This is an optimization exercise on Yosys and OpenROAD, whose aim is small area and a short achievable clock period, not a production implementation.
RTL that was checked went through simulation tests only; none was proved equivalent to the original.
Not every run is shown, and edits may drop behaviour that the tests do not exercise.
The RTL of runs 2 and 4 was laid out without a check of its function.
Power is estimated from default activity; no workload was simulated.

Fig. 1: run 1, sequential cells grouped by signal name
(1.5 px per micron)
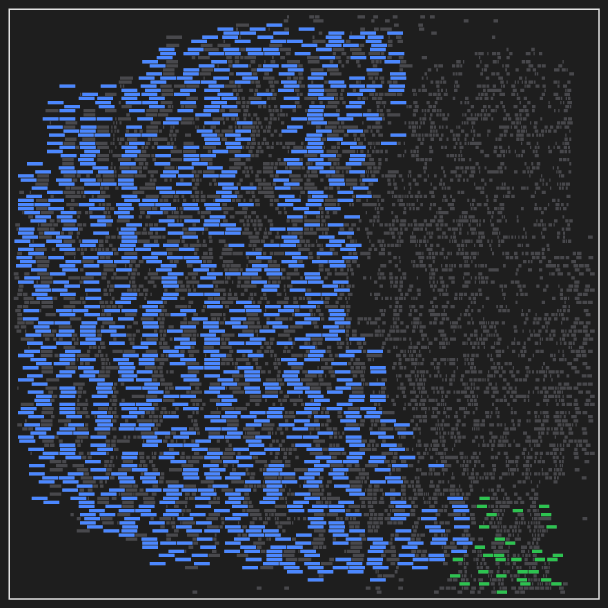
Fig. 2: run 1, metal 4
(1 px per micron) Cells faint in the background.
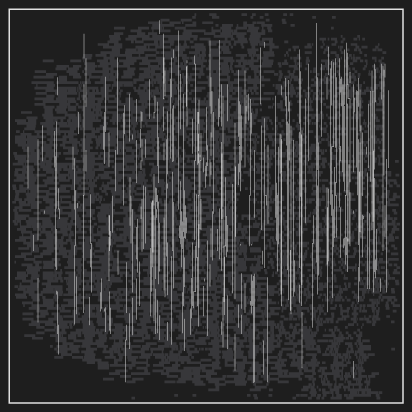
Fig. 3: run 1, routing congestion map
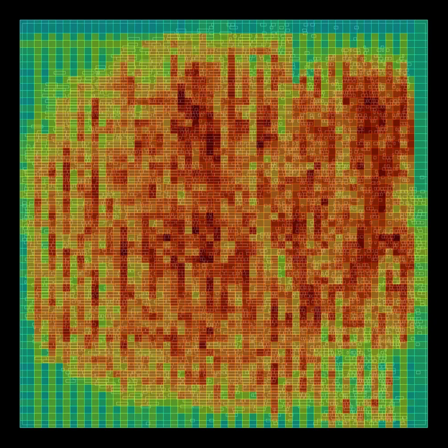
===== flow/design.v =====
module alu(
	input[31:0] data1,
	input[31:0] data2,
	input[5:0] alu_ctr,
	input[31:0] instruction,
	output reg zero,
	output reg[31:0] alu_result
);
always @(*)
begin
	alu_result=0;  
	case(alu_ctr)
		1:alu_result=data1+data2;
		2:alu_result=data1-data2;
		3:alu_result=data1<<data2;
		4:alu_result=data1>>data2;
		5:alu_result=data1<data2?1:0;
		6:alu_result=data1^data2;
		7:alu_result=data1|data2;
		8:alu_result=data1&data2;
		9:alu_result=data1+data2;
		10:alu_result=data1^data2;
		11:alu_result=data1|data2;
		12:alu_result=data1&data2;
		13:alu_result=data1<<data2;
		14:alu_result=data1>>data2;
		15:alu_result=data1+data2;
		16:alu_result=data1+{instruction[31:25],instruction[11:7]};
		17:alu_result=data1-data2;
		18:alu_result={instruction[31:12],12'h0};
	endcase
end
always @(*)
begin
	if(alu_result) zero=0;
	else zero=1;
end
endmodule
module decoder(
	input[31:0] instruction,
	output reg [5:0] alu_ctr, 
	output reg alusrc,
	output reg memwrite,
	output reg regwrite,
	output reg memtoreg,
	output reg branch,
	output reg memread
);
wire [6:0] opcode=instruction[6:0];
wire [2:0] f3=instruction[14:12];
wire [6:0] f7=instruction[31:25];
always@(*)
begin
	alu_ctr=0;
	alusrc=0;
	memwrite=0;
	regwrite=0;
	memtoreg=0;
	branch=0;
	memread=0;
	case(opcode)
		7'b0110011: 
		begin
			alusrc=0;
			memtoreg=0;
			regwrite=1;
			memwrite=0;
			branch=0;
			memread=0;
			case(f7)
				7'b0000000:
					case(f3)
						3'b000:alu_ctr=1; 
						3'b001:alu_ctr=3; 
						3'b101:alu_ctr=4; 
						3'b010:alu_ctr=5; 
						3'b100:alu_ctr=6; 
						3'b110:alu_ctr=7; 
						3'b111:alu_ctr=8; 
					endcase
				7'b0100000:
					case(f3)
						3'b000:alu_ctr=2; 
					endcase
			endcase		
		end
		7'b0010011: 
			begin
				alusrc=1;
				memtoreg=0;
				regwrite=1;
				memwrite=0;
				branch=0;
				memread=0;
				case(f3)
					3'b000:alu_ctr=9; 
					3'b100:alu_ctr=10; 
					3'b110:alu_ctr=11; 
					3'b111:alu_ctr=12; 
					3'b001:alu_ctr=13; 
					3'b101:alu_ctr=14; 
				endcase
			end
		7'b0000011: 
			begin
				alusrc=1;
				memtoreg=1;
				regwrite=1;
				memwrite=0;
				branch=0;
				memread=1;
				case(f3)
					3'b011:alu_ctr=15; 
				endcase
			end
		7'b0100011: 
			begin
				regwrite=0;
				memwrite=1;
				branch=0;
				memread=0;
				case(f3)
					3'b010:alu_ctr=16; 
				endcase
			end
		7'b1100011: 
			begin
				alusrc=0;
				regwrite=0;
				memwrite=0;
				branch=1;
				memread=0;	
				case(f3)
					3'b000:alu_ctr=17; 
				endcase
			end
		7'b0110111: 
			begin
				memtoreg=0;
				regwrite=1;
				memwrite=0;
				branch=0;
				memread=0;
				alu_ctr=18; 
			end
	endcase
end
endmodule
module riscv(       
	input clk,       
	input reset,
	output [31:0] iram_addr,
	input  [31:0] iram_data,
	output dram_read,
	output dram_write,
	output [31:0] dram_addr,
	output [31:0] dram_data_out,
	input  [31:0] dram_data_in
);
reg [31:0] pc;
reg [31:0] registers [0:31];  
assign iram_addr = pc;
wire [31:0] instruction= iram_data;
wire [5:0] alu_ctr;
wire zero;
wire alusrc;
wire [31:0]alu_result;
wire memwrite;
wire regwrite;
wire memtoreg;
wire memread;
wire branch;
decoder decoder1(.instruction(instruction),
					.alu_ctr(alu_ctr),
					.alusrc(alusrc),
					.memwrite(memwrite),
					.memread(memread),
					.regwrite(regwrite),
					.memtoreg(memtoreg),
					.branch(branch)
					);
wire [31:0] rs1_val = (instruction[19:15]==5'd0) ? 32'd0 : registers[instruction[19:15]];
wire [31:0] rs2_val = (instruction[24:20]==5'd0) ? 32'd0 : registers[instruction[24:20]];
alu alu1(.data1(rs1_val),
			.data2(alusrc ? {20'd0,instruction[31:20]} : rs2_val), 
			.alu_ctr(alu_ctr),
			.zero(zero),
			.alu_result(alu_result),
			.instruction(instruction)
			);
assign dram_addr=alu_result;
assign dram_data_out=rs2_val;
assign dram_write=memwrite;
assign dram_read=memread;
always@(posedge clk) 
begin
	if(regwrite && instruction[11:7]!=5'd0) begin
		registers[instruction[11:7]]<=memtoreg?dram_data_in:alu_result;
	end
end
always@(posedge clk) 
begin
	if(reset) pc<=0;
	else if(branch&&zero) pc<=pc+{20'd0,instruction[31],instruction[7],instruction[30:25],instruction[11:8]};
	else pc<=pc+1;
end
endmodule

===== flow/run.sh =====
#!/bin/bash
# synth_recipe.tcl (not shown) runs the flow's synth.tcl, then flattens the netlist and writes it again
# the make line also repeats each setting of config.mk as NAME=value (left out here)
make -C /OpenROAD-flow-scripts/flow DESIGN_CONFIG=/design/flow/config.mk WORK_HOME=/design/flow/orfs CLKGATE_MAP_FILE= SYNTH_SCRIPT=/design/flow/synth_recipe.tcl finish

===== flow/config.mk =====
export PLATFORM = sky130hd
export DESIGN_NAME = riscv
export DESIGN_NICKNAME = riscv
export VERILOG_FILES = /design/flow/design.v
export SDC_FILE = /design/flow/constraint.sdc
export NUM_CORES = 4
export LEC_CHECK = 0
export CAP_MARGIN = 20
export CORE_MARGIN = 2
export CORE_UTILIZATION = 40
export SLEW_MARGIN = 20

===== flow/constraint.sdc =====
create_clock -name core_clock -period 12.0 [get_ports {clk}]
set_input_delay 2.4000 -clock core_clock [delete_from_list [all_inputs] [get_ports {clk}]]
set_output_delay 2.4000 -clock core_clock [all_outputs]
set_load 0.01 [all_outputs]

==> flow_metrics.env, run 1 <==
export IMPL_outcome="timing/DRC/antenna clean"
export IMPL_yosys_warnings=3
export IMPL_clk_pin_slew_ns=0.06
export IMPL_multi_input_area_sq_um=27200
export IMPL_power_top_group="sequential cells"
export IMPL_hold_viol=0
export IMPL_grt_setup_unrepaired="false"
export IMPL_fillers=13114
export IMPL_io_buffers=163
export IMPL_grt_max_degree=63
export IMPL_setup_slack_ns=0.329
export IMPL_io_pin_count=164
export IMPL_hold_worst_slack_ns=0.499
export IMPL_ys_ff_latch=1055
export IMPL_arrival_ns=9.27
export IMPL_fin_skew_ns=0.0630
export IMPL_detailed_place_area_sq_um=69100
export IMPL_synth_area_leaders="edfxtp_1 51%, mux4_2 11%, mux2i_1 7.4%"
export IMPL_p_sw_frac=0.292
export IMPL_tightest_slew_ns=1.10
export IMPL_dr_wl_met3_microns=31500
export IMPL_multi_input_area_share=0.373
export IMPL_cp_depth=21
export IMPL_largest_reg_flops=1023
export IMPL_worst_path_buf_inv=10
export IMPL_setup_tns_final_ns=0
export IMPL_crit_chain="buf_8, buf_12, buf_12, buf_12, buf_12, mux4_2, a22o_1, a31oi_1, a21oi_1, a2111oi_0, o2111a_1, and4_1, nand2_1, buf_4, o311ai_0, buf_4, a221oi_1, buf_4, o21ai_1, buf_4, clkdlybuf4s50_1"
export IMPL_p_per_area_nw_per_um2=134
export IMPL_synthCells=4557
export IMPL_htreeDepth=3
export IMPL_grt_usage=0.353
export IMPL_synth_async_reset_ratio=0
export IMPL_first_iter_violations=7000
export IMPL_final_area_sq_um=72900
export IMPL_path_class="input port to primary output"
Notes on Fig. 1 above:
Key: registers = blue [placed flops 1,023]; pc = green [placed flops 32, where bottom right]
final core occ: 0.487
Seq. cell area: 31,400 sq um
Seq power: 4.04 mW
sequential share of cell area: 0.430

Notes on Fig. 2 above:
The longest straight run is 239 microns. The layer carries 19,000 microns of wire.

Notes on Fig. 3 above:
grt met3 use: 0.0900
drt wl/cell: 37.4 microns
met2 Use GR: 0.540

==> run 2, diff against run 1 <==
==> flow/design.v (replaced) <==
module alu(
	input  [31:0] data1,       
	input  [31:0] rs2,
	input  [31:0] data2,       
	input  [2:0]  f3,
	input         sub,         
	input         is_rtype,
	input  [31:0] addr_sum,    
	output reg [31:0] alu_result
);
wire        do_sub = sub | f3[1];
wire [32:0] as = {1'b0, data1} + {1'b0, do_sub ? ~rs2 : rs2} + {32'd0, do_sub};
wire        ltu = ~as[32];
wire        big = |data2[31:5];
wire        left = ~f3[2];
reg  [31:0] sh_in, sh_out, rev_out;
integer i;
always @(*) begin
	for (i = 0; i < 32; i = i + 1) sh_in[i] = left ? data1[31-i] : data1[i];
	sh_out = big ? 32'd0 : (sh_in >> data2[4:0]);
	for (i = 0; i < 32; i = i + 1) rev_out[i] = left ? sh_out[31-i] : sh_out[i];
end
always @(*) begin
	case (f3)
		3'b000: alu_result = is_rtype ? as[31:0] : addr_sum;
		3'b010: alu_result = {31'd0, ltu};
		3'b100: alu_result = data1 ^ data2;
		3'b110: alu_result = data1 | data2;
		3'b111: alu_result = data1 & data2;
		default: alu_result = rev_out;    
	endcase
end
endmodule
module rf_bit(
	input  [31:1] sel,
	input  [31:1] val,
	output        q
);
wire [10:0] t;    
genvar k;
generate
	for (k = 0; k < 10; k = k + 1) begin : g3
		ao222_n u(.a1(sel[3*k+1]), .a2(val[3*k+1]), .b1(sel[3*k+2]), .b2(val[3*k+2]),
		          .c1(sel[3*k+3]), .c2(val[3*k+3]), .y(t[k]));
	end
endgenerate
assign t[10] = ~(sel[31] & val[31]);
assign q = ~(&t);
endmodule
module ao222_n(input a1, input a2, input b1, input b2, input c1, input c2, output y);
assign y = ~((a1 & a2) | (b1 & b2) | (c1 & c2));
endmodule
module decoder(
	input  [31:0] instruction,
	output        is_load,
	output        is_store,
	output        is_branch,
	output        is_lui,
	output        is_rtype,
	output        use_imm,     
	output        regwrite
);
wire b2 = instruction[2];
wire b4 = instruction[4];
wire b5 = instruction[5];
wire b6 = instruction[6];
assign is_load   = ~b5 & ~b4;
assign is_store  = b5 & ~b4 & ~b6;
assign is_branch = b6;
assign is_lui    = b2;
assign is_rtype  = b5 & b4 & ~b2;
assign use_imm   = ~b5;
assign regwrite  = b4 | ~b5;    
endmodule
module riscv(
	input clk,
	input reset,
	output [31:0] iram_addr,
	input  [31:0] iram_data,
	output dram_read,
	output dram_write,
	output [31:0] dram_addr,
	output [31:0] dram_data_out,
	input  [31:0] dram_data_in
);
reg [31:0] pc;
reg [31:0] registers [1:31];
assign iram_addr = pc;
wire [31:0] instruction = iram_data;
wire [4:0] rd  = instruction[11:7];
wire [4:0] rs1 = instruction[19:15];
wire [4:0] rs2 = instruction[24:20];
wire is_load, is_store, is_branch, is_lui, is_rtype, use_imm, regwrite;
decoder decoder1(.instruction(instruction), .is_load(is_load), .is_store(is_store),
	.is_branch(is_branch), .is_lui(is_lui), .is_rtype(is_rtype),
	.use_imm(use_imm), .regwrite(regwrite));
wire [31:1] sel1, sel2;
genvar g;
generate
	for (g = 1; g < 32; g = g + 1) begin : dec
		assign sel1[g] = (rs1 == g);
		assign sel2[g] = (rs2 == g);
	end
endgenerate
wire [31:0] rs1_val, rs2_val;
generate
	for (g = 0; g < 32; g = g + 1) begin : rd_bit
		wire [31:1] col;
		genvar k;
		for (k = 1; k < 32; k = k + 1) begin : c
			assign col[k] = registers[k][g];
		end
		rf_bit p1(.sel(sel1), .val(col), .q(rs1_val[g]));
		rf_bit p2(.sel(sel2), .val(col), .q(rs2_val[g]));
	end
endgenerate
wire [11:0] imm12 = is_store ? {instruction[31:25], instruction[11:7]} : instruction[31:20];
wire [31:0] addr_sum = rs1_val + {20'd0, imm12};
wire [31:0] immI = {20'd0, instruction[31:20]};
wire [31:0] data2 = use_imm ? immI : rs2_val;
wire [31:0] alu_result;
alu alu1(.data1(rs1_val), .rs2(rs2_val), .data2(data2), .f3(instruction[14:12]),
	.sub(instruction[30]), .is_rtype(is_rtype), .addr_sum(addr_sum),
	.alu_result(alu_result));
assign dram_addr = addr_sum;
assign dram_data_out = rs2_val;
assign dram_write = is_store;
assign dram_read = is_load;
wire [31:0] wdata = is_load ? dram_data_in :
                    is_lui  ? {instruction[31:12], 12'd0} : alu_result;
always @(posedge clk) begin
	if (regwrite && rd != 5'd0)
		registers[rd] <= wdata;
end
wire take = is_branch && (rs1_val == rs2_val);
wire [11:0] pc_inc = take ? {instruction[31], instruction[7], instruction[30:25], instruction[11:8]} : 12'd1;
always @(posedge clk) begin
	if (reset) pc <= 32'd0;
	else pc <= pc + {20'd0, pc_inc};
end
endmodule
--- a/flow/config.mk
+++ b/flow/config.mk
@@ -10,2 +10,3 @@
 export CORE_UTILIZATION = 40
 export SLEW_MARGIN = 20
+export SYNTH_HIERARCHICAL = 1
==> run 2 against run 1 <==
Against the previous run:
- sequential cell count shrank 31
- count of clock-buffer cells in the layout shrank 17
- sequential share of layout area rose by 9.0 points
- register-to-register slack better by 2.8 ns
- first-iteration DRC count rose by 40%
- via count down 17%
- synthesized area fell by 17%
==> flow_metrics.env, run 2 <==
export IMPL_htreeDepth=3
export IMPL_largest_class="registers"
export IMPL_slew_limit_headroom=0.189
export IMPL_r2r_cells=12
export IMPL_powerSeq_mw=4.05
export IMPL_grt_max_degree=66
export IMPL_power_top_group="sequential cells"
export IMPL_die_h_microns=358
export IMPL_synth_async_reset_ratio=0
export IMPL_area_growth_pct=17.0
export IMPL_path_class="input port to primary output"
export IMPL_seq_share=0.520
export IMPL_p_per_area_nw_per_um2=156
export IMPL_tritoncts="done"
export IMPL_cp_depth=15
export IMPL_clk_pin_slew_ns=0.06
export IMPL_synth_compound_area_frac=0.206
export IMPL_cts_setup_buffers=0
export IMPL_cts_buffers=102
export IMPL_hold_viol=0
export IMPL_yosys_warnings=8
export IMPL_crit_chain="clkdlybuf4s50_1, nand2_1, nor2_4, buf_4, a222oi_1, nand4_1, a2111o_1, ha_1, o21a_1, o31a_1, o22a_1, a2111o_1, nand4_1, xnor2_1, clkdlybuf4s50_1"
export IMPL_die_x_microns=358
export IMPL_start_kind="input port"
export IMPL_fin_skew_ns=0.0351
export IMPL_n_clock_buffer=119
export IMPL_synthCells=3608
export IMPL_worst_path_buf_inv=3
export IMPL_synth_flop_cell="edfxtp_1"
export IMPL_ys_ff_latch=1024
export IMPL_tightest_slew_ns=1.21
export IMPL_seq_area_sq_um=30400
export IMPL_io_buffers=160
export IMPL_holdPathEnd="pc[15]$_SDFF_PP0_"
export IMPL_arrival_ns=8.94
export IMPL_routed_wl_microns=210000
export IMPL_multi_input_area_share=0.332
export IMPL_grtUsageMet2=0.467
export IMPL_p_leak_nw=19.3
export IMPL_multi_input_area_sq_um=19400
export IMPL_drcViolationCount=0
export IMPL_outcome="timing/DRC/antenna clean"
export IMPL_via_per_inst=7.23
export IMPL_dr_wl_met3_microns=31300
export IMPL_first_iter_violations=9797
export IMPL_final_area_sq_um=58500
export IMPL_grt_setup_unrepaired="false"
export IMPL_synth_area_leaders="edfxtp_1 60%, a222oi_1 13%, ha_1 3.0%"
export IMPL_detailed_place_area_sq_um=55200
export IMPL_hold_worst_slack_ns=0.546
export IMPL_synthMuxAreaShare=0.0353
export IMPL_setup_tns_final_ns=0
export IMPL_p_sw_frac=0.295
export IMPL_grt_usage=0.319
export IMPL_setup_slack_ns=0.660
export IMPL_io_pin_count=164
export IMPL_largest_reg_flops=992
Fig. 4: run 2, routing congestion map
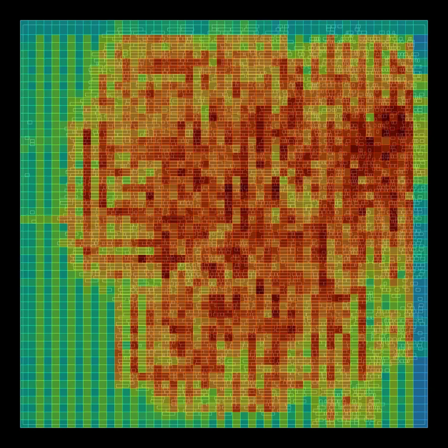
drt wl/cell: 37.2 microns
final core occ: 0.472
grt met3 use: 0.106

Fig. 5: run 2, sequential cells grouped by signal name
(2 px per micron)
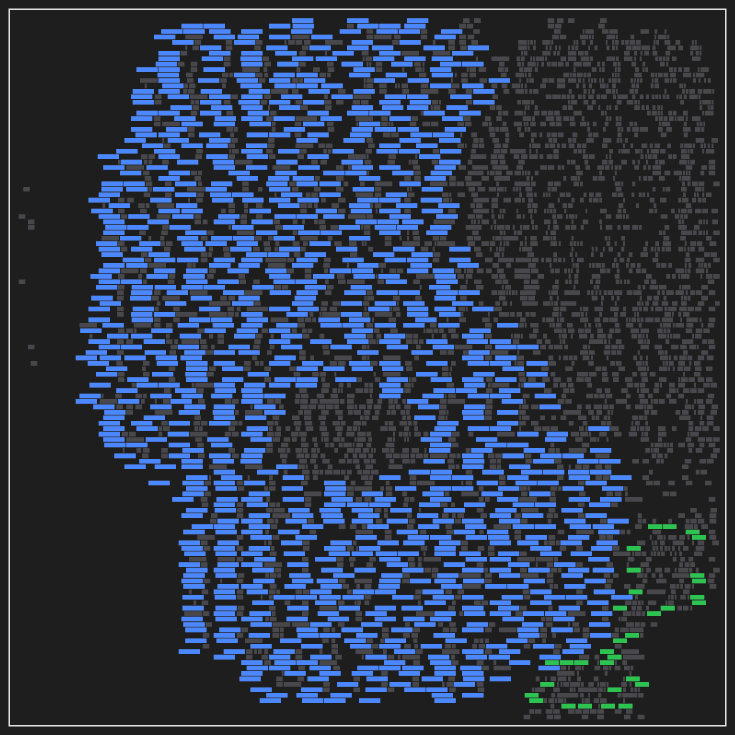
Key: pc = green [placed flops 32, where bottom right]; registers = blue [placed flops 992]

Fig. 6: run 2, nets reached from selected ports
(1.5 px per micron)
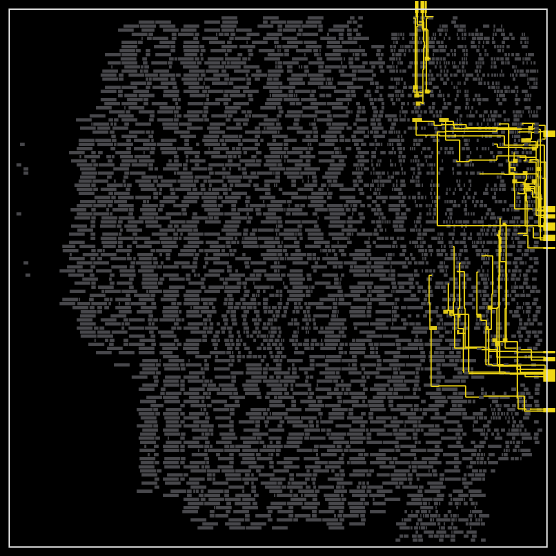
Key: dram_addr = yellow [bits 32, direction output, edge 27 right, 5 top, end cells 32, buffers 32, wire 3,090 microns]

==> run 3: a larger rewrite; changed files in full <==
==> flow/design.v <==
module rf_bit(
	input  [31:1] sel,
	input  [31:1] val,
	output        q
);
wire [10:0] t;    
genvar k;
generate
	for (k = 0; k < 10; k = k + 1) begin : g3
		ao222_n u(.a1(sel[3*k+1]), .a2(val[3*k+1]), .b1(sel[3*k+2]), .b2(val[3*k+2]),
		          .c1(sel[3*k+3]), .c2(val[3*k+3]), .y(t[k]));
	end
endgenerate
assign t[10] = ~(sel[31] & val[31]);
assign q = ~(&t);
endmodule
module ao222_n(input a1, input a2, input b1, input b2, input c1, input c2, output y);
assign y = ~((a1 & a2) | (b1 & b2) | (c1 & c2));
endmodule
module dec5(input [4:0] a, output [31:1] y);
genvar k;
generate
	for (k = 1; k < 32; k = k + 1) begin : d
		assign y[k] = (a == k);
	end
endgenerate
endmodule
module mx2n(input a, input b, input s, output y);
assign y = ~(s ? b : a);
endmodule
module shifter(input [31:0] x, input rev, input [4:0] s, output [31:0] y);
wire [31:0] x0, l1, l2, l3, l4;
genvar i;
generate
	for (i = 0; i < 32; i = i + 1) begin : b
		mx2n m0(.a(x[i]), .b(x[31-i]), .s(rev), .y(x0[i]));    
		if (i < 31) mx2n m1(.a(x0[i]), .b(x0[i+1]), .s(s[0]), .y(l1[i]));
		else        assign l1[i] = ~(x0[i] | s[0]);
		if (i < 30) mx2n m2(.a(l1[i]), .b(l1[i+2]), .s(s[1]), .y(l2[i]));
		else        assign l2[i] = ~(l1[i] & ~s[1]);
		if (i < 28) mx2n m3(.a(l2[i]), .b(l2[i+4]), .s(s[2]), .y(l3[i]));
		else        assign l3[i] = ~(l2[i] | s[2]);
		if (i < 24) mx2n m4(.a(l3[i]), .b(l3[i+8]), .s(s[3]), .y(l4[i]));
		else        assign l4[i] = ~(l3[i] & ~s[3]);
		if (i < 16) mx2n m5(.a(l4[i]), .b(l4[i+16]), .s(s[4]), .y(y[i]));
		else        assign y[i] = ~(l4[i] | s[4]);
	end
endgenerate
endmodule
module wb_bit(
	input en_add, input v_add,
	input en_addr, input v_addr,
	input en_srl, input v_srl,
	input en_sll, input v_sll,
	input en_ld, input v_ld,
	input en_lui, input v_lui,
	input lx, input la, input x, input an,   
	output y
);
assign y = (en_add & v_add) | (en_addr & v_addr) | (en_srl & v_srl) | (en_sll & v_sll) |
           (en_ld & v_ld) | (en_lui & v_lui) | (lx & x) | (la & an);
endmodule
module addr_add(input [31:0] a, input [11:0] imm, output [31:0] s);
wire c12;
add12 lo(.a(a[11:0]), .b(imm), .ci(1'b0), .s(s[11:0]), .co(c12));
wire [19:0] ah = a[31:12];
wire [19:0] pa;    
genvar j;
assign pa[0] = 1'b1;
generate
	for (j = 1; j < 20; j = j + 1) begin : g
		assign pa[j] = &ah[j-1:0];
	end
endgenerate
assign s[31:12] = ah ^ (pa & {20{c12}});
endmodule
module alu(
	input  [31:0] a,           
	input  [31:0] b,           
	input  [31:0] instruction,
	input         is_rtype,
	input         is_itype,
	input         is_load,
	input         is_lui,
	input  [31:0] addr_sum,    
	input  [31:0] din,         
	output [31:0] wdata,
	output        eq           
);
wire [2:0] f3 = instruction[14:12];
wire [31:0] d = is_itype ? {20'd0, instruction[31:20]} : b;
wire do_sub = instruction[30] | f3[1];
wire [31:0] as;
wire co;
add32 u_as(.a(a), .b(b ^ {32{do_sub}}), .ci(do_sub), .s(as), .co(co));
wire ltu = ~co;
wire big = is_itype ? (|instruction[31:25]) : (|b[31:5]);
wire is_shift = (is_rtype | is_itype) & ~f3[1] & f3[0];
wire [31:0] sh;
shifter u_sh(.x(a), .rev(~f3[2]), .s(d[4:0]), .y(sh));
wire [31:0] x = a ^ d;
wire lx = (is_rtype | is_itype) & f3[2] & ~f3[0];           
wire la = (is_rtype | is_itype) & f3[2] & f3[1];            
wire en_add  = is_rtype & (f3 == 3'b000);
wire en_addr = is_itype & (f3 == 3'b000);
wire en_slt  = is_rtype & (f3 == 3'b010);
wire en_srl  = is_shift & f3[2] & ~big;
wire en_sll  = is_shift & ~f3[2] & ~big;
wire [31:0] wb;
genvar i;
generate
	for (i = 0; i < 32; i = i + 1) begin : w
		wb_bit u(.en_add(en_add), .v_add(as[i]), .en_addr(en_addr), .v_addr(addr_sum[i]),
		         .en_srl(en_srl), .v_srl(sh[i]), .en_sll(en_sll), .v_sll(sh[31-i]),
		         .en_ld(is_load), .v_ld(din[i]),
		         .en_lui(is_lui), .v_lui(i >= 12 ? instruction[i] : 1'b0),
		         .lx(lx), .la(la), .x(x[i]), .an(a[i] & d[i]), .y(wb[i]));
	end
endgenerate
assign wdata = {wb[31:1], wb[0] | (en_slt & ltu)};
assign eq = ~(|x);
endmodule
module add32(input [31:0] a, input [31:0] b, input ci, output [31:0] s, output co);
wire [31:0] p0 = a ^ b;
wire [31:0] g0 = a & b;
wire gc0 = g0[0] | (p0[0] & ci);
wire G1 = g0[1] | (p0[1] & gc0);
wire P1 = p0[1] & p0[0];
wire G2 = g0[3] | (p0[3] & g0[2]);
wire P2 = p0[3] & p0[2];
wire G3 = g0[5] | (p0[5] & g0[4]);
wire P3 = p0[5] & p0[4];
wire G4 = g0[7] | (p0[7] & g0[6]);
wire P4 = p0[7] & p0[6];
wire G5 = g0[9] | (p0[9] & g0[8]);
wire P5 = p0[9] & p0[8];
wire G6 = g0[11] | (p0[11] & g0[10]);
wire P6 = p0[11] & p0[10];
wire G7 = g0[13] | (p0[13] & g0[12]);
wire P7 = p0[13] & p0[12];
wire G8 = g0[15] | (p0[15] & g0[14]);
wire P8 = p0[15] & p0[14];
wire G9 = g0[17] | (p0[17] & g0[16]);
wire P9 = p0[17] & p0[16];
wire G10 = g0[19] | (p0[19] & g0[18]);
wire P10 = p0[19] & p0[18];
wire G11 = g0[21] | (p0[21] & g0[20]);
wire P11 = p0[21] & p0[20];
wire G12 = g0[23] | (p0[23] & g0[22]);
wire P12 = p0[23] & p0[22];
wire G13 = g0[25] | (p0[25] & g0[24]);
wire P13 = p0[25] & p0[24];
wire G14 = g0[27] | (p0[27] & g0[26]);
wire P14 = p0[27] & p0[26];
wire G15 = g0[29] | (p0[29] & g0[28]);
wire P15 = p0[29] & p0[28];
wire G16 = g0[31] | (p0[31] & g0[30]);
wire P16 = p0[31] & p0[30];
wire G17 = g0[2] | (p0[2] & G1);
wire P17 = p0[2] & P1;
wire G18 = G2 | (P2 & G1);
wire P18 = P2 & P1;
wire G19 = g0[6] | (p0[6] & G3);
wire P19 = p0[6] & P3;
wire G20 = G4 | (P4 & G3);
wire P20 = P4 & P3;
wire G21 = g0[10] | (p0[10] & G5);
wire P21 = p0[10] & P5;
wire G22 = G6 | (P6 & G5);
wire P22 = P6 & P5;
wire G23 = g0[14] | (p0[14] & G7);
wire P23 = p0[14] & P7;
wire G24 = G8 | (P8 & G7);
wire P24 = P8 & P7;
wire G25 = g0[18] | (p0[18] & G9);
wire P25 = p0[18] & P9;
wire G26 = G10 | (P10 & G9);
wire P26 = P10 & P9;
wire G27 = g0[22] | (p0[22] & G11);
wire P27 = p0[22] & P11;
wire G28 = G12 | (P12 & G11);
wire P28 = P12 & P11;
wire G29 = g0[26] | (p0[26] & G13);
wire P29 = p0[26] & P13;
wire G30 = G14 | (P14 & G13);
wire P30 = P14 & P13;
wire G31 = g0[30] | (p0[30] & G15);
wire P31 = p0[30] & P15;
wire G32 = G16 | (P16 & G15);
wire P32 = P16 & P15;
wire G33 = g0[4] | (p0[4] & G18);
wire P33 = p0[4] & P18;
wire G34 = G3 | (P3 & G18);
wire P34 = P3 & P18;
wire G35 = G19 | (P19 & G18);
wire P35 = P19 & P18;
wire G36 = G20 | (P20 & G18);
wire P36 = P20 & P18;
wire G37 = g0[12] | (p0[12] & G22);
wire P37 = p0[12] & P22;
wire G38 = G7 | (P7 & G22);
wire P38 = P7 & P22;
wire G39 = G23 | (P23 & G22);
wire P39 = P23 & P22;
wire G40 = G24 | (P24 & G22);
wire P40 = P24 & P22;
wire G41 = g0[20] | (p0[20] & G26);
wire P41 = p0[20] & P26;
wire G42 = G11 | (P11 & G26);
wire P42 = P11 & P26;
wire G43 = G27 | (P27 & G26);
wire P43 = P27 & P26;
wire G44 = G28 | (P28 & G26);
wire P44 = P28 & P26;
wire G45 = g0[28] | (p0[28] & G30);
wire P45 = p0[28] & P30;
wire G46 = G15 | (P15 & G30);
wire P46 = P15 & P30;
wire G47 = G31 | (P31 & G30);
wire P47 = P31 & P30;
wire G48 = G32 | (P32 & G30);
wire P48 = P32 & P30;
wire G49 = g0[8] | (p0[8] & G36);
wire P49 = p0[8] & P36;
wire G50 = G5 | (P5 & G36);
wire P50 = P5 & P36;
wire G51 = G21 | (P21 & G36);
wire P51 = P21 & P36;
wire G52 = G22 | (P22 & G36);
wire P52 = P22 & P36;
wire G53 = G37 | (P37 & G36);
wire P53 = P37 & P36;
wire G54 = G38 | (P38 & G36);
wire P54 = P38 & P36;
wire G55 = G39 | (P39 & G36);
wire P55 = P39 & P36;
wire G56 = G40 | (P40 & G36);
wire P56 = P40 & P36;
wire G57 = g0[24] | (p0[24] & G44);
wire P57 = p0[24] & P44;
wire G58 = G13 | (P13 & G44);
wire P58 = P13 & P44;
wire G59 = G29 | (P29 & G44);
wire P59 = P29 & P44;
wire G60 = G30 | (P30 & G44);
wire P60 = P30 & P44;
wire G61 = G45 | (P45 & G44);
wire P61 = P45 & P44;
wire G62 = G46 | (P46 & G44);
wire P62 = P46 & P44;
wire G63 = G47 | (P47 & G44);
wire P63 = P47 & P44;
wire G64 = G48 | (P48 & G44);
wire P64 = P48 & P44;
wire G65 = g0[16] | (p0[16] & G56);
wire P65 = p0[16] & P56;
wire G66 = G9 | (P9 & G56);
wire P66 = P9 & P56;
wire G67 = G25 | (P25 & G56);
wire P67 = P25 & P56;
wire G68 = G26 | (P26 & G56);
wire P68 = P26 & P56;
wire G69 = G41 | (P41 & G56);
wire P69 = P41 & P56;
wire G70 = G42 | (P42 & G56);
wire P70 = P42 & P56;
wire G71 = G43 | (P43 & G56);
wire P71 = P43 & P56;
wire G72 = G44 | (P44 & G56);
wire P72 = P44 & P56;
wire G73 = G57 | (P57 & G56);
wire P73 = P57 & P56;
wire G74 = G58 | (P58 & G56);
wire P74 = P58 & P56;
wire G75 = G59 | (P59 & G56);
wire P75 = P59 & P56;
wire G76 = G60 | (P60 & G56);
wire P76 = P60 & P56;
wire G77 = G61 | (P61 & G56);
wire P77 = P61 & P56;
wire G78 = G62 | (P62 & G56);
wire P78 = P62 & P56;
wire G79 = G63 | (P63 & G56);
wire P79 = P63 & P56;
wire G80 = G64 | (P64 & G56);
wire P80 = P64 & P56;
assign s = p0 ^ {G79, G78, G77, G76, G75, G74, G73, G72, G71, G70, G69, G68, G67, G66, G65, G56, G55, G54, G53, G52, G51, G50, G49, G36, G35, G34, G33, G18, G17, G1, gc0, ci};
assign co = G80;
endmodule
module add12(input [11:0] a, input [11:0] b, input ci, output [11:0] s, output co);
wire [11:0] p0 = a ^ b;
wire [11:0] g0 = a & b;
wire gc0 = g0[0] | (p0[0] & ci);
wire G1 = g0[1] | (p0[1] & gc0);
wire P1 = p0[1] & p0[0];
wire G2 = g0[3] | (p0[3] & g0[2]);
wire P2 = p0[3] & p0[2];
wire G3 = g0[5] | (p0[5] & g0[4]);
wire P3 = p0[5] & p0[4];
wire G4 = g0[7] | (p0[7] & g0[6]);
wire P4 = p0[7] & p0[6];
wire G5 = g0[9] | (p0[9] & g0[8]);
wire P5 = p0[9] & p0[8];
wire G6 = g0[11] | (p0[11] & g0[10]);
wire P6 = p0[11] & p0[10];
wire G7 = g0[2] | (p0[2] & G1);
wire P7 = p0[2] & P1;
wire G8 = G2 | (P2 & G1);
wire P8 = P2 & P1;
wire G9 = g0[6] | (p0[6] & G3);
wire P9 = p0[6] & P3;
wire G10 = G4 | (P4 & G3);
wire P10 = P4 & P3;
wire G11 = g0[10] | (p0[10] & G5);
wire P11 = p0[10] & P5;
wire G12 = G6 | (P6 & G5);
wire P12 = P6 & P5;
wire G13 = g0[4] | (p0[4] & G8);
wire P13 = p0[4] & P8;
wire G14 = G3 | (P3 & G8);
wire P14 = P3 & P8;
wire G15 = G9 | (P9 & G8);
wire P15 = P9 & P8;
wire G16 = G10 | (P10 & G8);
wire P16 = P10 & P8;
wire G17 = g0[8] | (p0[8] & G16);
wire P17 = p0[8] & P16;
wire G18 = G5 | (P5 & G16);
wire P18 = P5 & P16;
wire G19 = G11 | (P11 & G16);
wire P19 = P11 & P16;
wire G20 = G12 | (P12 & G16);
wire P20 = P12 & P16;
assign s = p0 ^ {G19, G18, G17, G16, G15, G14, G13, G8, G7, G1, gc0, ci};
assign co = G20;
endmodule
module decoder(
	input  [31:0] instruction,
	output        is_load,
	output        is_store,
	output        is_branch,
	output        is_lui,
	output        is_rtype,
	output        is_itype,
	output        regwrite
);
wire b2 = instruction[2];
wire b4 = instruction[4];
wire b5 = instruction[5];
wire b6 = instruction[6];
assign is_load   = ~b5 & ~b4;
assign is_store  = b5 & ~b4 & ~b6;
assign is_branch = b6;
assign is_lui    = b2;
assign is_rtype  = b5 & b4 & ~b2;
assign is_itype  = ~b5 & b4;
assign regwrite  = b4 | ~b5;    
endmodule
module riscv(
	input clk,
	input reset,
	output [31:0] iram_addr,
	input  [31:0] iram_data,
	output dram_read,
	output dram_write,
	output [31:0] dram_addr,
	output [31:0] dram_data_out,
	input  [31:0] dram_data_in
);
reg [31:0] pc;
reg [31:0] registers [1:31];
assign iram_addr = pc;
wire [31:0] instruction = iram_data;
wire [4:0] rd  = instruction[11:7];
wire [4:0] rs1 = instruction[19:15];
wire [4:0] rs2 = instruction[24:20];
wire is_load, is_store, is_branch, is_lui, is_rtype, is_itype, regwrite;
decoder decoder1(.instruction(instruction), .is_load(is_load), .is_store(is_store),
	.is_branch(is_branch), .is_lui(is_lui), .is_rtype(is_rtype), .is_itype(is_itype),
	.regwrite(regwrite));
wire [31:1] sel1, sel2;
dec5 d1(.a(rs1), .y(sel1));
dec5 d2(.a(rs2), .y(sel2));
wire [31:0] rs1_val, rs2_val;
genvar g, k;
generate
	for (g = 0; g < 32; g = g + 1) begin : rd_bit
		wire [31:1] col;
		for (k = 1; k < 32; k = k + 1) begin : c
			assign col[k] = registers[k][g];
		end
		rf_bit p1(.sel(sel1), .val(col), .q(rs1_val[g]));
		rf_bit p2(.sel(sel2), .val(col), .q(rs2_val[g]));
	end
endgenerate
wire [11:0] imm12 = is_store ? {instruction[31:25], instruction[11:7]} : instruction[31:20];
wire [31:0] addr_sum;
addr_add u_addr(.a(rs1_val), .imm(imm12), .s(addr_sum));
wire [31:0] wdata;
wire eq;
alu alu1(.a(rs1_val), .b(rs2_val), .instruction(instruction), .is_rtype(is_rtype),
	.is_itype(is_itype), .is_load(is_load), .is_lui(is_lui), .addr_sum(addr_sum),
	.din(dram_data_in), .wdata(wdata), .eq(eq));
assign dram_addr = addr_sum;
assign dram_data_out = rs2_val;
assign dram_write = is_store;
assign dram_read = is_load;
always @(posedge clk) begin
	if (regwrite && rd != 5'd0)
		registers[rd] <= wdata;
end
wire take = is_branch & eq;
wire [11:0] pc_inc = take ? {instruction[31], instruction[7], instruction[30:25], instruction[11:8]} : 12'd1;
wire [31:0] pc_next;
addr_add u_pc(.a(pc), .imm(pc_inc), .s(pc_next));
always @(posedge clk) begin
	if (reset) pc <= 32'd0;
	else pc <= pc_next;
end
endmodule
==> flow/config.mk <==
export PLATFORM = sky130hd
export DESIGN_NAME = riscv
export DESIGN_NICKNAME = riscv
export VERILOG_FILES = /design/flow/design.v
export SDC_FILE = /design/flow/constraint.sdc
export NUM_CORES = 4
export LEC_CHECK = 0
export CAP_MARGIN = 20
export CORE_MARGIN = 2
export CORE_UTILIZATION = 40
export SETUP_SLACK_MARGIN = 3
export SLEW_MARGIN = 20
export SYNTH_HIERARCHICAL = 1
==> run 3 against run 2 <==
Against the previous run:
- still clean on timing, DRC and antenna
- sequential cell count did not move
- count of clock-buffer cells in the layout rose by 6
- first-iteration DRC count rose by 1.4%
- clock power barely moved
- worst setup slack improved by 1.7 ns
- die area fell by 5.6%
- register-to-register slack improved by 0.60 ns
- largest power group unchanged
==> flow_metrics.env, run 3 <==
export IMPL_outcome="timing/DRC/antenna clean"
export IMPL_synthCells=3051
export IMPL_r2r_cells=23
export IMPL_setup_slack_ns=2.39
export IMPL_synthMuxAreaShare=0.0386
export IMPL_cts_buffers=104
export IMPL_start_kind="input port"
export IMPL_grtUsageMet2=0.457
export IMPL_seq_area_sq_um=30400
export IMPL_synthAdderAreaFrac=0.0291
export IMPL_seq_share=0.531
export IMPL_synthSimpleGateAreaFrac=0.0730
export IMPL_crit_chain="buf_12, buf_8, or3b_4, nor2_4, buf_6, a222oi_1, nand4_1, a2111o_1, ha_4, o211ai_1, o211a_1, o31ai_4, a21o_4, and4_4, nand4_4, buf_6, nor3_4, xor2_2, buf_2"
export IMPL_synth_flop_cell="edfxtp_1"
export IMPL_via_per_inst=7.35
export IMPL_final_area_sq_um=57300
export IMPL_final_clk_cell_share=0.0566
export IMPL_worst_path_buf_inv=5
export IMPL_multi_input_area_share=0.306
export IMPL_yosys_warnings=7
export IMPL_wl_per_cell_microns=38.3
export IMPL_n_clock_buffer=125
export IMPL_grt_setup_unrepaired="true"
export IMPL_cp_depth=19
export IMPL_multi_input_area_sq_um=17500
export IMPL_htreeDepth=3
export IMPL_powerSeq_mw=4.07
export IMPL_tightest_slew_ns=1.30
export IMPL_area_growth_pct=21.4
export IMPL_hold_viol=0
export IMPL_power_top_group="sequential cells"
export IMPL_synth_compound_area_frac=0.184
export IMPL_holdPathEnd="pc[31]$_SDFF_PP0_"
export IMPL_hold_worst_slack_ns=0.573
export IMPL_grt_use_met3=0.126
export IMPL_fillers=10061
export IMPL_p_leak_nw=19.3
export IMPL_slew_limit_headroom=0.129
export IMPL_clk_pin_slew_ns=0.06
export IMPL_synth_seq_area_share=0.645
export IMPL_via_count=38170
export IMPL_path_class="input port to primary output"
export IMPL_largest_class="registers"
export IMPL_first_iter_violations=9933
export IMPL_io_buffers=160
export IMPL_drcViolationCount=0
export IMPL_detailed_place_area_sq_um=52400
export IMPL_dr_wl_met3_microns=33400
export IMPL_grt_max_degree=38
export IMPL_arrival_ns=7.21
export IMPL_critical_path_top_delay_family="compound AO/OA/AOI/OAI gates"
export IMPL_p_per_area_nw_per_um2=155
export IMPL_die_x_microns=347
export IMPL_utilization=0.487
export IMPL_ys_ff_latch=1024
export IMPL_io_pin_count=164
export IMPL_synth_async_reset_ratio=0
export IMPL_fin_skew_ns=0.0968
export IMPL_setup_tns_final_ns=0
Fig. 7: run 3, sequential cells grouped by signal name
(2 px per micron)
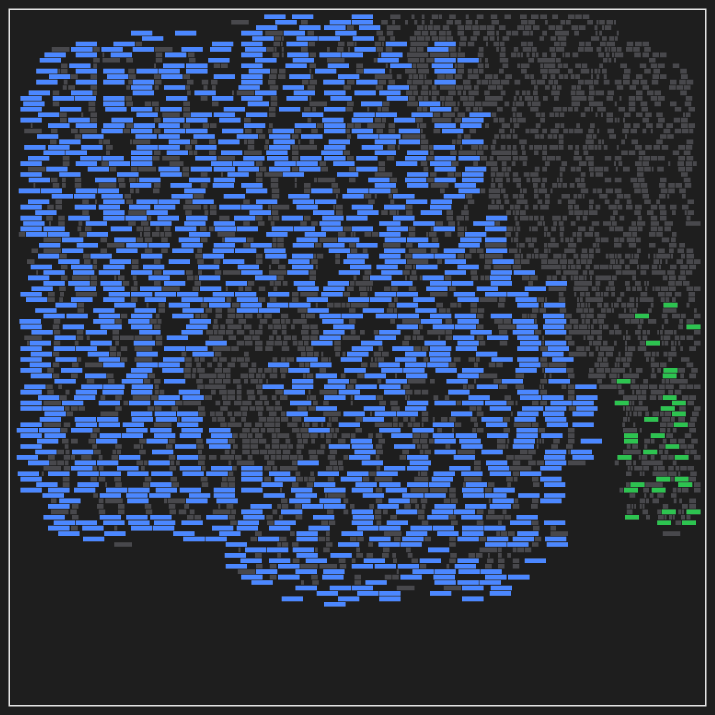
Key: pc = green [placed flops 32, where right middle]; registers = blue [placed flops 992, where spread over the die]

Fig. 8: run 3, drive-strength map
(1.5 px per micron)
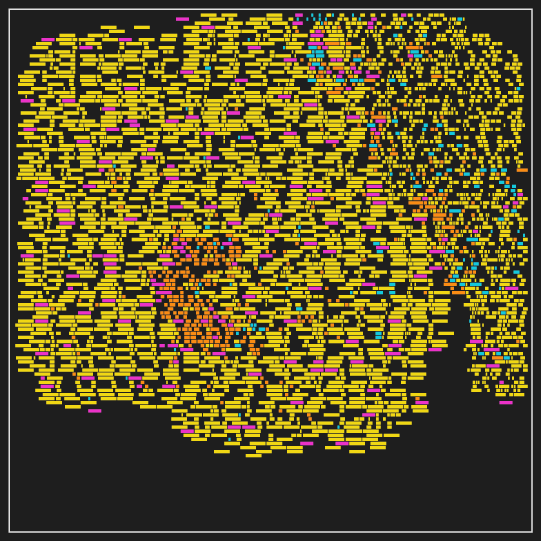
Key: _0 and _1 cells = yellow [cells 2,955, most used edfxtp_1]; _2 cells = cyan [cells 131, most used clkinv_2]; _3 and _4 cells = orange [cells 392, most used buf_4]; _6 and larger = magenta [cells 173, most used clkbuf_16]

Fig. 9: run 3, nets reached from selected ports
(1.5 px per micron)
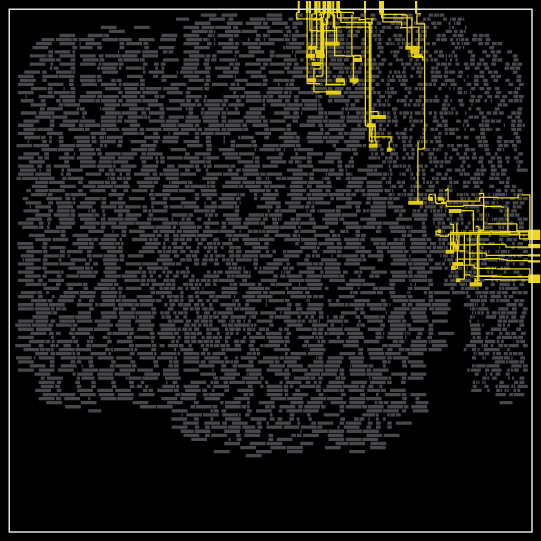
Key: dram_addr = yellow [bits 32, direction output, edge 19 top, 13 right, end cells 32, buffers 36, wire 2,340 microns]

--- run 4 (changed files replaced; the others as in run 3) ---
==> flow/design.v <==
module c_inv  (input a, output y);                      assign y = ~a;                          endmodule
module c_nand2(input a, input b, output y);             assign y = ~(a & b);                    endmodule
module c_nor2 (input a, input b, output y);             assign y = ~(a | b);                    endmodule
module c_xor2 (input a, input b, output y);             assign y = a ^ b;                       endmodule
module c_xnor2(input a, input b, output y);             assign y = ~(a ^ b);                    endmodule
module c_aoi21(input a1, input a2, input b1, output y); assign y = ~((a1 & a2) | b1);           endmodule
module c_oai21(input a1, input a2, input b1, output y); assign y = ~((a1 | a2) & b1);           endmodule
module c_nand3(input a, input b, input c, output y);    assign y = ~(a & b & c);                endmodule
module c_nand4(input a, input b, input c, input d, output y); assign y = ~(a & b & c & d);      endmodule
module c_or3  (input a, input b, input c, output y);    assign y = a | b | c;                   endmodule
module c_mux2 (input a, input b, input s, output y);    assign y = s ? b : a;                   endmodule
module ao222_n(input a1, input a2, input b1, input b2, input c1, input c2, output y);
assign y = ~((a1 & a2) | (b1 & b2) | (c1 & c2));
endmodule
module mx2n(input a, input b, input s, output y);
assign y = ~(s ? b : a);
endmodule
module rf_bit(
	input  [31:1] sel,
	input  [31:1] val,
	output        q
);
wire [10:0] t;    
genvar k;
generate
	for (k = 0; k < 10; k = k + 1) begin : g3
		ao222_n u(.a1(sel[3*k+1]), .a2(val[3*k+1]), .b1(sel[3*k+2]), .b2(val[3*k+2]),
		          .c1(sel[3*k+3]), .c2(val[3*k+3]), .y(t[k]));
	end
endgenerate
c_nand2 u10(.a(sel[31]), .b(val[31]), .y(t[10]));
wire h0, h1, h2;
c_nand4 n0(.a(t[0]), .b(t[1]), .c(t[2]), .d(t[3]), .y(h0));
c_nand4 n1(.a(t[4]), .b(t[5]), .c(t[6]), .d(t[7]), .y(h1));
c_nand3 n2(.a(t[8]), .b(t[9]), .c(t[10]), .y(h2));
c_or3   o(.a(h0), .b(h1), .c(h2), .y(q));
endmodule
module dec5(input [4:0] a, output [31:1] y);
wire [3:0] lo = {a[1] & a[0], a[1] & ~a[0], ~a[1] & a[0], ~a[1] & ~a[0]};
wire [7:0] hi;
genvar k;
generate
	for (k = 0; k < 8; k = k + 1) begin : h
		assign hi[k] = (a[4:2] == k);
	end
	for (k = 1; k < 32; k = k + 1) begin : d
		assign y[k] = lo[k % 4] & hi[k / 4];
	end
endgenerate
endmodule
module shifter(input [31:0] x, input rev, input [4:0] s, output [31:0] y);
wire [31:0] x0, l1, l2, l3, l4;
genvar i;
generate
	for (i = 0; i < 32; i = i + 1) begin : b
		mx2n m0(.a(x[i]), .b(x[31-i]), .s(rev), .y(x0[i]));    
		if (i < 31) mx2n m1(.a(x0[i]), .b(x0[i+1]), .s(s[0]), .y(l1[i]));
		else        assign l1[i] = ~(x0[i] | s[0]);
		if (i < 30) mx2n m2(.a(l1[i]), .b(l1[i+2]), .s(s[1]), .y(l2[i]));
		else        assign l2[i] = ~(l1[i] & ~s[1]);
		if (i < 28) mx2n m3(.a(l2[i]), .b(l2[i+4]), .s(s[2]), .y(l3[i]));
		else        assign l3[i] = ~(l2[i] | s[2]);
		if (i < 24) mx2n m4(.a(l3[i]), .b(l3[i+8]), .s(s[3]), .y(l4[i]));
		else        assign l4[i] = ~(l3[i] & ~s[3]);
		if (i < 16) mx2n m5(.a(l4[i]), .b(l4[i+16]), .s(s[4]), .y(y[i]));
		else        assign y[i] = ~(l4[i] | s[4]);
	end
endgenerate
endmodule
module wb_bit(
	input en_add, input v_add,
	input en_srl, input v_srl,
	input en_sll, input v_sll,
	input en_ld, input v_ld,
	input en_lui, input v_lui,
	input lx, input la, input x, input an,   
	output y
);
assign y = (en_add & v_add) | (en_srl & v_srl) | (en_sll & v_sll) |
           (en_ld & v_ld) | (en_lui & v_lui) | (lx & x) | (la & an);
endmodule
module add12z(input [31:0] a, input [11:0] b, output [31:0] s);
wire c12;
add12 lo(.a(a[11:0]), .b(b), .s(s[11:0]), .co(c12));
wire [19:0] pa;
hi_pre hp(.a(a[31:12]), .pa(pa));
hi_inc hi(.a(a[31:12]), .pa(pa), .c(c12), .s(s[31:12]));
endmodule
module hi_pre(input [19:0] a, output [19:0] pa);
genvar j;
assign pa[0] = 1'b1;
generate
	for (j = 1; j < 20; j = j + 1) begin : g
		assign pa[j] = &a[j-1:0];
	end
endgenerate
endmodule
module hi_inc(input [19:0] a, input [19:0] pa, input c, output [19:0] s);
genvar j;
generate
	for (j = 0; j < 20; j = j + 1) begin : g
		wire t;
		c_nand2 n(.a(pa[j]), .b(c), .y(t));
		c_xnor2 x(.a(a[j]), .b(t), .y(s[j]));
	end
endgenerate
endmodule
module pc_next(input [31:0] pc, input [11:0] immb, input take, output [31:0] nxt);
wire cb, c1;
wire [11:0] lb, l1;
add12 lo(.a(pc[11:0]), .b(immb), .s(lb), .co(cb));
assign l1 = pc[11:0] + 12'd1;
assign c1 = &pc[11:0];
wire [19:0] pa;
hi_pre hp(.a(pc[31:12]), .pa(pa));
wire c = take ? cb : c1;
hi_inc hi(.a(pc[31:12]), .pa(pa), .c(c), .s(nxt[31:12]));
assign nxt[11:0] = take ? lb : l1;
endmodule
module alu(
	input  [31:0] a,           
	input  [31:0] b,           
	input  [31:0] instruction,
	input         is_rtype,
	input         is_itype,
	input         is_load,
	input         is_lui,
	input  [31:0] din,         
	output [31:0] wdata,
	output        eq           
);
wire [2:0] f3 = instruction[14:12];
wire [31:0] d = is_itype ? {20'd0, instruction[31:20]} : b;
wire do_sub = is_rtype & (instruction[30] | f3[1]);
wire [31:0] as;
wire co;
add32 u_as(.a(a), .b(d ^ {32{do_sub}}), .ci(do_sub), .s(as), .co(co));
wire ltu = ~co;
wire big = is_itype ? (|instruction[31:25]) : (|b[31:5]);
wire is_shift = (is_rtype | is_itype) & ~f3[1] & f3[0];
wire [31:0] sh;
shifter u_sh(.x(a), .rev(~f3[2]), .s(d[4:0]), .y(sh));
wire [31:0] x = a ^ d;
wire lx = (is_rtype | is_itype) & f3[2] & ~f3[0];           
wire la = (is_rtype | is_itype) & f3[2] & f3[1];            
wire en_add  = (is_rtype | is_itype) & (f3 == 3'b000);
wire en_slt  = is_rtype & (f3 == 3'b010);
wire en_srl  = is_shift & f3[2] & ~big;
wire en_sll  = is_shift & ~f3[2] & ~big;
wire [31:0] wb;
genvar i;
generate
	for (i = 0; i < 32; i = i + 1) begin : w
		wb_bit u(.en_add(en_add), .v_add(as[i]),
		         .en_srl(en_srl), .v_srl(sh[i]), .en_sll(en_sll), .v_sll(sh[31-i]),
		         .en_ld(is_load), .v_ld(din[i]),
		         .en_lui(is_lui), .v_lui(i >= 12 ? instruction[i] : 1'b0),
		         .lx(lx), .la(la), .x(x[i]), .an(a[i] & d[i]), .y(wb[i]));
	end
endgenerate
assign wdata = {wb[31:1], wb[0] | (en_slt & ltu)};
assign eq = ~(|x);
endmodule
module add32(input [31:0] a, input [31:0] b, input ci, output [31:0] s, output co);
wire [31:0] p0 = a ^ b;
wire [31:0] g0 = a & b;
wire gc0 = g0[0] | (p0[0] & ci);
wire G1 = g0[1] | (p0[1] & gc0);
wire P1 = p0[1] & p0[0];
wire G2 = g0[3] | (p0[3] & g0[2]);
wire P2 = p0[3] & p0[2];
wire G3 = g0[5] | (p0[5] & g0[4]);
wire P3 = p0[5] & p0[4];
wire G4 = g0[7] | (p0[7] & g0[6]);
wire P4 = p0[7] & p0[6];
wire G5 = g0[9] | (p0[9] & g0[8]);
wire P5 = p0[9] & p0[8];
wire G6 = g0[11] | (p0[11] & g0[10]);
wire P6 = p0[11] & p0[10];
wire G7 = g0[13] | (p0[13] & g0[12]);
wire P7 = p0[13] & p0[12];
wire G8 = g0[15] | (p0[15] & g0[14]);
wire P8 = p0[15] & p0[14];
wire G9 = g0[17] | (p0[17] & g0[16]);
wire P9 = p0[17] & p0[16];
wire G10 = g0[19] | (p0[19] & g0[18]);
wire P10 = p0[19] & p0[18];
wire G11 = g0[21] | (p0[21] & g0[20]);
wire P11 = p0[21] & p0[20];
wire G12 = g0[23] | (p0[23] & g0[22]);
wire P12 = p0[23] & p0[22];
wire G13 = g0[25] | (p0[25] & g0[24]);
wire P13 = p0[25] & p0[24];
wire G14 = g0[27] | (p0[27] & g0[26]);
wire P14 = p0[27] & p0[26];
wire G15 = g0[29] | (p0[29] & g0[28]);
wire P15 = p0[29] & p0[28];
wire G16 = g0[31] | (p0[31] & g0[30]);
wire P16 = p0[31] & p0[30];
wire G17 = g0[2] | (p0[2] & G1);
wire P17 = p0[2] & P1;
wire G18 = G2 | (P2 & G1);
wire P18 = P2 & P1;
wire G19 = g0[6] | (p0[6] & G3);
wire P19 = p0[6] & P3;
wire G20 = G4 | (P4 & G3);
wire P20 = P4 & P3;
wire G21 = g0[10] | (p0[10] & G5);
wire P21 = p0[10] & P5;
wire G22 = G6 | (P6 & G5);
wire P22 = P6 & P5;
wire G23 = g0[14] | (p0[14] & G7);
wire P23 = p0[14] & P7;
wire G24 = G8 | (P8 & G7);
wire P24 = P8 & P7;
wire G25 = g0[18] | (p0[18] & G9);
wire P25 = p0[18] & P9;
wire G26 = G10 | (P10 & G9);
wire P26 = P10 & P9;
wire G27 = g0[22] | (p0[22] & G11);
wire P27 = p0[22] & P11;
wire G28 = G12 | (P12 & G11);
wire P28 = P12 & P11;
wire G29 = g0[26] | (p0[26] & G13);
wire P29 = p0[26] & P13;
wire G30 = G14 | (P14 & G13);
wire P30 = P14 & P13;
wire G31 = g0[30] | (p0[30] & G15);
wire P31 = p0[30] & P15;
wire G32 = G16 | (P16 & G15);
wire P32 = P16 & P15;
wire G33 = g0[4] | (p0[4] & G18);
wire P33 = p0[4] & P18;
wire G34 = G3 | (P3 & G18);
wire P34 = P3 & P18;
wire G35 = G19 | (P19 & G18);
wire P35 = P19 & P18;
wire G36 = G20 | (P20 & G18);
wire P36 = P20 & P18;
wire G37 = g0[12] | (p0[12] & G22);
wire P37 = p0[12] & P22;
wire G38 = G7 | (P7 & G22);
wire P38 = P7 & P22;
wire G39 = G23 | (P23 & G22);
wire P39 = P23 & P22;
wire G40 = G24 | (P24 & G22);
wire P40 = P24 & P22;
wire G41 = g0[20] | (p0[20] & G26);
wire P41 = p0[20] & P26;
wire G42 = G11 | (P11 & G26);
wire P42 = P11 & P26;
wire G43 = G27 | (P27 & G26);
wire P43 = P27 & P26;
wire G44 = G28 | (P28 & G26);
wire P44 = P28 & P26;
wire G45 = g0[28] | (p0[28] & G30);
wire P45 = p0[28] & P30;
wire G46 = G15 | (P15 & G30);
wire P46 = P15 & P30;
wire G47 = G31 | (P31 & G30);
wire P47 = P31 & P30;
wire G48 = G32 | (P32 & G30);
wire P48 = P32 & P30;
wire G49 = g0[8] | (p0[8] & G36);
wire P49 = p0[8] & P36;
wire G50 = G5 | (P5 & G36);
wire P50 = P5 & P36;
wire G51 = G21 | (P21 & G36);
wire P51 = P21 & P36;
wire G52 = G22 | (P22 & G36);
wire P52 = P22 & P36;
wire G53 = G37 | (P37 & G36);
wire P53 = P37 & P36;
wire G54 = G38 | (P38 & G36);
wire P54 = P38 & P36;
wire G55 = G39 | (P39 & G36);
wire P55 = P39 & P36;
wire G56 = G40 | (P40 & G36);
wire P56 = P40 & P36;
wire G57 = g0[24] | (p0[24] & G44);
wire P57 = p0[24] & P44;
wire G58 = G13 | (P13 & G44);
wire P58 = P13 & P44;
wire G59 = G29 | (P29 & G44);
wire P59 = P29 & P44;
wire G60 = G30 | (P30 & G44);
wire P60 = P30 & P44;
wire G61 = G45 | (P45 & G44);
wire P61 = P45 & P44;
wire G62 = G46 | (P46 & G44);
wire P62 = P46 & P44;
wire G63 = G47 | (P47 & G44);
wire P63 = P47 & P44;
wire G64 = G48 | (P48 & G44);
wire P64 = P48 & P44;
wire G65 = g0[16] | (p0[16] & G56);
wire P65 = p0[16] & P56;
wire G66 = G9 | (P9 & G56);
wire P66 = P9 & P56;
wire G67 = G25 | (P25 & G56);
wire P67 = P25 & P56;
wire G68 = G26 | (P26 & G56);
wire P68 = P26 & P56;
wire G69 = G41 | (P41 & G56);
wire P69 = P41 & P56;
wire G70 = G42 | (P42 & G56);
wire P70 = P42 & P56;
wire G71 = G43 | (P43 & G56);
wire P71 = P43 & P56;
wire G72 = G44 | (P44 & G56);
wire P72 = P44 & P56;
wire G73 = G57 | (P57 & G56);
wire P73 = P57 & P56;
wire G74 = G58 | (P58 & G56);
wire P74 = P58 & P56;
wire G75 = G59 | (P59 & G56);
wire P75 = P59 & P56;
wire G76 = G60 | (P60 & G56);
wire P76 = P60 & P56;
wire G77 = G61 | (P61 & G56);
wire P77 = P61 & P56;
wire G78 = G62 | (P62 & G56);
wire P78 = P62 & P56;
wire G79 = G63 | (P63 & G56);
wire P79 = P63 & P56;
wire G80 = G64 | (P64 & G56);
wire P80 = P64 & P56;
assign s = p0 ^ {G79, G78, G77, G76, G75, G74, G73, G72, G71, G70, G69, G68, G67, G66, G65, G56, G55, G54, G53, G52, G51, G50, G49, G36, G35, G34, G33, G18, G17, G1, gc0, ci};
assign co = G80;
endmodule
module add12(input [11:0] a, input [11:0] b, output [11:0] s, output co);
wire w1;
c_xnor2 u1(.a(a[0]), .b(b[0]), .y(w1));
wire w2;
c_xnor2 u2(.a(a[1]), .b(b[1]), .y(w2));
wire w3;
c_xnor2 u3(.a(a[2]), .b(b[2]), .y(w3));
wire w4;
c_xnor2 u4(.a(a[3]), .b(b[3]), .y(w4));
wire w5;
c_xnor2 u5(.a(a[4]), .b(b[4]), .y(w5));
wire w6;
c_xnor2 u6(.a(a[5]), .b(b[5]), .y(w6));
wire w7;
c_xnor2 u7(.a(a[6]), .b(b[6]), .y(w7));
wire w8;
c_xnor2 u8(.a(a[7]), .b(b[7]), .y(w8));
wire w9;
c_xnor2 u9(.a(a[8]), .b(b[8]), .y(w9));
wire w10;
c_xnor2 u10(.a(a[9]), .b(b[9]), .y(w10));
wire w11;
c_xnor2 u11(.a(a[10]), .b(b[10]), .y(w11));
wire w12;
c_xnor2 u12(.a(a[11]), .b(b[11]), .y(w12));
wire w13;
c_nand2 u13(.a(a[0]), .b(b[0]), .y(w13));
wire w14;
c_nand2 u14(.a(a[1]), .b(b[1]), .y(w14));
wire w15;
c_nand2 u15(.a(a[2]), .b(b[2]), .y(w15));
wire w16;
c_nand2 u16(.a(a[3]), .b(b[3]), .y(w16));
wire w17;
c_nand2 u17(.a(a[4]), .b(b[4]), .y(w17));
wire w18;
c_nand2 u18(.a(a[5]), .b(b[5]), .y(w18));
wire w19;
c_nand2 u19(.a(a[6]), .b(b[6]), .y(w19));
wire w20;
c_nand2 u20(.a(a[7]), .b(b[7]), .y(w20));
wire w21;
c_nand2 u21(.a(a[8]), .b(b[8]), .y(w21));
wire w22;
c_nand2 u22(.a(a[9]), .b(b[9]), .y(w22));
wire w23;
c_nand2 u23(.a(a[10]), .b(b[10]), .y(w23));
wire w24;
c_nand2 u24(.a(a[11]), .b(b[11]), .y(w24));
wire w25;
c_oai21 u25(.a1(w2), .a2(w13), .b1(w14), .y(w25));
wire w26;
c_oai21 u26(.a1(w4), .a2(w15), .b1(w16), .y(w26));
wire w27;
c_nor2 u27(.a(w4), .b(w3), .y(w27));
wire w28;
c_oai21 u28(.a1(w6), .a2(w17), .b1(w18), .y(w28));
wire w29;
c_nor2 u29(.a(w6), .b(w5), .y(w29));
wire w30;
c_oai21 u30(.a1(w8), .a2(w19), .b1(w20), .y(w30));
wire w31;
c_nor2 u31(.a(w8), .b(w7), .y(w31));
wire w32;
c_oai21 u32(.a1(w10), .a2(w21), .b1(w22), .y(w32));
wire w33;
c_nor2 u33(.a(w10), .b(w9), .y(w33));
wire w34;
c_oai21 u34(.a1(w12), .a2(w23), .b1(w24), .y(w34));
wire w35;
c_nor2 u35(.a(w12), .b(w11), .y(w35));
wire w36;
c_inv u36(.a(w25), .y(w36));
wire w37;
c_oai21 u37(.a1(w3), .a2(w36), .b1(w15), .y(w37));
wire w38;
c_aoi21 u38(.a1(w27), .a2(w25), .b1(w26), .y(w38));
wire w39;
c_inv u39(.a(w28), .y(w39));
wire w40;
c_inv u40(.a(w29), .y(w40));
wire w41;
c_oai21 u41(.a1(w7), .a2(w39), .b1(w19), .y(w41));
wire w42;
c_nor2 u42(.a(w7), .b(w40), .y(w42));
wire w43;
c_aoi21 u43(.a1(w31), .a2(w28), .b1(w30), .y(w43));
wire w44;
c_nand2 u44(.a(w31), .b(w29), .y(w44));
wire w45;
c_inv u45(.a(w32), .y(w45));
wire w46;
c_inv u46(.a(w33), .y(w46));
wire w47;
c_oai21 u47(.a1(w11), .a2(w45), .b1(w23), .y(w47));
wire w48;
c_nor2 u48(.a(w11), .b(w46), .y(w48));
wire w49;
c_aoi21 u49(.a1(w35), .a2(w32), .b1(w34), .y(w49));
wire w50;
c_nand2 u50(.a(w35), .b(w33), .y(w50));
wire w51;
c_oai21 u51(.a1(w5), .a2(w38), .b1(w17), .y(w51));
wire w52;
c_inv u52(.a(w38), .y(w52));
wire w53;
c_aoi21 u53(.a1(w29), .a2(w52), .b1(w28), .y(w53));
wire w54;
c_aoi21 u54(.a1(w42), .a2(w52), .b1(w41), .y(w54));
wire w55;
c_oai21 u55(.a1(w44), .a2(w38), .b1(w43), .y(w55));
wire w56;
c_inv u56(.a(w55), .y(w56));
wire w57;
c_oai21 u57(.a1(w9), .a2(w56), .b1(w21), .y(w57));
wire w58;
c_aoi21 u58(.a1(w33), .a2(w55), .b1(w32), .y(w58));
wire w59;
c_aoi21 u59(.a1(w48), .a2(w55), .b1(w47), .y(w59));
wire w60;
c_oai21 u60(.a1(w50), .a2(w56), .b1(w49), .y(w60));
wire w61;
c_inv u61(.a(w1), .y(w61));
assign s[0] = w61;
wire w62;
c_xor2 u62(.a(w2), .b(w13), .y(w62));
assign s[1] = w62;
wire w63;
c_xnor2 u63(.a(w3), .b(w25), .y(w63));
assign s[2] = w63;
wire w64;
c_xnor2 u64(.a(w4), .b(w37), .y(w64));
assign s[3] = w64;
wire w65;
c_xor2 u65(.a(w5), .b(w38), .y(w65));
assign s[4] = w65;
wire w66;
c_xnor2 u66(.a(w6), .b(w51), .y(w66));
assign s[5] = w66;
wire w67;
c_xor2 u67(.a(w7), .b(w53), .y(w67));
assign s[6] = w67;
wire w68;
c_xor2 u68(.a(w8), .b(w54), .y(w68));
assign s[7] = w68;
wire w69;
c_xnor2 u69(.a(w9), .b(w55), .y(w69));
assign s[8] = w69;
wire w70;
c_xnor2 u70(.a(w10), .b(w57), .y(w70));
assign s[9] = w70;
wire w71;
c_xor2 u71(.a(w11), .b(w58), .y(w71));
assign s[10] = w71;
wire w72;
c_xor2 u72(.a(w12), .b(w59), .y(w72));
assign s[11] = w72;
assign co = w60;
endmodule
module decoder(
	input  [31:0] instruction,
	output        is_load,
	output        is_store,
	output        is_branch,
	output        is_lui,
	output        is_rtype,
	output        is_itype,
	output        regwrite
);
wire b2 = instruction[2];
wire b4 = instruction[4];
wire b5 = instruction[5];
wire b6 = instruction[6];
assign is_load   = ~b5 & ~b4;
assign is_store  = b5 & ~b4 & ~b6;
assign is_branch = b6;
assign is_lui    = b2;
assign is_rtype  = b5 & b4 & ~b2;
assign is_itype  = ~b5 & b4;
assign regwrite  = b4 | ~b5;    
endmodule
module riscv(
	input clk,
	input reset,
	output [31:0] iram_addr,
	input  [31:0] iram_data,
	output dram_read,
	output dram_write,
	output [31:0] dram_addr,
	output [31:0] dram_data_out,
	input  [31:0] dram_data_in
);
reg [31:0] pc;
reg [31:0] registers [1:31];
assign iram_addr = pc;
wire [31:0] instruction = iram_data;
wire [4:0] rd  = instruction[11:7];
wire [4:0] rs1 = instruction[19:15];
wire [4:0] rs2 = instruction[24:20];
wire is_load, is_store, is_branch, is_lui, is_rtype, is_itype, regwrite;
decoder decoder1(.instruction(instruction), .is_load(is_load), .is_store(is_store),
	.is_branch(is_branch), .is_lui(is_lui), .is_rtype(is_rtype), .is_itype(is_itype),
	.regwrite(regwrite));
wire [31:1] sel1, sel2;
dec5 d1(.a(rs1), .y(sel1));
dec5 d2(.a(rs2), .y(sel2));
wire [31:0] rs1_val, rs2_val;
genvar g, k;
generate
	for (g = 0; g < 32; g = g + 1) begin : rd_bit
		wire [31:1] col;
		for (k = 1; k < 32; k = k + 1) begin : c
			assign col[k] = registers[k][g];
		end
		rf_bit p1(.sel(sel1), .val(col), .q(rs1_val[g]));
		rf_bit p2(.sel(sel2), .val(col), .q(rs2_val[g]));
	end
endgenerate
wire [11:0] imm12 = is_store ? {instruction[31:25], instruction[11:7]} : instruction[31:20];
wire [31:0] addr_sum;
add12z u_addr(.a(rs1_val), .b(imm12), .s(addr_sum));
wire [31:0] wdata;
wire eq;
alu alu1(.a(rs1_val), .b(rs2_val), .instruction(instruction), .is_rtype(is_rtype),
	.is_itype(is_itype), .is_load(is_load), .is_lui(is_lui),
	.din(dram_data_in), .wdata(wdata), .eq(eq));
assign dram_addr = addr_sum;
assign dram_data_out = rs2_val;
assign dram_write = is_store;
assign dram_read = is_load;
always @(posedge clk) begin
	if (regwrite && rd != 5'd0)
		registers[rd] <= wdata;
end
wire take = is_branch & eq;
wire [31:0] pc_nxt;
pc_next u_pcn(.pc(pc), .immb({instruction[31], instruction[7], instruction[30:25], instruction[11:8]}),
	.take(take), .nxt(pc_nxt));
always @(posedge clk) begin
	if (reset) pc <= 32'd0;
	else pc <= pc_nxt;
end
endmodule
==> run 4 against run 3 <==
Against the previous run:
- still clean on timing, DRC and antenna
- hold slack gained 0.012 ns
- synthesized area is 0.77% higher
- fmax rose by 4.1%
- die area is 0.77% higher
- register-to-register slack better by 0.21 ns
- final area is 0.22% lower
- sequential cell count stayed put
- power increased by 1.0%
- global-route usage is 1.2 points lower
- wire length is 3.0% lower
- worst setup slack better by 0.38 ns
- critical path type unchanged
- critical endpoint is now dram_addr[15]
- largest cell class unchanged
==> flow_metrics.env, run 4 <==
export IMPL_multi_input_area_share=0.305
export IMPL_largest_class="registers"
export IMPL_hold_worst_slack_ns=0.585
export IMPL_crit_chain="buf_2, or3_4, nor2_4, buf_4, a222oi_1, nand4_1, or3_4, xnor2_2, o21ai_1, a21oi_2, o21ai_4, inv_1, o21ai_4, buf_12, nand2_1, xnor2_2, clkdlybuf4s50_1"
export IMPL_cts_setup_buffers=67
export IMPL_slew_limit_headroom=0.264
export IMPL_p_leak_nw=18.9
export IMPL_cts_buffers=105
export IMPL_seq_share=0.532
export IMPL_grt_max_degree=38
export IMPL_die_h_microns=349
export IMPL_via_count=37937
export IMPL_tightest_slew_ns=1.09
export IMPL_yosys_warnings=7
export IMPL_io_buffers=160
export IMPL_tritoncts="done"
export IMPL_arrival_ns=6.84
export IMPL_grt_usage=0.303
export IMPL_setup_tns_final_ns=0
export IMPL_grt_use_met3=0.104
export IMPL_setup_slack_ns=2.76
export IMPL_r2r_cells=17
export IMPL_synth_seq_area_share=0.640
export IMPL_ys_ff_latch=1024
export IMPL_via_per_inst=7.16
export IMPL_critical_path_top_delay_family="simple AND/OR/NAND/NOR gates"
export IMPL_multi_input_area_sq_um=17400
export IMPL_drcViolationCount=0
export IMPL_worst_path_buf_inv=5
export IMPL_outcome="timing/DRC/antenna clean"
export IMPL_io_pin_count=164
export IMPL_synthSimpleGateAreaFrac=0.0940
export IMPL_synthMuxAreaShare=0.0386
export IMPL_synthCells=3204
export IMPL_holdPathEnd="pc[30]$_SDFF_PP0_"
export IMPL_utilization=0.485
export IMPL_synth_area_leaders="edfxtp_1 63%, a222oi_1 14%, mux2i_1 3.4%"
export IMPL_powerSeq_mw=4.07
export IMPL_dr_wl_met3_microns=30600
Fig. 10: run 4, drive-strength map
(1.5 px per micron)
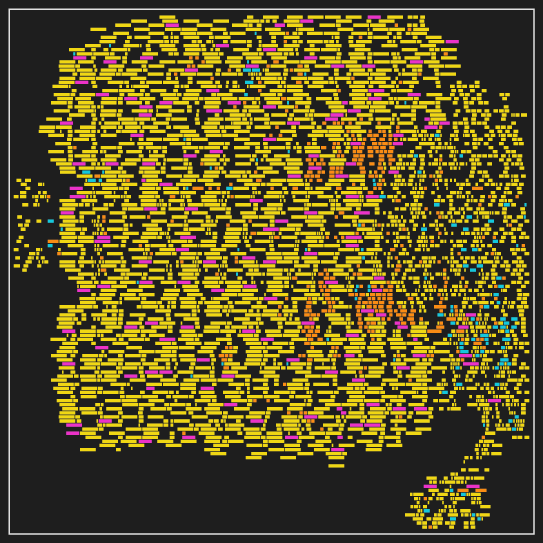
Key: _3 and _4 cells = orange [cells 387, most used buf_4]; _6 and larger = magenta [cells 143, most used clkbuf_16]; _2 cells = cyan [cells 113, most used clkinv_2]; _0 and _1 cells = yellow [cells 3,112, most used edfxtp_1]
Area Growth Syn to Fin: 20.2%
area of all placed cells without fillers: 57,200 sq um
non-clock buffer count: 423

Fig. 11: run 4, metal 4
(1.5 px per micron) Cells faint in the background.
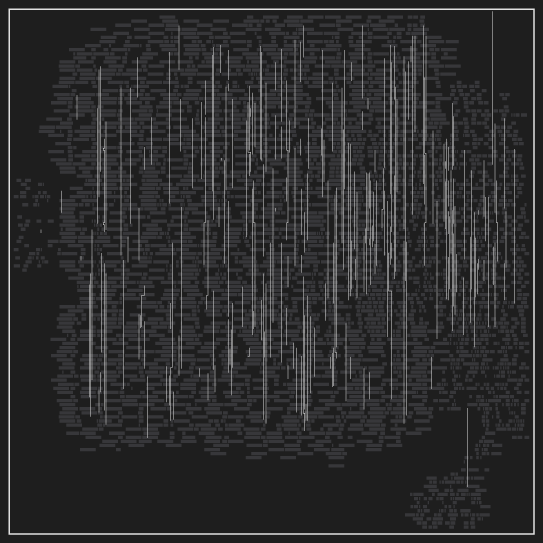
The longest straight run is 139 microns. 178 nets have wire on it. The layer carries 11,200 microns of wire.

Fig. 12: run 4, nets reached from selected ports
(1.5 px per micron)
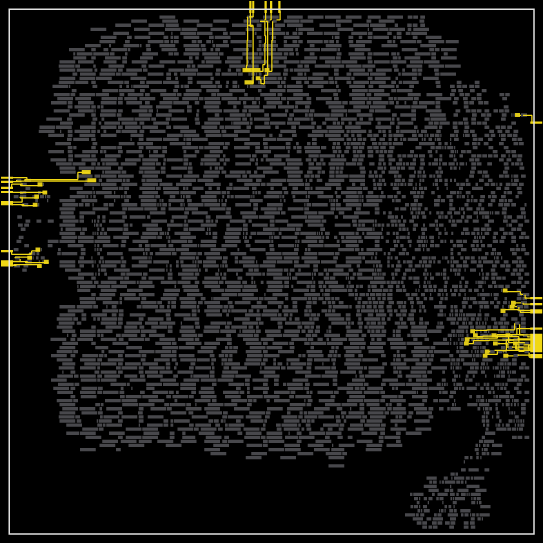
Key: dram_addr = yellow [bits 32, direction output, edge 17 right, 10 left, 5 top, end cells 32, buffers 32, wire 981 microns]

--- run 5: outline of the changes from run 4 ---
flow/design.v: 573 -> 954 lines; modules unchanged: 21
  c_and3: new, 1 lines
  c_and4: new, 1 lines
  c_a22oi: new, 1 lines
  rf_bit: edited, 20 -> 22 lines
  dec5: edited, 13 -> 13 lines
  alu: edited, 44 -> 43 lines
  add32: edited, 167 -> 543 lines
  riscv: edited, 62 -> 63 lines
==> module c_and4 as of run 5 <==
module c_and4 (input a, input b, input c, input d, output y); assign y = a & b & c & d;         endmodule
==> module c_and3 as of run 5 <==
module c_and3 (input a, input b, input c, output y);    assign y = a & b & c;                   endmodule
==> module rf_bit as of run 5 <==
module rf_bit(
	input  [31:1] sel,
	input  [31:1] val,
	input         e,
	input         v,
	output        q
);
wire [10:0] t;    
genvar k;
generate
	for (k = 0; k < 10; k = k + 1) begin : g3
		ao222_n u(.a1(sel[3*k+1]), .a2(val[3*k+1]), .b1(sel[3*k+2]), .b2(val[3*k+2]),
		          .c1(sel[3*k+3]), .c2(val[3*k+3]), .y(t[k]));
	end
endgenerate
c_a22oi u10(.a1(sel[31]), .a2(val[31]), .b1(e), .b2(v), .y(t[10]));
wire h0, h1, h2;
c_and4 n0(.a(t[0]), .b(t[1]), .c(t[2]), .d(t[3]), .y(h0));
c_and4 n1(.a(t[4]), .b(t[5]), .c(t[6]), .d(t[7]), .y(h1));
c_and3 n2(.a(t[8]), .b(t[9]), .c(t[10]), .y(h2));
c_nand3 o(.a(h0), .b(h1), .c(h2), .y(q));
endmodule
==> module alu as of run 5 <==
module alu(
	input  [31:0] a,           
	input  [31:0] d,           
	input  [31:0] instruction,
	input         is_rtype,
	input         is_itype,
	input         is_load,
	input         is_lui,
	input  [31:0] din,         
	output [31:0] wdata,
	output        eq           
);
wire [2:0] f3 = instruction[14:12];
wire do_sub = is_rtype & (instruction[30] | f3[1]);
wire [31:0] as;
wire co;
add32 u_as(.a(a), .b(d ^ {32{do_sub}}), .ci(do_sub), .s(as), .co(co));
wire ltu = ~co;
wire big = |d[31:5];
wire is_shift = (is_rtype | is_itype) & ~f3[1] & f3[0];
wire [31:0] sh;
shifter u_sh(.x(a), .rev(~f3[2]), .s(d[4:0]), .y(sh));
wire [31:0] x = a ^ d;
wire lx = (is_rtype | is_itype) & f3[2] & ~f3[0];           
wire la = (is_rtype | is_itype) & f3[2] & f3[1];            
wire en_add  = (is_rtype | is_itype) & (f3 == 3'b000);
wire en_slt  = is_rtype & (f3 == 3'b010);
wire en_srl  = is_shift & f3[2] & ~big;
wire en_sll  = is_shift & ~f3[2] & ~big;
wire [31:0] wb;
genvar i;
generate
	for (i = 0; i < 32; i = i + 1) begin : w
		wb_bit u(.en_add(en_add), .v_add(as[i]),
		         .en_srl(en_srl), .v_srl(sh[i]), .en_sll(en_sll), .v_sll(sh[31-i]),
		         .en_ld(is_load), .v_ld(din[i]),
		         .en_lui(is_lui), .v_lui(i >= 12 ? instruction[i] : 1'b0),
		         .lx(lx), .la(la), .x(x[i]), .an(a[i] & d[i]), .y(wb[i]));
	end
endgenerate
assign wdata = {wb[31:1], wb[0] | (en_slt & ltu)};
assign eq = ~(|x);
endmodule
==> module c_a22oi as of run 5 <==
module c_a22oi(input a1, input a2, input b1, input b2, output y); assign y = ~((a1 & a2) | (b1 & b2)); endmodule
==> module riscv as of run 5 <==
module riscv(
	input clk,
	input reset,
	output [31:0] iram_addr,
	input  [31:0] iram_data,
	output dram_read,
	output dram_write,
	output [31:0] dram_addr,
	output [31:0] dram_data_out,
	input  [31:0] dram_data_in
);
reg [31:0] pc;
reg [31:0] registers [1:31];
assign iram_addr = pc;
wire [31:0] instruction = iram_data;
wire [4:0] rd  = instruction[11:7];
wire [4:0] rs1 = instruction[19:15];
wire [4:0] rs2 = instruction[24:20];
wire is_load, is_store, is_branch, is_lui, is_rtype, is_itype, regwrite;
decoder decoder1(.instruction(instruction), .is_load(is_load), .is_store(is_store),
	.is_branch(is_branch), .is_lui(is_lui), .is_rtype(is_rtype), .is_itype(is_itype),
	.regwrite(regwrite));
wire [31:1] sel1, sel2;
dec5 d1(.a(rs1), .en(1'b1), .y(sel1));
dec5 d2(.a(rs2), .en(~is_itype), .y(sel2));
wire [31:0] immI = {20'd0, instruction[31:20]};
wire [31:0] rs1_val, rs2_val;
genvar g, k;
generate
	for (g = 0; g < 32; g = g + 1) begin : rd_bit
		wire [31:1] col;
		for (k = 1; k < 32; k = k + 1) begin : c
			assign col[k] = registers[k][g];
		end
		rf_bit p1(.sel(sel1), .val(col), .e(1'b0), .v(1'b0), .q(rs1_val[g]));
		rf_bit p2(.sel(sel2), .val(col), .e(is_itype), .v(immI[g]), .q(rs2_val[g]));
	end
endgenerate
wire [11:0] imm12 = is_store ? {instruction[31:25], instruction[11:7]} : instruction[31:20];
wire [31:0] addr_sum;
add12z u_addr(.a(rs1_val), .b(imm12), .s(addr_sum));
wire [31:0] wdata;
wire eq;
alu alu1(.a(rs1_val), .d(rs2_val), .instruction(instruction), .is_rtype(is_rtype),
	.is_itype(is_itype), .is_load(is_load), .is_lui(is_lui),
	.din(dram_data_in), .wdata(wdata), .eq(eq));
assign dram_addr = addr_sum;
assign dram_data_out = rs2_val;
assign dram_write = is_store;
assign dram_read = is_load;
always @(posedge clk) begin
	if (regwrite && rd != 5'd0)
		registers[rd] <= wdata;
end
wire take = is_branch & eq;
wire [31:0] pc_nxt;
pc_next u_pcn(.pc(pc), .immb({instruction[31], instruction[7], instruction[30:25], instruction[11:8]}),
	.take(take), .nxt(pc_nxt));
always @(posedge clk) begin
	if (reset) pc <= 32'd0;
	else pc <= pc_nxt;
end
endmodule
==> module dec5 as of run 5 <==
module dec5(input [4:0] a, input en, output [31:1] y);
wire [3:0] lo = {a[1] & a[0], a[1] & ~a[0], ~a[1] & a[0], ~a[1] & ~a[0]};
wire [7:0] hi;
genvar k;
generate
	for (k = 0; k < 8; k = k + 1) begin : h
		assign hi[k] = en & (a[4:2] == k);
	end
	for (k = 1; k < 32; k = k + 1) begin : d
		assign y[k] = lo[k % 4] & hi[k / 4];
	end
endgenerate
endmodule
==> flow/flow/run.sh (new file) <==
#!/bin/bash
# The standard layout (standard.sh, all ORFS steps), with one change:
# the port buffers that global placement inserts on every input and output are
# sky130_fd_sc_hd__buf_4 rather than the tool's default pick (a slow delay cell).
set -euo pipefail
export BUFFER_PORTS_ARGS="-buffer_cell sky130_fd_sc_hd__buf_4"
bash standard.sh > standard.log 2>&1
==> flow/standard.sh (new file) <==
#!/bin/bash
# synth_recipe.tcl (not shown) runs the flow's synth.tcl, then flattens the netlist and writes it again
# the make line also repeats each setting of config.mk as NAME=value (left out here)
make -C /OpenROAD-flow-scripts/flow DESIGN_CONFIG=/design/flow/config.mk WORK_HOME=/design/flow/orfs CLKGATE_MAP_FILE= SYNTH_SCRIPT=/design/flow/synth_recipe.tcl "${@:-finish}"
--- a/flow/config.mk
+++ b/flow/config.mk
@@ -9,5 +9,6 @@
 export CORE_MARGIN = 2
 export CORE_UTILIZATION = 40
-export SETUP_SLACK_MARGIN = 3
+export CTS_BUF_LIST = sky130_fd_sc_hd__clkbuf_8
+export SETUP_SLACK_MARGIN = 4
 export SLEW_MARGIN = 20
 export SYNTH_HIERARCHICAL = 1
removed: flow/run.sh
==> run 5 against run 4 <==
Against the previous run:
- still clean on timing, DRC and antenna
- clock power fell by 3%
- critical path depth grew 4
- synthesized area grew 2.0%
- core utilization increased by 1.1 points
- combinational power barely moved
- critical endpoint is now dram_addr[29]
- largest cell class unchanged
==> flow_metrics.env, run 5 <==
export IMPL_synthCells=3276
export IMPL_yosys_warnings=7
export IMPL_routed_wl_microns=202000
export IMPL_multi_input_area_share=0.326
export IMPL_path_class="input port to primary output"
export IMPL_multi_input_area_sq_um=19400
export IMPL_io_buffers=160
export IMPL_fillers=10278
export IMPL_detailed_place_area_sq_um=53400
export IMPL_synth_area_leaders="edfxtp_1 61%, a222oi_1 14%, mux2i_1 3.3%"
export IMPL_final_area_sq_um=59600
export IMPL_n_all_buffers=477
export IMPL_cp_depth=21
export IMPL_hold_viol=0
export IMPL_io_pin_count=164
export IMPL_ys_ff_latch=1024
export IMPL_seq_area_sq_um=30400
export IMPL_synthSimpleGateAreaFrac=0.0912
export IMPL_outcome="timing/DRC/antenna clean"
export IMPL_grt_usage=0.310
export IMPL_power_top_group="sequential cells"
export IMPL_tightest_slew_ns=1.10
export IMPL_p_per_area_nw_per_um2=149
export IMPL_start_kind="input port"
export IMPL_p_leak_nw=19.5
export IMPL_critical_path_top_delay_family="buffers and inverters"
export IMPL_grt_use_met3=0.112
export IMPL_synthMuxAreaShare=0.0346
export IMPL_via_per_inst=7.07
export IMPL_first_iter_violations=9699
export IMPL_crit_chain="buf_12, nand2b_4, buf_12, nor2_4, buf_12, buf_12, buf_16, a222oi_1, and4_4, nand3_4, xnor2_4, nor2_4, a21oi_4, buf_12, o21ai_4, inv_4, o21ai_4, buf_6, nand2_4, xnor2_4, buf_6"
export IMPL_drcViolationCount=0
Fig. 13: run 5, routing congestion map
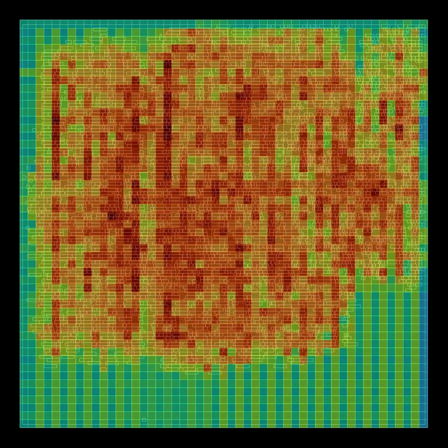
drt wl/cell: 35.7 microns
busiest grt layer: met2
met2 Use GR: 0.459
met1 usage: 0.414
final core occ: 0.496

Fig. 14: run 5, metal 4
(1.5 px per micron) Cells faint in the background.
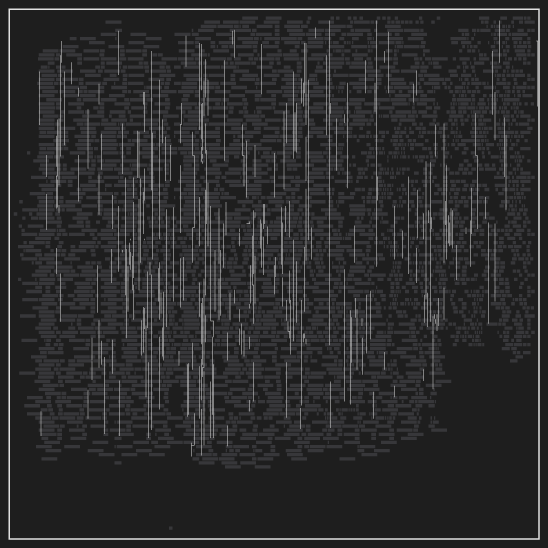
The layer carries 8,310 microns of wire. 175 nets have wire on it. The wires run mostly vertical. The longest straight run is 216 microns.

Fig. 15: run 5, sequential cells grouped by signal name
(2 px per micron)
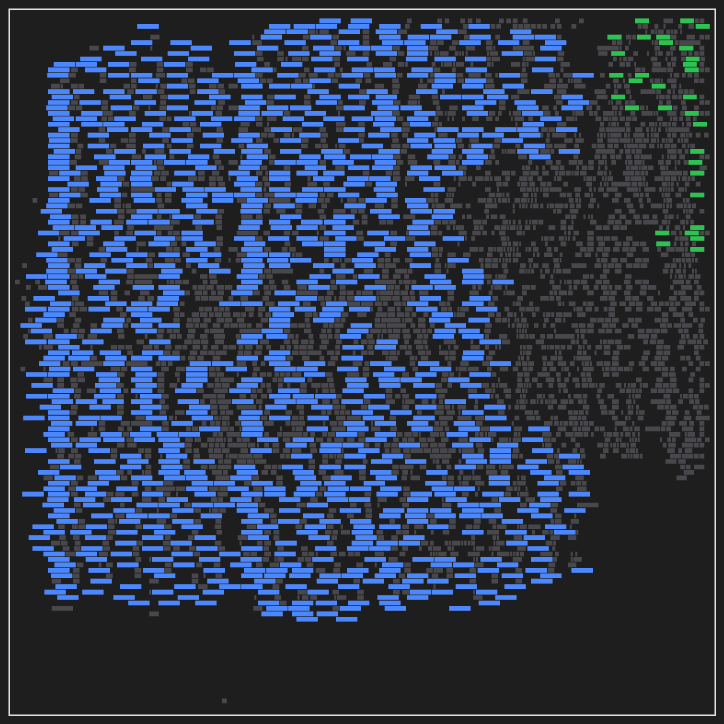
Key: pc = green [placed flops 32, where top right]; registers = blue [placed flops 992]

==> run 6, diff against run 5 <==
==> flow/flow/run.sh (replaced) <==
#!/bin/bash
# The standard layout (standard.sh, all ORFS steps), with one change:
# the port buffers that global placement inserts on every input and output are
# sky130_fd_sc_hd__buf_2 rather than the tool's default pick (a slow delay cell).
set -euo pipefail
export BUFFER_PORTS_ARGS="-buffer_cell sky130_fd_sc_hd__buf_2"
bash standard.sh > standard.log 2>&1
==> run 6 against run 5 <==
Against the previous run:
- still clean on timing, DRC and antenna
- power shrank 3.8%
- fmax grew 1.8%
- clock power shrank about 10%
- wire length shrank 1.9%
- register-to-register slack is essentially flat
- via count shrank 1.1%
- critical path type unchanged
==> flow_metrics.env, run 6 <==
export IMPL_critical_path_top_delay_family="buffers and inverters"
export IMPL_synth_async_reset_ratio=0
export IMPL_grt_setup_unrepaired="true"
export IMPL_grt_use_met1=0.396
export IMPL_seq_area_sq_um=30400
export IMPL_p_per_area_nw_per_um2=145
export IMPL_fillers=10426
export IMPL_crit_chain="buf_8, nand2b_4, buf_12, nor2_4, buf_6, a222oi_1, and4_4, nand3_4, buf_4, nand2_1, o21ai_4, buf_4, buf_4, inv_1, o21ai_1, xnor2_1, buf_2"
export IMPL_yosys_warnings=7
export IMPL_synthAdderAreaFrac=0.00851
export IMPL_die_h_microns=352
export IMPL_outcome="timing/DRC/antenna clean"
export IMPL_cp_depth=17
export IMPL_p_leak_nw=19.3
export IMPL_clk_pin_slew_ns=0.05
export IMPL_tritoncts="done"
export IMPL_final_clk_cell_share=0.0516
export IMPL_start_kind="input port"
export IMPL_detailed_place_area_sq_um=53000
export IMPL_io_pin_count=164
export IMPL_grtUsageMet2=0.443
export IMPL_n_all_buffers=489
export IMPL_multi_input_area_sq_um=19400
export IMPL_area_growth_pct=21.5
export IMPL_hold_viol=0
export IMPL_largest_class="registers"
export IMPL_htreeDepth=4
export IMPL_multi_input_area_share=0.330
export IMPL_path_class="input port to primary output"
export IMPL_utilization=0.491
export IMPL_r2r_cells=17
export IMPL_fin_skew_ns=0.0430
export IMPL_synthMuxAreaShare=0.0346
export IMPL_tightest_slew_ns=1.30
export IMPL_synth_flop_cell="edfxtp_1"
export IMPL_synth_compound_area_frac=0.184
export IMPL_cts_setup_buffers=132
export IMPL_first_iter_violations=9392
export IMPL_p_sw_frac=0.297
export IMPL_largest_reg_flops=992
export IMPL_dr_wl_met3_microns=34200
export IMPL_top_usage_layer="met2"
export IMPL_via_per_inst=7.00
export IMPL_hold_worst_slack_ns=0.569
export IMPL_final_area_sq_um=58900
Fig. 16: run 6, routing congestion map
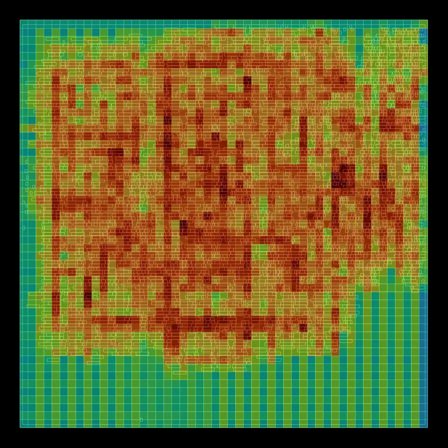
GRT Overall Usage: 0.302
drt wl/cell: 35.0 microns
grt met3 use: 0.131

Fig. 17: run 6, metal 4
(1.5 px per micron) Cells faint in the background.
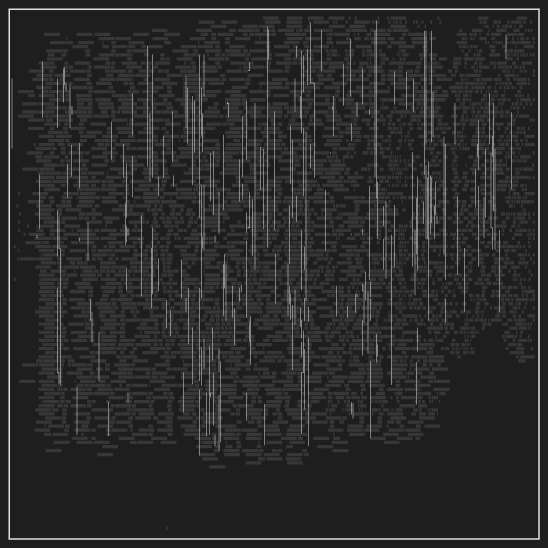
The longest straight run is 147 microns. 158 nets have wire on it. The layer holds 3.7% of the routed length. The wires run mostly vertical. The layer carries 7,340 microns of wire.
vias after detailed routing: 39,664
DRT Wirelength: 198,000 microns

Fig. 18: run 6, drive-strength map
(1.5 px per micron)
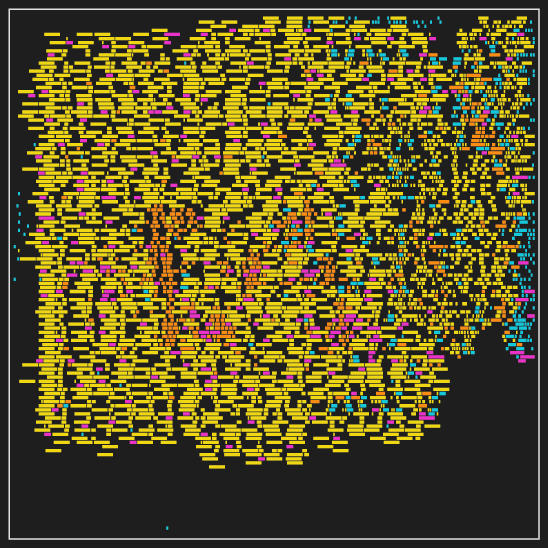
Key: _0 and _1 cells = yellow [cells 2,948, most used edfxtp_1]; _2 cells = cyan [cells 380, most used buf_2]; _6 and larger = magenta [cells 245, most used clkbuf_8]; _3 and _4 cells = orange [cells 475, most used buf_4]

==> run 7, diff against run 6 <==
--- a/flow/design.v
+++ b/flow/design.v
@@ -111,8 +111,23 @@
 endgenerate
 endmodule
+module c_fa(input a, input b, input ci, output s, output co);
+assign s = a ^ b ^ ci;
+assign co = (a & b) | (ci & (a ^ b));
+endmodule
+module rca12(input [11:0] a, input [11:0] b, output [11:0] s, output co);
+wire [12:0] c;
+assign c[0] = 1'b0;
+genvar i;
+generate
+	for (i = 0; i < 12; i = i + 1) begin : f
+		c_fa u(.a(a[i]), .b(b[i]), .ci(c[i]), .s(s[i]), .co(c[i+1]));
+	end
+endgenerate
+assign co = c[12];
+endmodule
 module pc_next(input [31:0] pc, input [11:0] immb, input take, output [31:0] nxt);
 wire cb, c1;
 wire [11:0] lb, l1;
-add12 lo(.a(pc[11:0]), .b(immb), .s(lb), .co(cb));
+rca12 lo(.a(pc[11:0]), .b(immb), .s(lb), .co(cb));
 assign l1 = pc[11:0] + 12'd1;
 assign c1 = &pc[11:0];
--- a/flow/config.mk
+++ b/flow/config.mk
@@ -10,4 +10,6 @@
 export CORE_UTILIZATION = 40
 export CTS_BUF_LIST = sky130_fd_sc_hd__clkbuf_8
+export CTS_CLUSTER_DIAMETER = 90
+export CTS_CLUSTER_SIZE = 14
 export SETUP_SLACK_MARGIN = 4
 export SLEW_MARGIN = 20
==> run 7 against run 6 <==
Against the previous run:
- still clean on timing, DRC and antenna
- sequential power about the same
- count of clock-buffer cells in the layout decreased by 82
- wire length increased by 1.7%
- clock skew increased by 0.0055 ns
- non-clock buffer count decreased by 35
- worst setup slack got worse by 0.031 ns
- clock power decreased by 36%
- combinational power about the same
- final cell count decreased by 4.7%
- largest power group unchanged
==> flow_metrics.env, run 7 <==
export IMPL_outcome="timing/DRC/antenna clean"
export IMPL_cp_depth=18
export IMPL_wl_per_cell_microns=37.4
export IMPL_htreeDepth=3
export IMPL_cts_buffers=84
export IMPL_clk_pin_slew_ns=0.09
export IMPL_crit_chain="buf_12, or2_4, buf_12, nor2_4, buf_4, a222oi_1, and4_4, nand3_4, xnor2_4, o21ai_4, a21oi_4, o21ai_4, clkinv_4, buf_12, o21ai_4, nand2_2, xnor2_2, buf_2"
export IMPL_arrival_ns=5.68
export IMPL_n_all_buffers=454
export IMPL_grt_usage=0.315
export IMPL_r2r_cells=18
export IMPL_area_growth_pct=17.7
export IMPL_final_clk_cell_share=0.0234
export IMPL_start_kind="input port"
export IMPL_worst_path_buf_inv=6
export IMPL_fillers=10530
export IMPL_seq_area_sq_um=30400
export IMPL_synth_seq_area_share=0.631
export IMPL_cts_setup_buffers=100
export IMPL_synth_async_reset_ratio=0
export IMPL_synth_flop_cell="edfxtp_1"
export IMPL_top_usage_layer="met2"
export IMPL_die_h_microns=351
export IMPL_hold_viol=0
export IMPL_power_top_group="sequential cells"
export IMPL_detailed_place_area_sq_um=52800
export IMPL_drcViolationCount=0
export IMPL_synthAdderAreaFrac=0.0135
export IMPL_utilization=0.474
export IMPL_yosys_warnings=7
export IMPL_synthCells=3205
export IMPL_tightest_slew_ns=1.01
export IMPL_slew_limit_headroom=0.322
export IMPL_fin_skew_ns=0.0486
export IMPL_grt_use_met1=0.391
export IMPL_powerSeq_mw=4.07
export IMPL_largest_reg_flops=992
export IMPL_hold_worst_slack_ns=0.578
export IMPL_path_class="input port to primary output"
export IMPL_grt_setup_unrepaired="true"
export IMPL_dr_wl_met3_microns=30100
export IMPL_p_per_area_nw_per_um2=132
export IMPL_synth_area_leaders="edfxtp_1 62%, a222oi_1 14%, mux2i_1 3.3%"
export IMPL_critical_path_top_delay_family="compound AO/OA/AOI/OAI gates"
Fig. 19: run 7, drive-strength map
(1.5 px per micron)
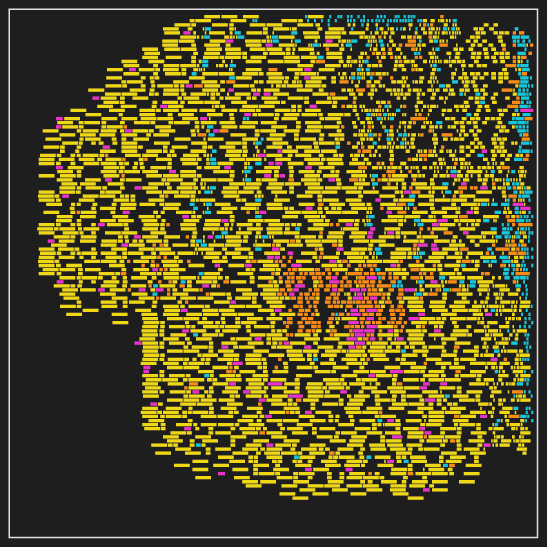
Key: _0 and _1 cells = yellow [cells 2,826, most used edfxtp_1]; _2 cells = cyan [cells 371, most used buf_2]; _6 and larger = magenta [cells 158, most used clkbuf_8]; _3 and _4 cells = orange [cells 424, most used buf_4]

Fig. 20: run 7, nets reached from selected ports
(1.5 px per micron)
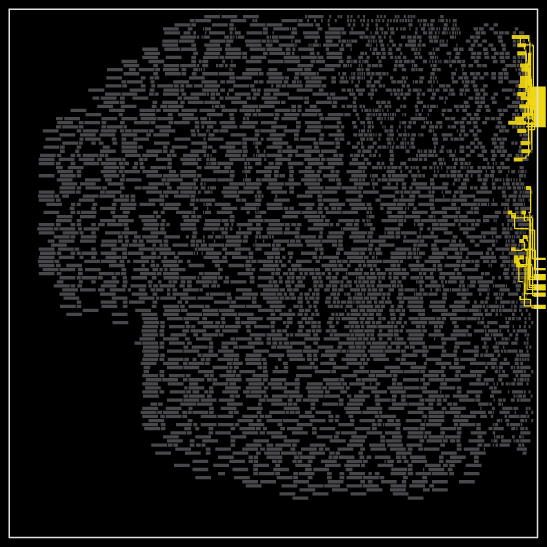
Key: dram_addr = yellow [bits 32, direction output, edge right, end cells 32, buffers 32, wire 1,040 microns]
IO buf count: 160
I/O pin total: 164

Fig. 21: run 7, metal 4
(1.5 px per micron) Cells faint in the background.
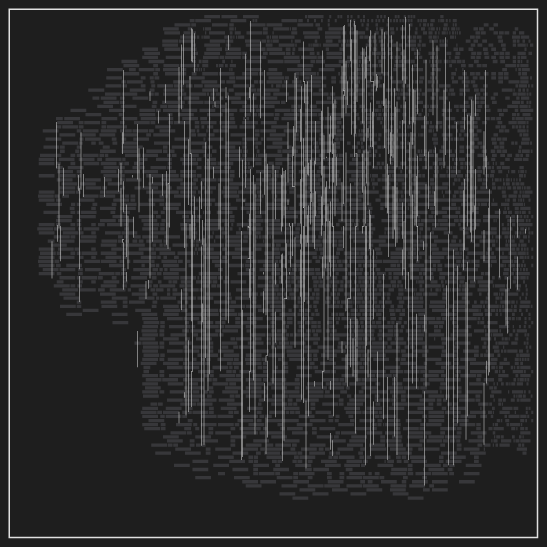
The layer carries 15,500 microns of wire. The wires run mostly vertical. 213 nets have wire on it. The longest straight run is 209 microns. The layer holds 7.7% of the routed length.
vias after detailed routing: 38,911
DRT Wirelength: 202,000 microns

==> run 8, diff against run 7 <==
--- a/flow/design.v
+++ b/flow/design.v
@@ -928,5 +928,7 @@
 	.regwrite(regwrite));
 wire [31:1] sel1, sel2;
+wire [31:1] sel1b;
 dec5 d1(.a(rs1), .en(1'b1), .y(sel1));
+dec5 d1b(.a(rs1), .en(1'b1), .y(sel1b));
 dec5 d2(.a(rs2), .en(~is_itype), .y(sel2));
 wire [31:0] immI = {20'd0, instruction[31:20]};
@@ -939,5 +941,5 @@
 			assign col[k] = registers[k][g];
 		end
-		rf_bit p1(.sel(sel1), .val(col), .e(1'b0), .v(1'b0), .q(rs1_val[g]));
+		rf_bit p1(.sel(g < 16 ? sel1 : sel1b), .val(col), .e(1'b0), .v(1'b0), .q(rs1_val[g]));
 		rf_bit p2(.sel(sel2), .val(col), .e(is_itype), .v(immI[g]), .q(rs2_val[g]));
 	end
==> run 8 against run 7 <==
Against the previous run:
- die area increased by 0.47%
- register-to-register slack lost 0.04 ns
- combinational power fell by 6%
- hold slack got worse by 0.010 ns
- clock power hardly changed
- largest power group unchanged
==> flow_metrics.env, run 8 <==
export IMPL_largest_class="registers"
export IMPL_slew_limit_headroom=0.279
export IMPL_area_growth_pct=15.2
export IMPL_start_kind="input port"
export IMPL_synthMuxAreaShare=0.0347
export IMPL_detailed_place_area_sq_um=52800
export IMPL_first_iter_violations=8326
export IMPL_p_clk_mw=1.80
export IMPL_yosys_warnings=7
export IMPL_utilization=0.465
export IMPL_path_class="input port to primary output"
export IMPL_grt_setup_unrepaired="true"
export IMPL_synth_area_leaders="edfxtp_1 61%, a222oi_1 14%, mux2i_1 3.3%"
export IMPL_wl_per_cell_microns=34.8
export IMPL_largest_reg_flops=992
export IMPL_tightest_slew_ns=1.07
export IMPL_synth_seq_area_share=0.628
export IMPL_multi_input_area_share=0.339
export IMPL_power_mw=7.37
export IMPL_htreeDepth=3
export IMPL_cp_depth=17
export IMPL_critical_path_top_delay_family="simple AND/OR/NAND/NOR gates"
export IMPL_via_count=37955
export IMPL_p_leak_nw=17.5
export IMPL_setup_tns_final_ns=0
export IMPL_final_clk_cell_share=0.0232
export IMPL_outcome="timing/DRC/antenna clean"
export IMPL_multi_input_area_sq_um=18900
export IMPL_dr_wl_met3_microns=27900
export IMPL_grt_use_met3=0.0893
export IMPL_maxCapViolCount=0
export IMPL_p_per_area_nw_per_um2=132
export IMPL_synth_flop_cell="edfxtp_1"
export IMPL_grt_use_met1=0.371
export IMPL_ys_ff_latch=1024
export IMPL_io_pin_count=164
export IMPL_place_ws_ns=2.13
export IMPL_synthAdderAreaFrac=0.0135
export IMPL_n_all_buffers=400
export IMPL_syn_area_sq_um=48500
export IMPL_setup_slack_ns=4.02
export IMPL_r2r_cells=18
export IMPL_multi_input_gates=2187
export IMPL_die_x_microns=352
export IMPL_fillers=10426
export IMPL_cts_buffers=83
export IMPL_drcViolationCount=0
export IMPL_via_per_inst=7.05
export IMPL_power_top_group="sequential cells"
export IMPL_clk_pin_slew_ns=0.09
export IMPL_synth_compound_area_frac=0.181
export IMPL_crit_chain="buf_12, or2_4, nor2_2, buf_4, a222oi_1, and4_4, nand3_4, xnor2_4, nor2_2, nand2_2, o21ai_4, inv_4, o21ai_4, clkbuf_16, nand2_1, xnor2_1, buf_2"
export IMPL_top_usage_layer="met2"
export IMPL_n_clock_buffer=86
export IMPL_hold_viol=0
export IMPL_arrival_ns=5.58
export IMPL_synthCells=3251
export IMPL_io_buffers=160
export IMPL_tritoncts="done"
Fig. 22: run 8, sequential cells grouped by signal name
(2 px per micron)
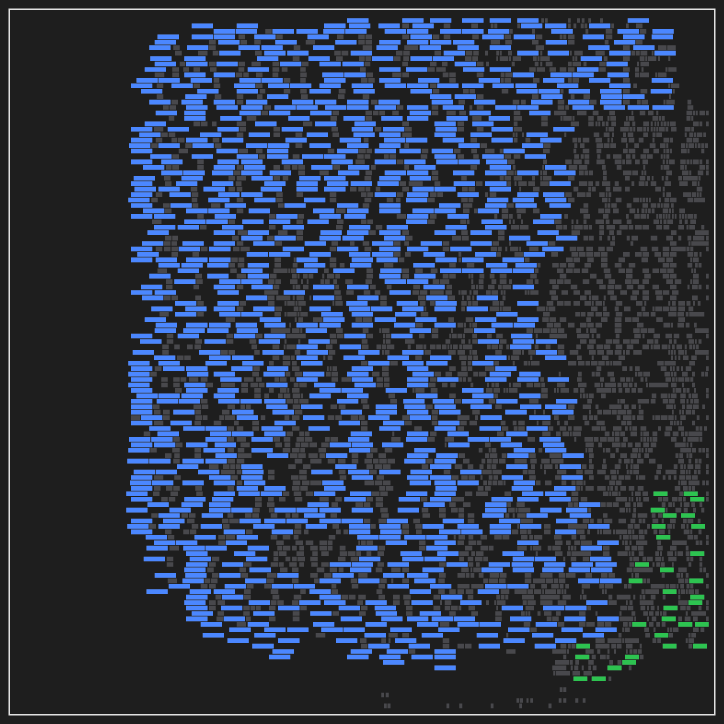
Key: pc = green [placed flops 32, where bottom right]; registers = blue [placed flops 992]
Seq. cell area: 30,400 sq um
Seq power: 4.07 mW
sequential share of cell area: 0.545

Fig. 23: run 8, routing congestion map
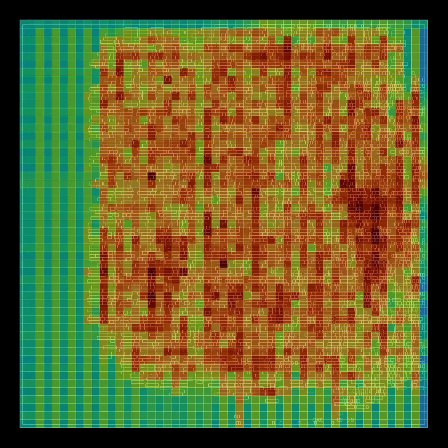
met2 Use GR: 0.445
GRT Overall Usage: 0.288

Fig. 24: run 8, metal 4
(1.5 px per micron) Cells faint in the background.
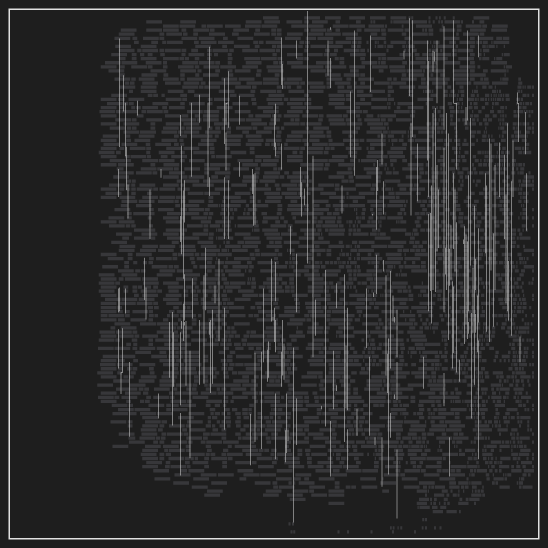
145 nets have wire on it. The wires run mostly vertical. The layer carries 8,690 microns of wire. The layer holds 4.6% of the routed length. The longest straight run is 168 microns.

==> run 9, diff against run 8 <==
--- a/flow/design.v
+++ b/flow/design.v
@@ -931,5 +931,5 @@
 dec5 d1(.a(rs1), .en(1'b1), .y(sel1));
 dec5 d1b(.a(rs1), .en(1'b1), .y(sel1b));
-dec5 d2(.a(rs2), .en(~is_itype), .y(sel2));
+dec5 d2(.a(rs2), .en(instruction[5] | ~instruction[4]), .y(sel2));    
 wire [31:0] immI = {20'd0, instruction[31:20]};
 wire [31:0] rs1_val, rs2_val;
==> run 9 against run 8 <==
Against the previous run:
- final cell count down 0.33%
- wire length rose by 0.32%
- combinational power hardly changed
- power up 0.21%
- synthesized area is essentially flat
- clock power is essentially flat
- critical path type unchanged
- sequential cell count stayed put
- sequential share of layout area rose by 0.26 points
- fmax is essentially flat
- still clean on timing, DRC and antenna
==> flow_metrics.env, run 9 <==
export IMPL_multi_input_gates=2189
export IMPL_htreeDepth=3
export IMPL_power_mw=7.39
export IMPL_maxCapViolCount=0
export IMPL_largest_reg_flops=992
export IMPL_outcome="timing/DRC/antenna clean"
export IMPL_final_clk_cell_share=0.0232
export IMPL_place_ws_ns=2.13
export IMPL_path_class="input port to primary output"
export IMPL_cts_setup_buffers=29
export IMPL_r2r_cells=18
export IMPL_power_top_group="sequential cells"
export IMPL_slew_limit_headroom=0.197
export IMPL_syn_area_sq_um=48500
export IMPL_cts_buffers=83
export IMPL_setup_tns_final_ns=0
export IMPL_powerSeq_mw=4.07
export IMPL_crit_chain="buf_6, or2_4, nor2_2, buf_4, a222oi_1, and4_4, nand3_4, xnor2_4, nor2_4, nand2_2, o21ai_4, buf_12, nand2_1, xnor2_1, buf_2"
export IMPL_p_clk_mw=1.81
export IMPL_die_h_microns=352
export IMPL_synth_seq_area_share=0.628
export IMPL_ys_ff_latch=1024
export IMPL_first_iter_violations=8717
export IMPL_synth_async_reset_ratio=0
export IMPL_seq_area_sq_um=30400
export IMPL_n_clock_buffer=83
export IMPL_yosys_warnings=7
export IMPL_clk_pin_slew_ns=0.11
export IMPL_p_per_area_nw_per_um2=133
export IMPL_tritoncts="done"
export IMPL_synth_compound_area_frac=0.181
export IMPL_drcViolationCount=0
export IMPL_routed_wl_microns=188000
export IMPL_detailed_place_area_sq_um=52800
export IMPL_grt_max_degree=39
export IMPL_start_kind="input port"
export IMPL_grt_setup_unrepaired="false"
export IMPL_synth_area_leaders="edfxtp_1 61%, a222oi_1 14%, mux2i_1 3.3%"
export IMPL_fin_skew_ns=0.0627
Fig. 25: run 9, nets reached from selected ports
(1.5 px per micron)
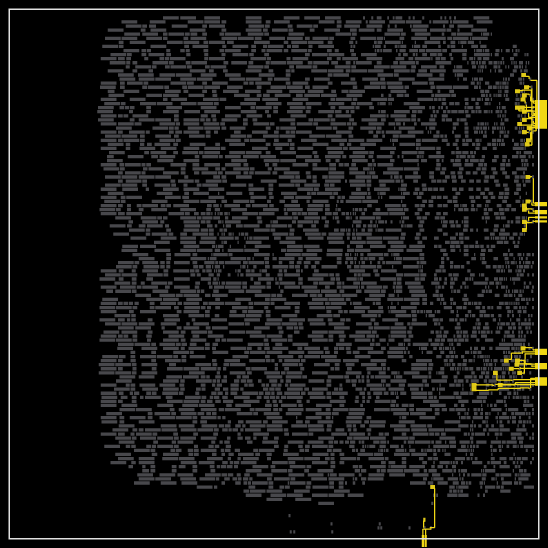
Key: dram_addr = yellow [bits 32, direction output, edge 30 right, 2 bottom, end cells 32, buffers 32, wire 568 microns]

Fig. 26: run 9, routing congestion map
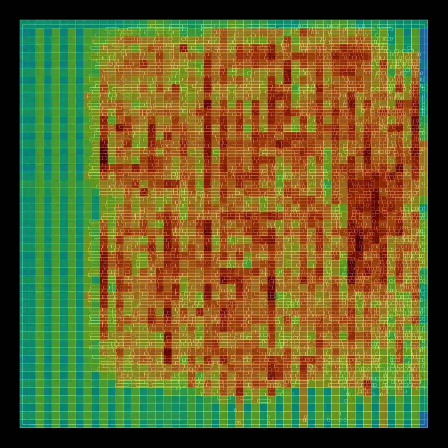
met1 usage: 0.387
GRT Overall Usage: 0.283
drt wl/cell: 35.0 microns
met2 Use GR: 0.438
grt met3 use: 0.0690

Fig. 27: run 9, drive-strength map
(1.5 px per micron)
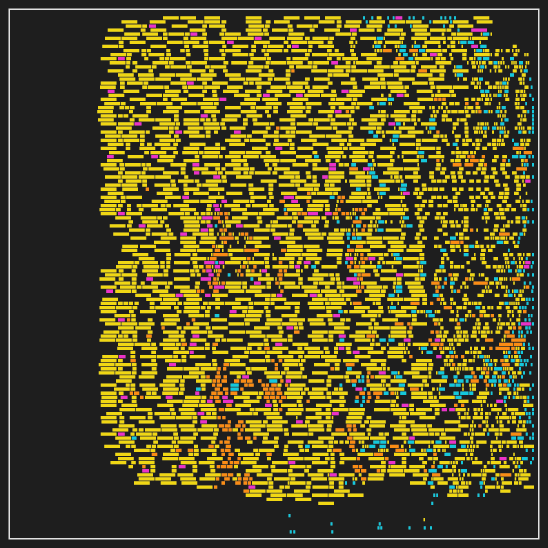
Key: _0 and _1 cells = yellow [cells 2,930, most used edfxtp_1]; _2 cells = cyan [cells 360, most used buf_2]; _6 and larger = magenta [cells 123, most used clkbuf_8]; _3 and _4 cells = orange [cells 334, most used buf_4]
Area Growth Syn to Fin: 14.7%
Final WS setup: 4.02 ns
non-clock buffer count: 385
area of all placed cells without fillers: 55,600 sq um

==> run 10, diff against run 9 <==
--- a/flow/design.v
+++ b/flow/design.v
@@ -931,5 +931,7 @@
 dec5 d1(.a(rs1), .en(1'b1), .y(sel1));
 dec5 d1b(.a(rs1), .en(1'b1), .y(sel1b));
-dec5 d2(.a(rs2), .en(instruction[5] | ~instruction[4]), .y(sel2));    
+wire [31:1] sel2b;
+dec5 d2(.a(rs2), .en(~is_itype), .y(sel2));
+dec5 d2b(.a(rs2), .en(~is_itype), .y(sel2b));
 wire [31:0] immI = {20'd0, instruction[31:20]};
 wire [31:0] rs1_val, rs2_val;
@@ -942,5 +944,5 @@
 		end
 		rf_bit p1(.sel(g < 16 ? sel1 : sel1b), .val(col), .e(1'b0), .v(1'b0), .q(rs1_val[g]));
-		rf_bit p2(.sel(sel2), .val(col), .e(is_itype), .v(immI[g]), .q(rs2_val[g]));
+		rf_bit p2(.sel(g < 16 ? sel2 : sel2b), .val(col), .e(is_itype), .v(immI[g]), .q(rs2_val[g]));
 	end
 endgenerate
==> run 10 against run 9 <==
Against the previous run:
- clock skew decreased by 0.011 ns
- highest routed layer unchanged
- final area increased by 1.1%
- wire length increased by 2.8%
- clock power about the same
==> flow_metrics.env, run 10 <==
export IMPL_syn_area_sq_um=48700
export IMPL_p_leak_nw=17.8
export IMPL_synthCells=3297
export IMPL_p_sw_frac=0.303
export IMPL_io_buffers=160
export IMPL_fin_skew_ns=0.0512
export IMPL_first_iter_violations=8647
export IMPL_ys_ff_latch=1024
export IMPL_power_top_group="sequential cells"
export IMPL_synthSimpleGateAreaFrac=0.0982
export IMPL_htreeDepth=3
export IMPL_grt_max_degree=40
export IMPL_synth_flop_cell="edfxtp_1"
export IMPL_via_count=38688
export IMPL_p_clk_mw=1.83
export IMPL_top_usage_layer="met2"
export IMPL_via_per_inst=7.07
export IMPL_place_ws_ns=1.88
export IMPL_synthAdderAreaFrac=0.0134
export IMPL_yosys_warnings=7
export IMPL_outcome="timing/DRC/antenna clean"
export IMPL_worst_path_buf_inv=6
export IMPL_power_mw=7.48
export IMPL_fillers=10525
export IMPL_r2r_cells=18
export IMPL_synth_compound_area_frac=0.180
export IMPL_start_kind="input port"
export IMPL_cp_depth=18
export IMPL_critical_path_top_delay_family="simple AND/OR/NAND/NOR gates"
export IMPL_hold_worst_slack_ns=0.575
export IMPL_die_h_microns=353
export IMPL_p_per_area_nw_per_um2=133
export IMPL_tritoncts="done"
export IMPL_hold_viol=0
export IMPL_synth_async_reset_ratio=0
export IMPL_crit_chain="buf_12, or2_4, buf_6, nor2_4, buf_8, a222oi_1, and4_2, nand3_4, xnor2_4, nor2_4, a21oi_4, o21ai_4, inv_4, o21ai_4, buf_12, nand2_1, xnor2_2, buf_2"
export IMPL_cts_buffers=84
export IMPL_routed_wl_microns=193000
export IMPL_tightest_slew_ns=1.15
export IMPL_clk_pin_slew_ns=0.10
export IMPL_slew_limit_headroom=0.226
export IMPL_die_x_microns=353
export IMPL_grt_setup_unrepaired="true"
export IMPL_seq_area_sq_um=30400
Fig. 28: run 10, routing congestion map
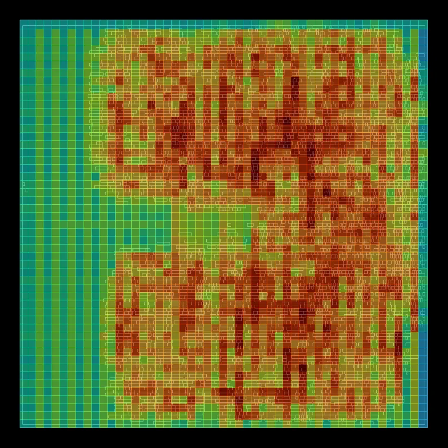
GRT Overall Usage: 0.291
grt met3 use: 0.0924
met2 Use GR: 0.444
drt wl/cell: 35.3 microns
met1 usage: 0.383

Fig. 29: run 10, sequential cells grouped by signal name
(2 px per micron)
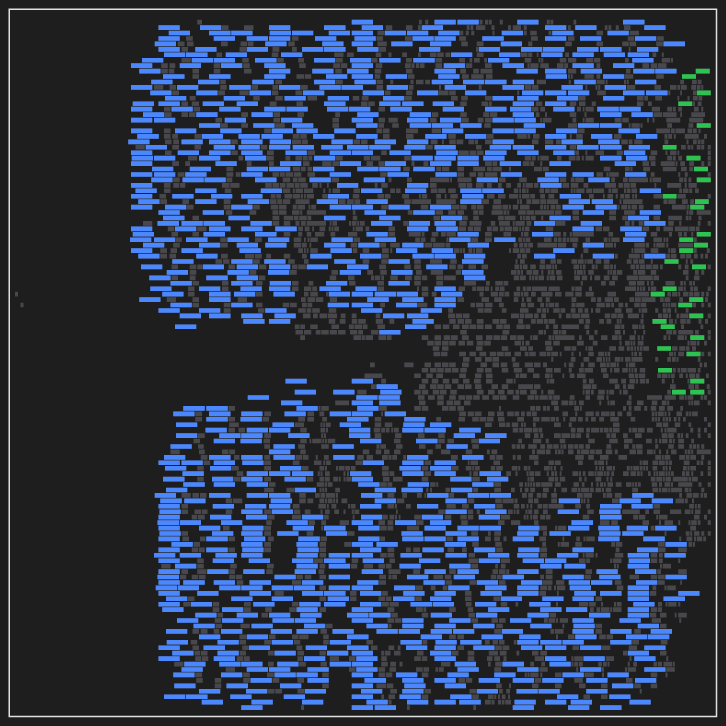
Key: pc = green [placed flops 32]; registers = blue [placed flops 992]
final core occ: 0.467
sequential share of cell area: 0.541

Fig. 30: run 10, drive-strength map
(1.5 px per micron)
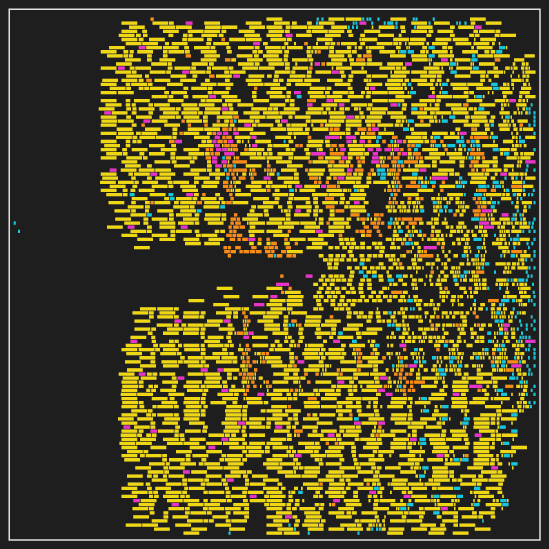
Key: _3 and _4 cells = orange [cells 363, most used buf_4]; _2 cells = cyan [cells 347, most used buf_2]; _6 and larger = magenta [cells 139, most used clkbuf_8]; _0 and _1 cells = yellow [cells 3,007, most used edfxtp_1]
area of all placed cells without fillers: 56,200 sq um
Area Growth Syn to Fin: 15.4%
non-clock buffer count: 445

## Run 11: large edit since run 10, in outline
flow/design.v: 973 -> 1199 lines; modules unchanged: 30
  c_nor3: new, 1 lines
  rf_bit_n: new, 20 lines
  add12zn: new, 14 lines
  hi_pre_n: new, 9 lines
  add12n: new, 183 lines
  riscv: edited, 67 -> 66 lines
==> module hi_pre_n as of run 11 <==
module hi_pre_n(input [19:0] an, output [19:0] pa);
genvar j;
assign pa[0] = 1'b1;
generate
	for (j = 1; j < 20; j = j + 1) begin : g
		assign pa[j] = ~|an[j-1:0];
	end
endgenerate
endmodule
==> module rf_bit_n as of run 11 <==
module rf_bit_n(
	input  [31:1] sel,
	input  [31:1] val,
	output        qn
);
wire [10:0] t;    
genvar k;
generate
	for (k = 0; k < 10; k = k + 1) begin : g3
		ao222_n u(.a1(sel[3*k+1]), .a2(val[3*k+1]), .b1(sel[3*k+2]), .b2(val[3*k+2]),
		          .c1(sel[3*k+3]), .c2(val[3*k+3]), .y(t[k]));
	end
endgenerate
c_nand2 u10(.a(sel[31]), .b(val[31]), .y(t[10]));
wire h0, h1, h2;
c_nand4 n0(.a(t[0]), .b(t[1]), .c(t[2]), .d(t[3]), .y(h0));
c_nand4 n1(.a(t[4]), .b(t[5]), .c(t[6]), .d(t[7]), .y(h1));
c_nand3 n2(.a(t[8]), .b(t[9]), .c(t[10]), .y(h2));
c_nor3  o(.a(h0), .b(h1), .c(h2), .y(qn));
endmodule
==> module add12zn as of run 11 <==
module add12zn(input [31:0] an, input [11:0] b, output [31:0] s);
wire c12;
add12n lo(.an(an[11:0]), .b(b), .s(s[11:0]), .co(c12));
wire [19:0] pa;
hi_pre_n hp(.an(an[31:12]), .pa(pa));
genvar j;
generate
	for (j = 0; j < 20; j = j + 1) begin : g
		wire t;
		c_nand2 n(.a(pa[j]), .b(c12), .y(t));
		c_xor2 x(.a(an[12+j]), .b(t), .y(s[12+j]));
	end
endgenerate
endmodule
==> module c_nor3 as of run 11 <==
module c_nor3 (input a, input b, input c, output y);    assign y = ~(a | b | c);                endmodule
==> run 11 against run 10 <==
Against the previous run:
- non-clock buffer count is 17 lower
- wire length shrank 4.3%
- worst setup slack worse by 0.56 ns
- global-route usage is 0.36 points lower
- final cell count down 1.4%
- sequential power hardly changed
- die area is 0.80% lower
==> flow_metrics.env, run 11 <==
export IMPL_synth_flop_cell="edfxtp_1"
export IMPL_yosys_warnings=7
export IMPL_outcome="timing/DRC/antenna clean"
export IMPL_via_per_inst=7.04
export IMPL_largest_reg_flops=992
export IMPL_syn_area_sq_um=48300
export IMPL_n_clock_buffer=84
export IMPL_path_class="input port to primary output"
export IMPL_clk_pin_slew_ns=0.11
export IMPL_setup_slack_ns=3.43
export IMPL_synthCells=3300
export IMPL_fillers=10656
export IMPL_detailed_place_area_sq_um=52400
export IMPL_seq_area_sq_um=30400
export IMPL_multi_input_area_share=0.327
export IMPL_dr_wl_met3_microns=26000
export IMPL_largest_class="registers"
export IMPL_critical_path_top_delay_family="buffers and inverters"
export IMPL_synthSimpleGateAreaFrac=0.0953
export IMPL_cts_buffers=83
export IMPL_io_buffers=160
export IMPL_hold_viol=0
export IMPL_crit_chain="buf_16, nand4b_1, buf_4, nor2_4, buf_4, buf_2, a222oi_1, nand4_1, nor3_4, xnor2_2, a21oi_2, o21ai_2, a21oi_2, inv_2, a21oi_4, clkinvlp_4, buf_12, nand2_4, xor2_2, buf_2"
export IMPL_htreeDepth=3
export IMPL_grt_max_degree=40
export IMPL_tritoncts="done"
export IMPL_final_area_sq_um=55300
export IMPL_grt_usage=0.287
export IMPL_synth_area_leaders="edfxtp_1 62%, a222oi_1 14%, mux2i_1 3.3%"
export IMPL_synth_async_reset_ratio=0
export IMPL_multi_input_area_sq_um=18100
export IMPL_wl_per_cell_microns=34.2
export IMPL_r2r_cells=18
export IMPL_first_iter_violations=8712
export IMPL_arrival_ns=6.17
export IMPL_ys_ff_latch=1024
export IMPL_final_clk_cell_share=0.0230
export IMPL_cts_setup_buffers=67
export IMPL_holdPathEnd="pc[31]$_SDFF_PP0_"
export IMPL_power_top_group="sequential cells"
export IMPL_p_leak_nw=17.9
export IMPL_die_x_microns=351
export IMPL_top_usage_layer="met2"
export IMPL_maxCapViolCount=0
export IMPL_cp_depth=20
export IMPL_setup_tns_final_ns=0
export IMPL_fin_skew_ns=0.0793
export IMPL_start_kind="input port"
export IMPL_grt_setup_unrepaired="true"
export IMPL_p_clk_mw=1.78
Fig. 31: run 11, metal 4
(1.5 px per micron) Cells faint in the background.
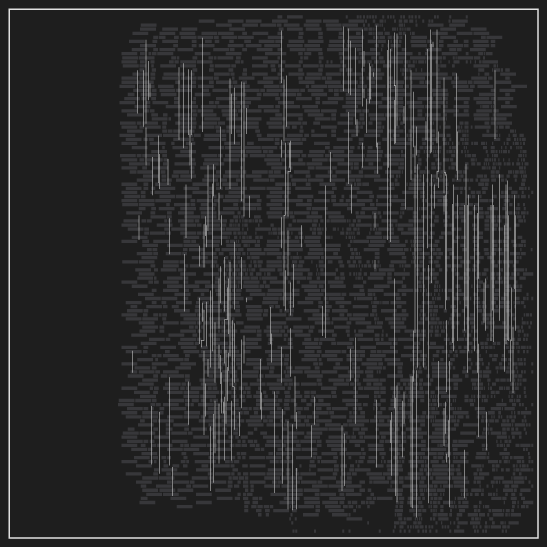
The longest straight run is 158 microns. The wires run mostly vertical. The layer carries 9,770 microns of wire. 142 nets have wire on it. The layer holds 5.3% of the routed length.
vias after detailed routing: 37,963
DRT Wirelength: 185,000 microns

Fig. 32: run 11, nets reached from selected ports
(1.5 px per micron)
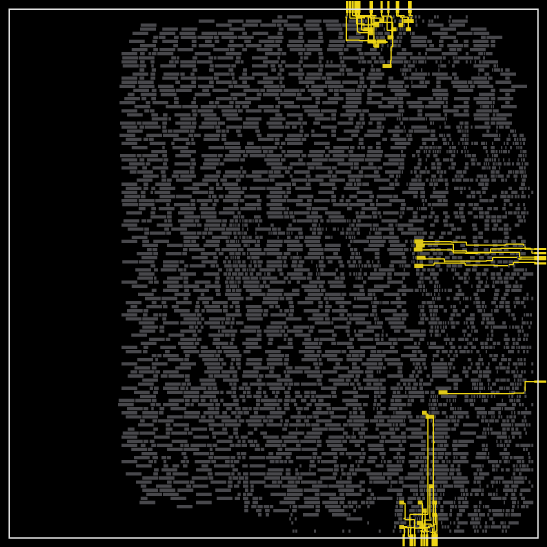
Key: dram_addr = yellow [bits 32, direction output, edge 15 top, 11 bottom, 6 right, end cells 32, buffers 32, wire 1,260 microns]

Fig. 33: run 11, sequential cells grouped by signal name
(2 px per micron)
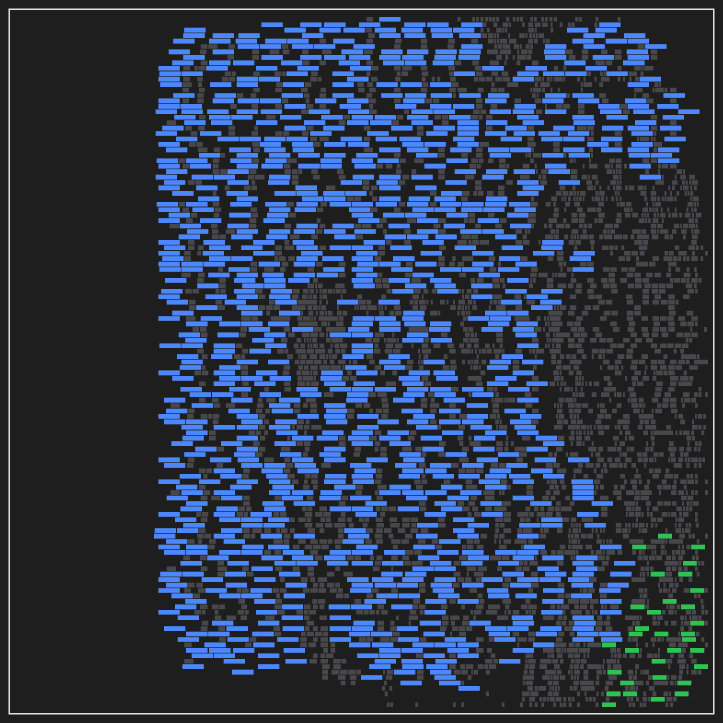
Key: pc = green [placed flops 32, where bottom right]; registers = blue [placed flops 992]
final core occ: 0.462
Seq power: 4.06 mW


==> notes/layouts.md <==
Pictures saved along the way, in no particular order.

Metal 4.
(1.5 px per micron) Cells faint in the background.
shot_01.png
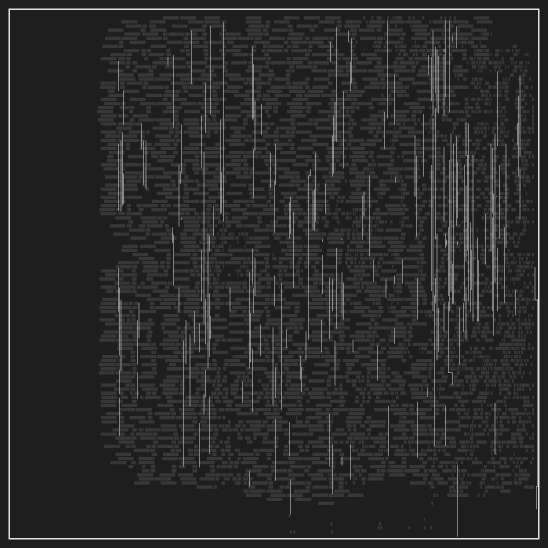
shot_02.png
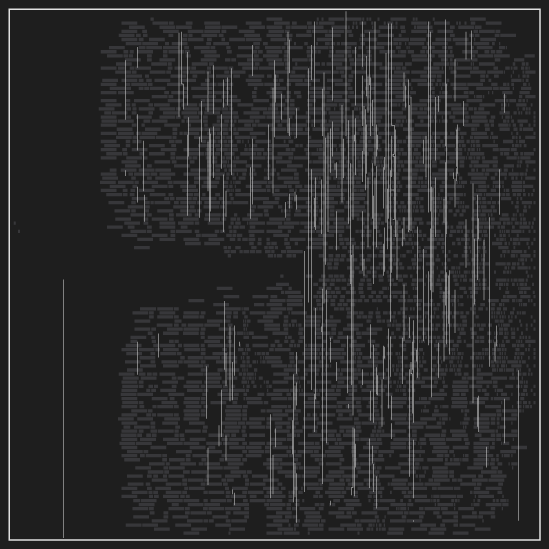
shot_03.png
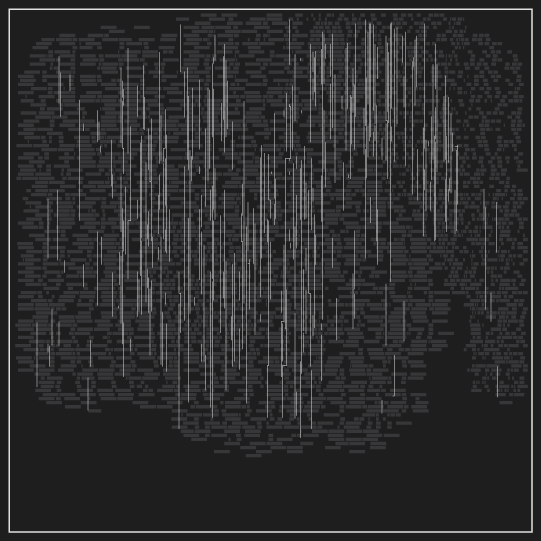
shot_04.png
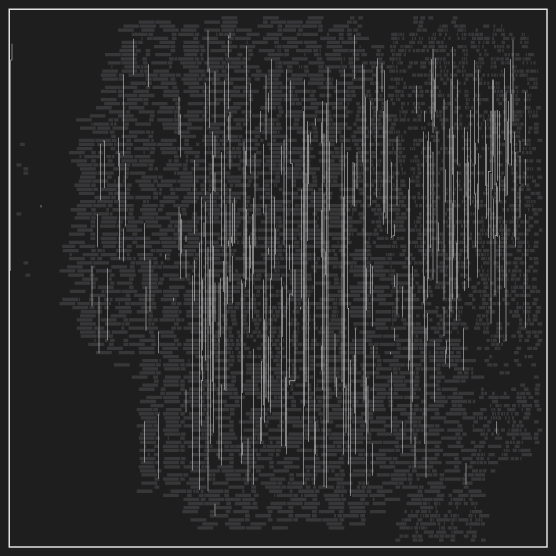
| picture | from |
|---|---|
| shot_01.png | run 9 |
| shot_03.png | run 3 |
| shot_02.png | run 10 |
| shot_04.png | run 2 |

Key to shot_01.png:
The layer holds 4.0% of the routed length. 129 nets have wire on it.

[what the ideal ports hide]
Ports are ideal in the flow. The routed layouts listed here were re-timed in OpenROAD.
Step 1 sets driving cells, clkbuf_16 on the clock port and buf_2 on the other inputs (assumed; they add their load-dependent delay and slew).
Step 2 moves the port delays by t, midway between the first and last clock arrival at a register: inputs arrive t later, outputs are due t later. That takes back most of the time a late clock gives input paths.
Slacks: ideal ports / drivers / drivers and shift; pairs: ideal ports / drivers.
run	t (ns)	slack for setup (ns)	worst slew at a driven data input, ns
run 1	0.825	0.329 / 0.274 / -0.147	0.11
run 2	0.762	0.660 / 0.625 / 0.625	0.06
run 3	0.772	2.386 / 2.251 / 2.251	0.14
run 4	0.778	2.764 / 2.740 / 2.649	0.04
run 5	0.925	3.805 / 3.738 / 3.323	0.11
run 6	0.901	3.949 / 3.765 / 3.216	0.23
run 7	0.819	3.919 / 3.781 / 3.294	0.15
run 8	0.835	4.023 / 3.896 / 3.340	0.17
run 9	0.828	4.017 / 3.915 / 3.382	0.16
run 10	0.804	3.990 / 3.782 / 3.352	0.28
run 11	0.834	3.426 / 3.197 / 3.197	0.27
With both steps, setup timing fails in run 1, where it was met with ideal ports. For run 6, which loses most, drivers alone change the setup slack by -0.184 ns; drivers and shift together by -0.733 ns.
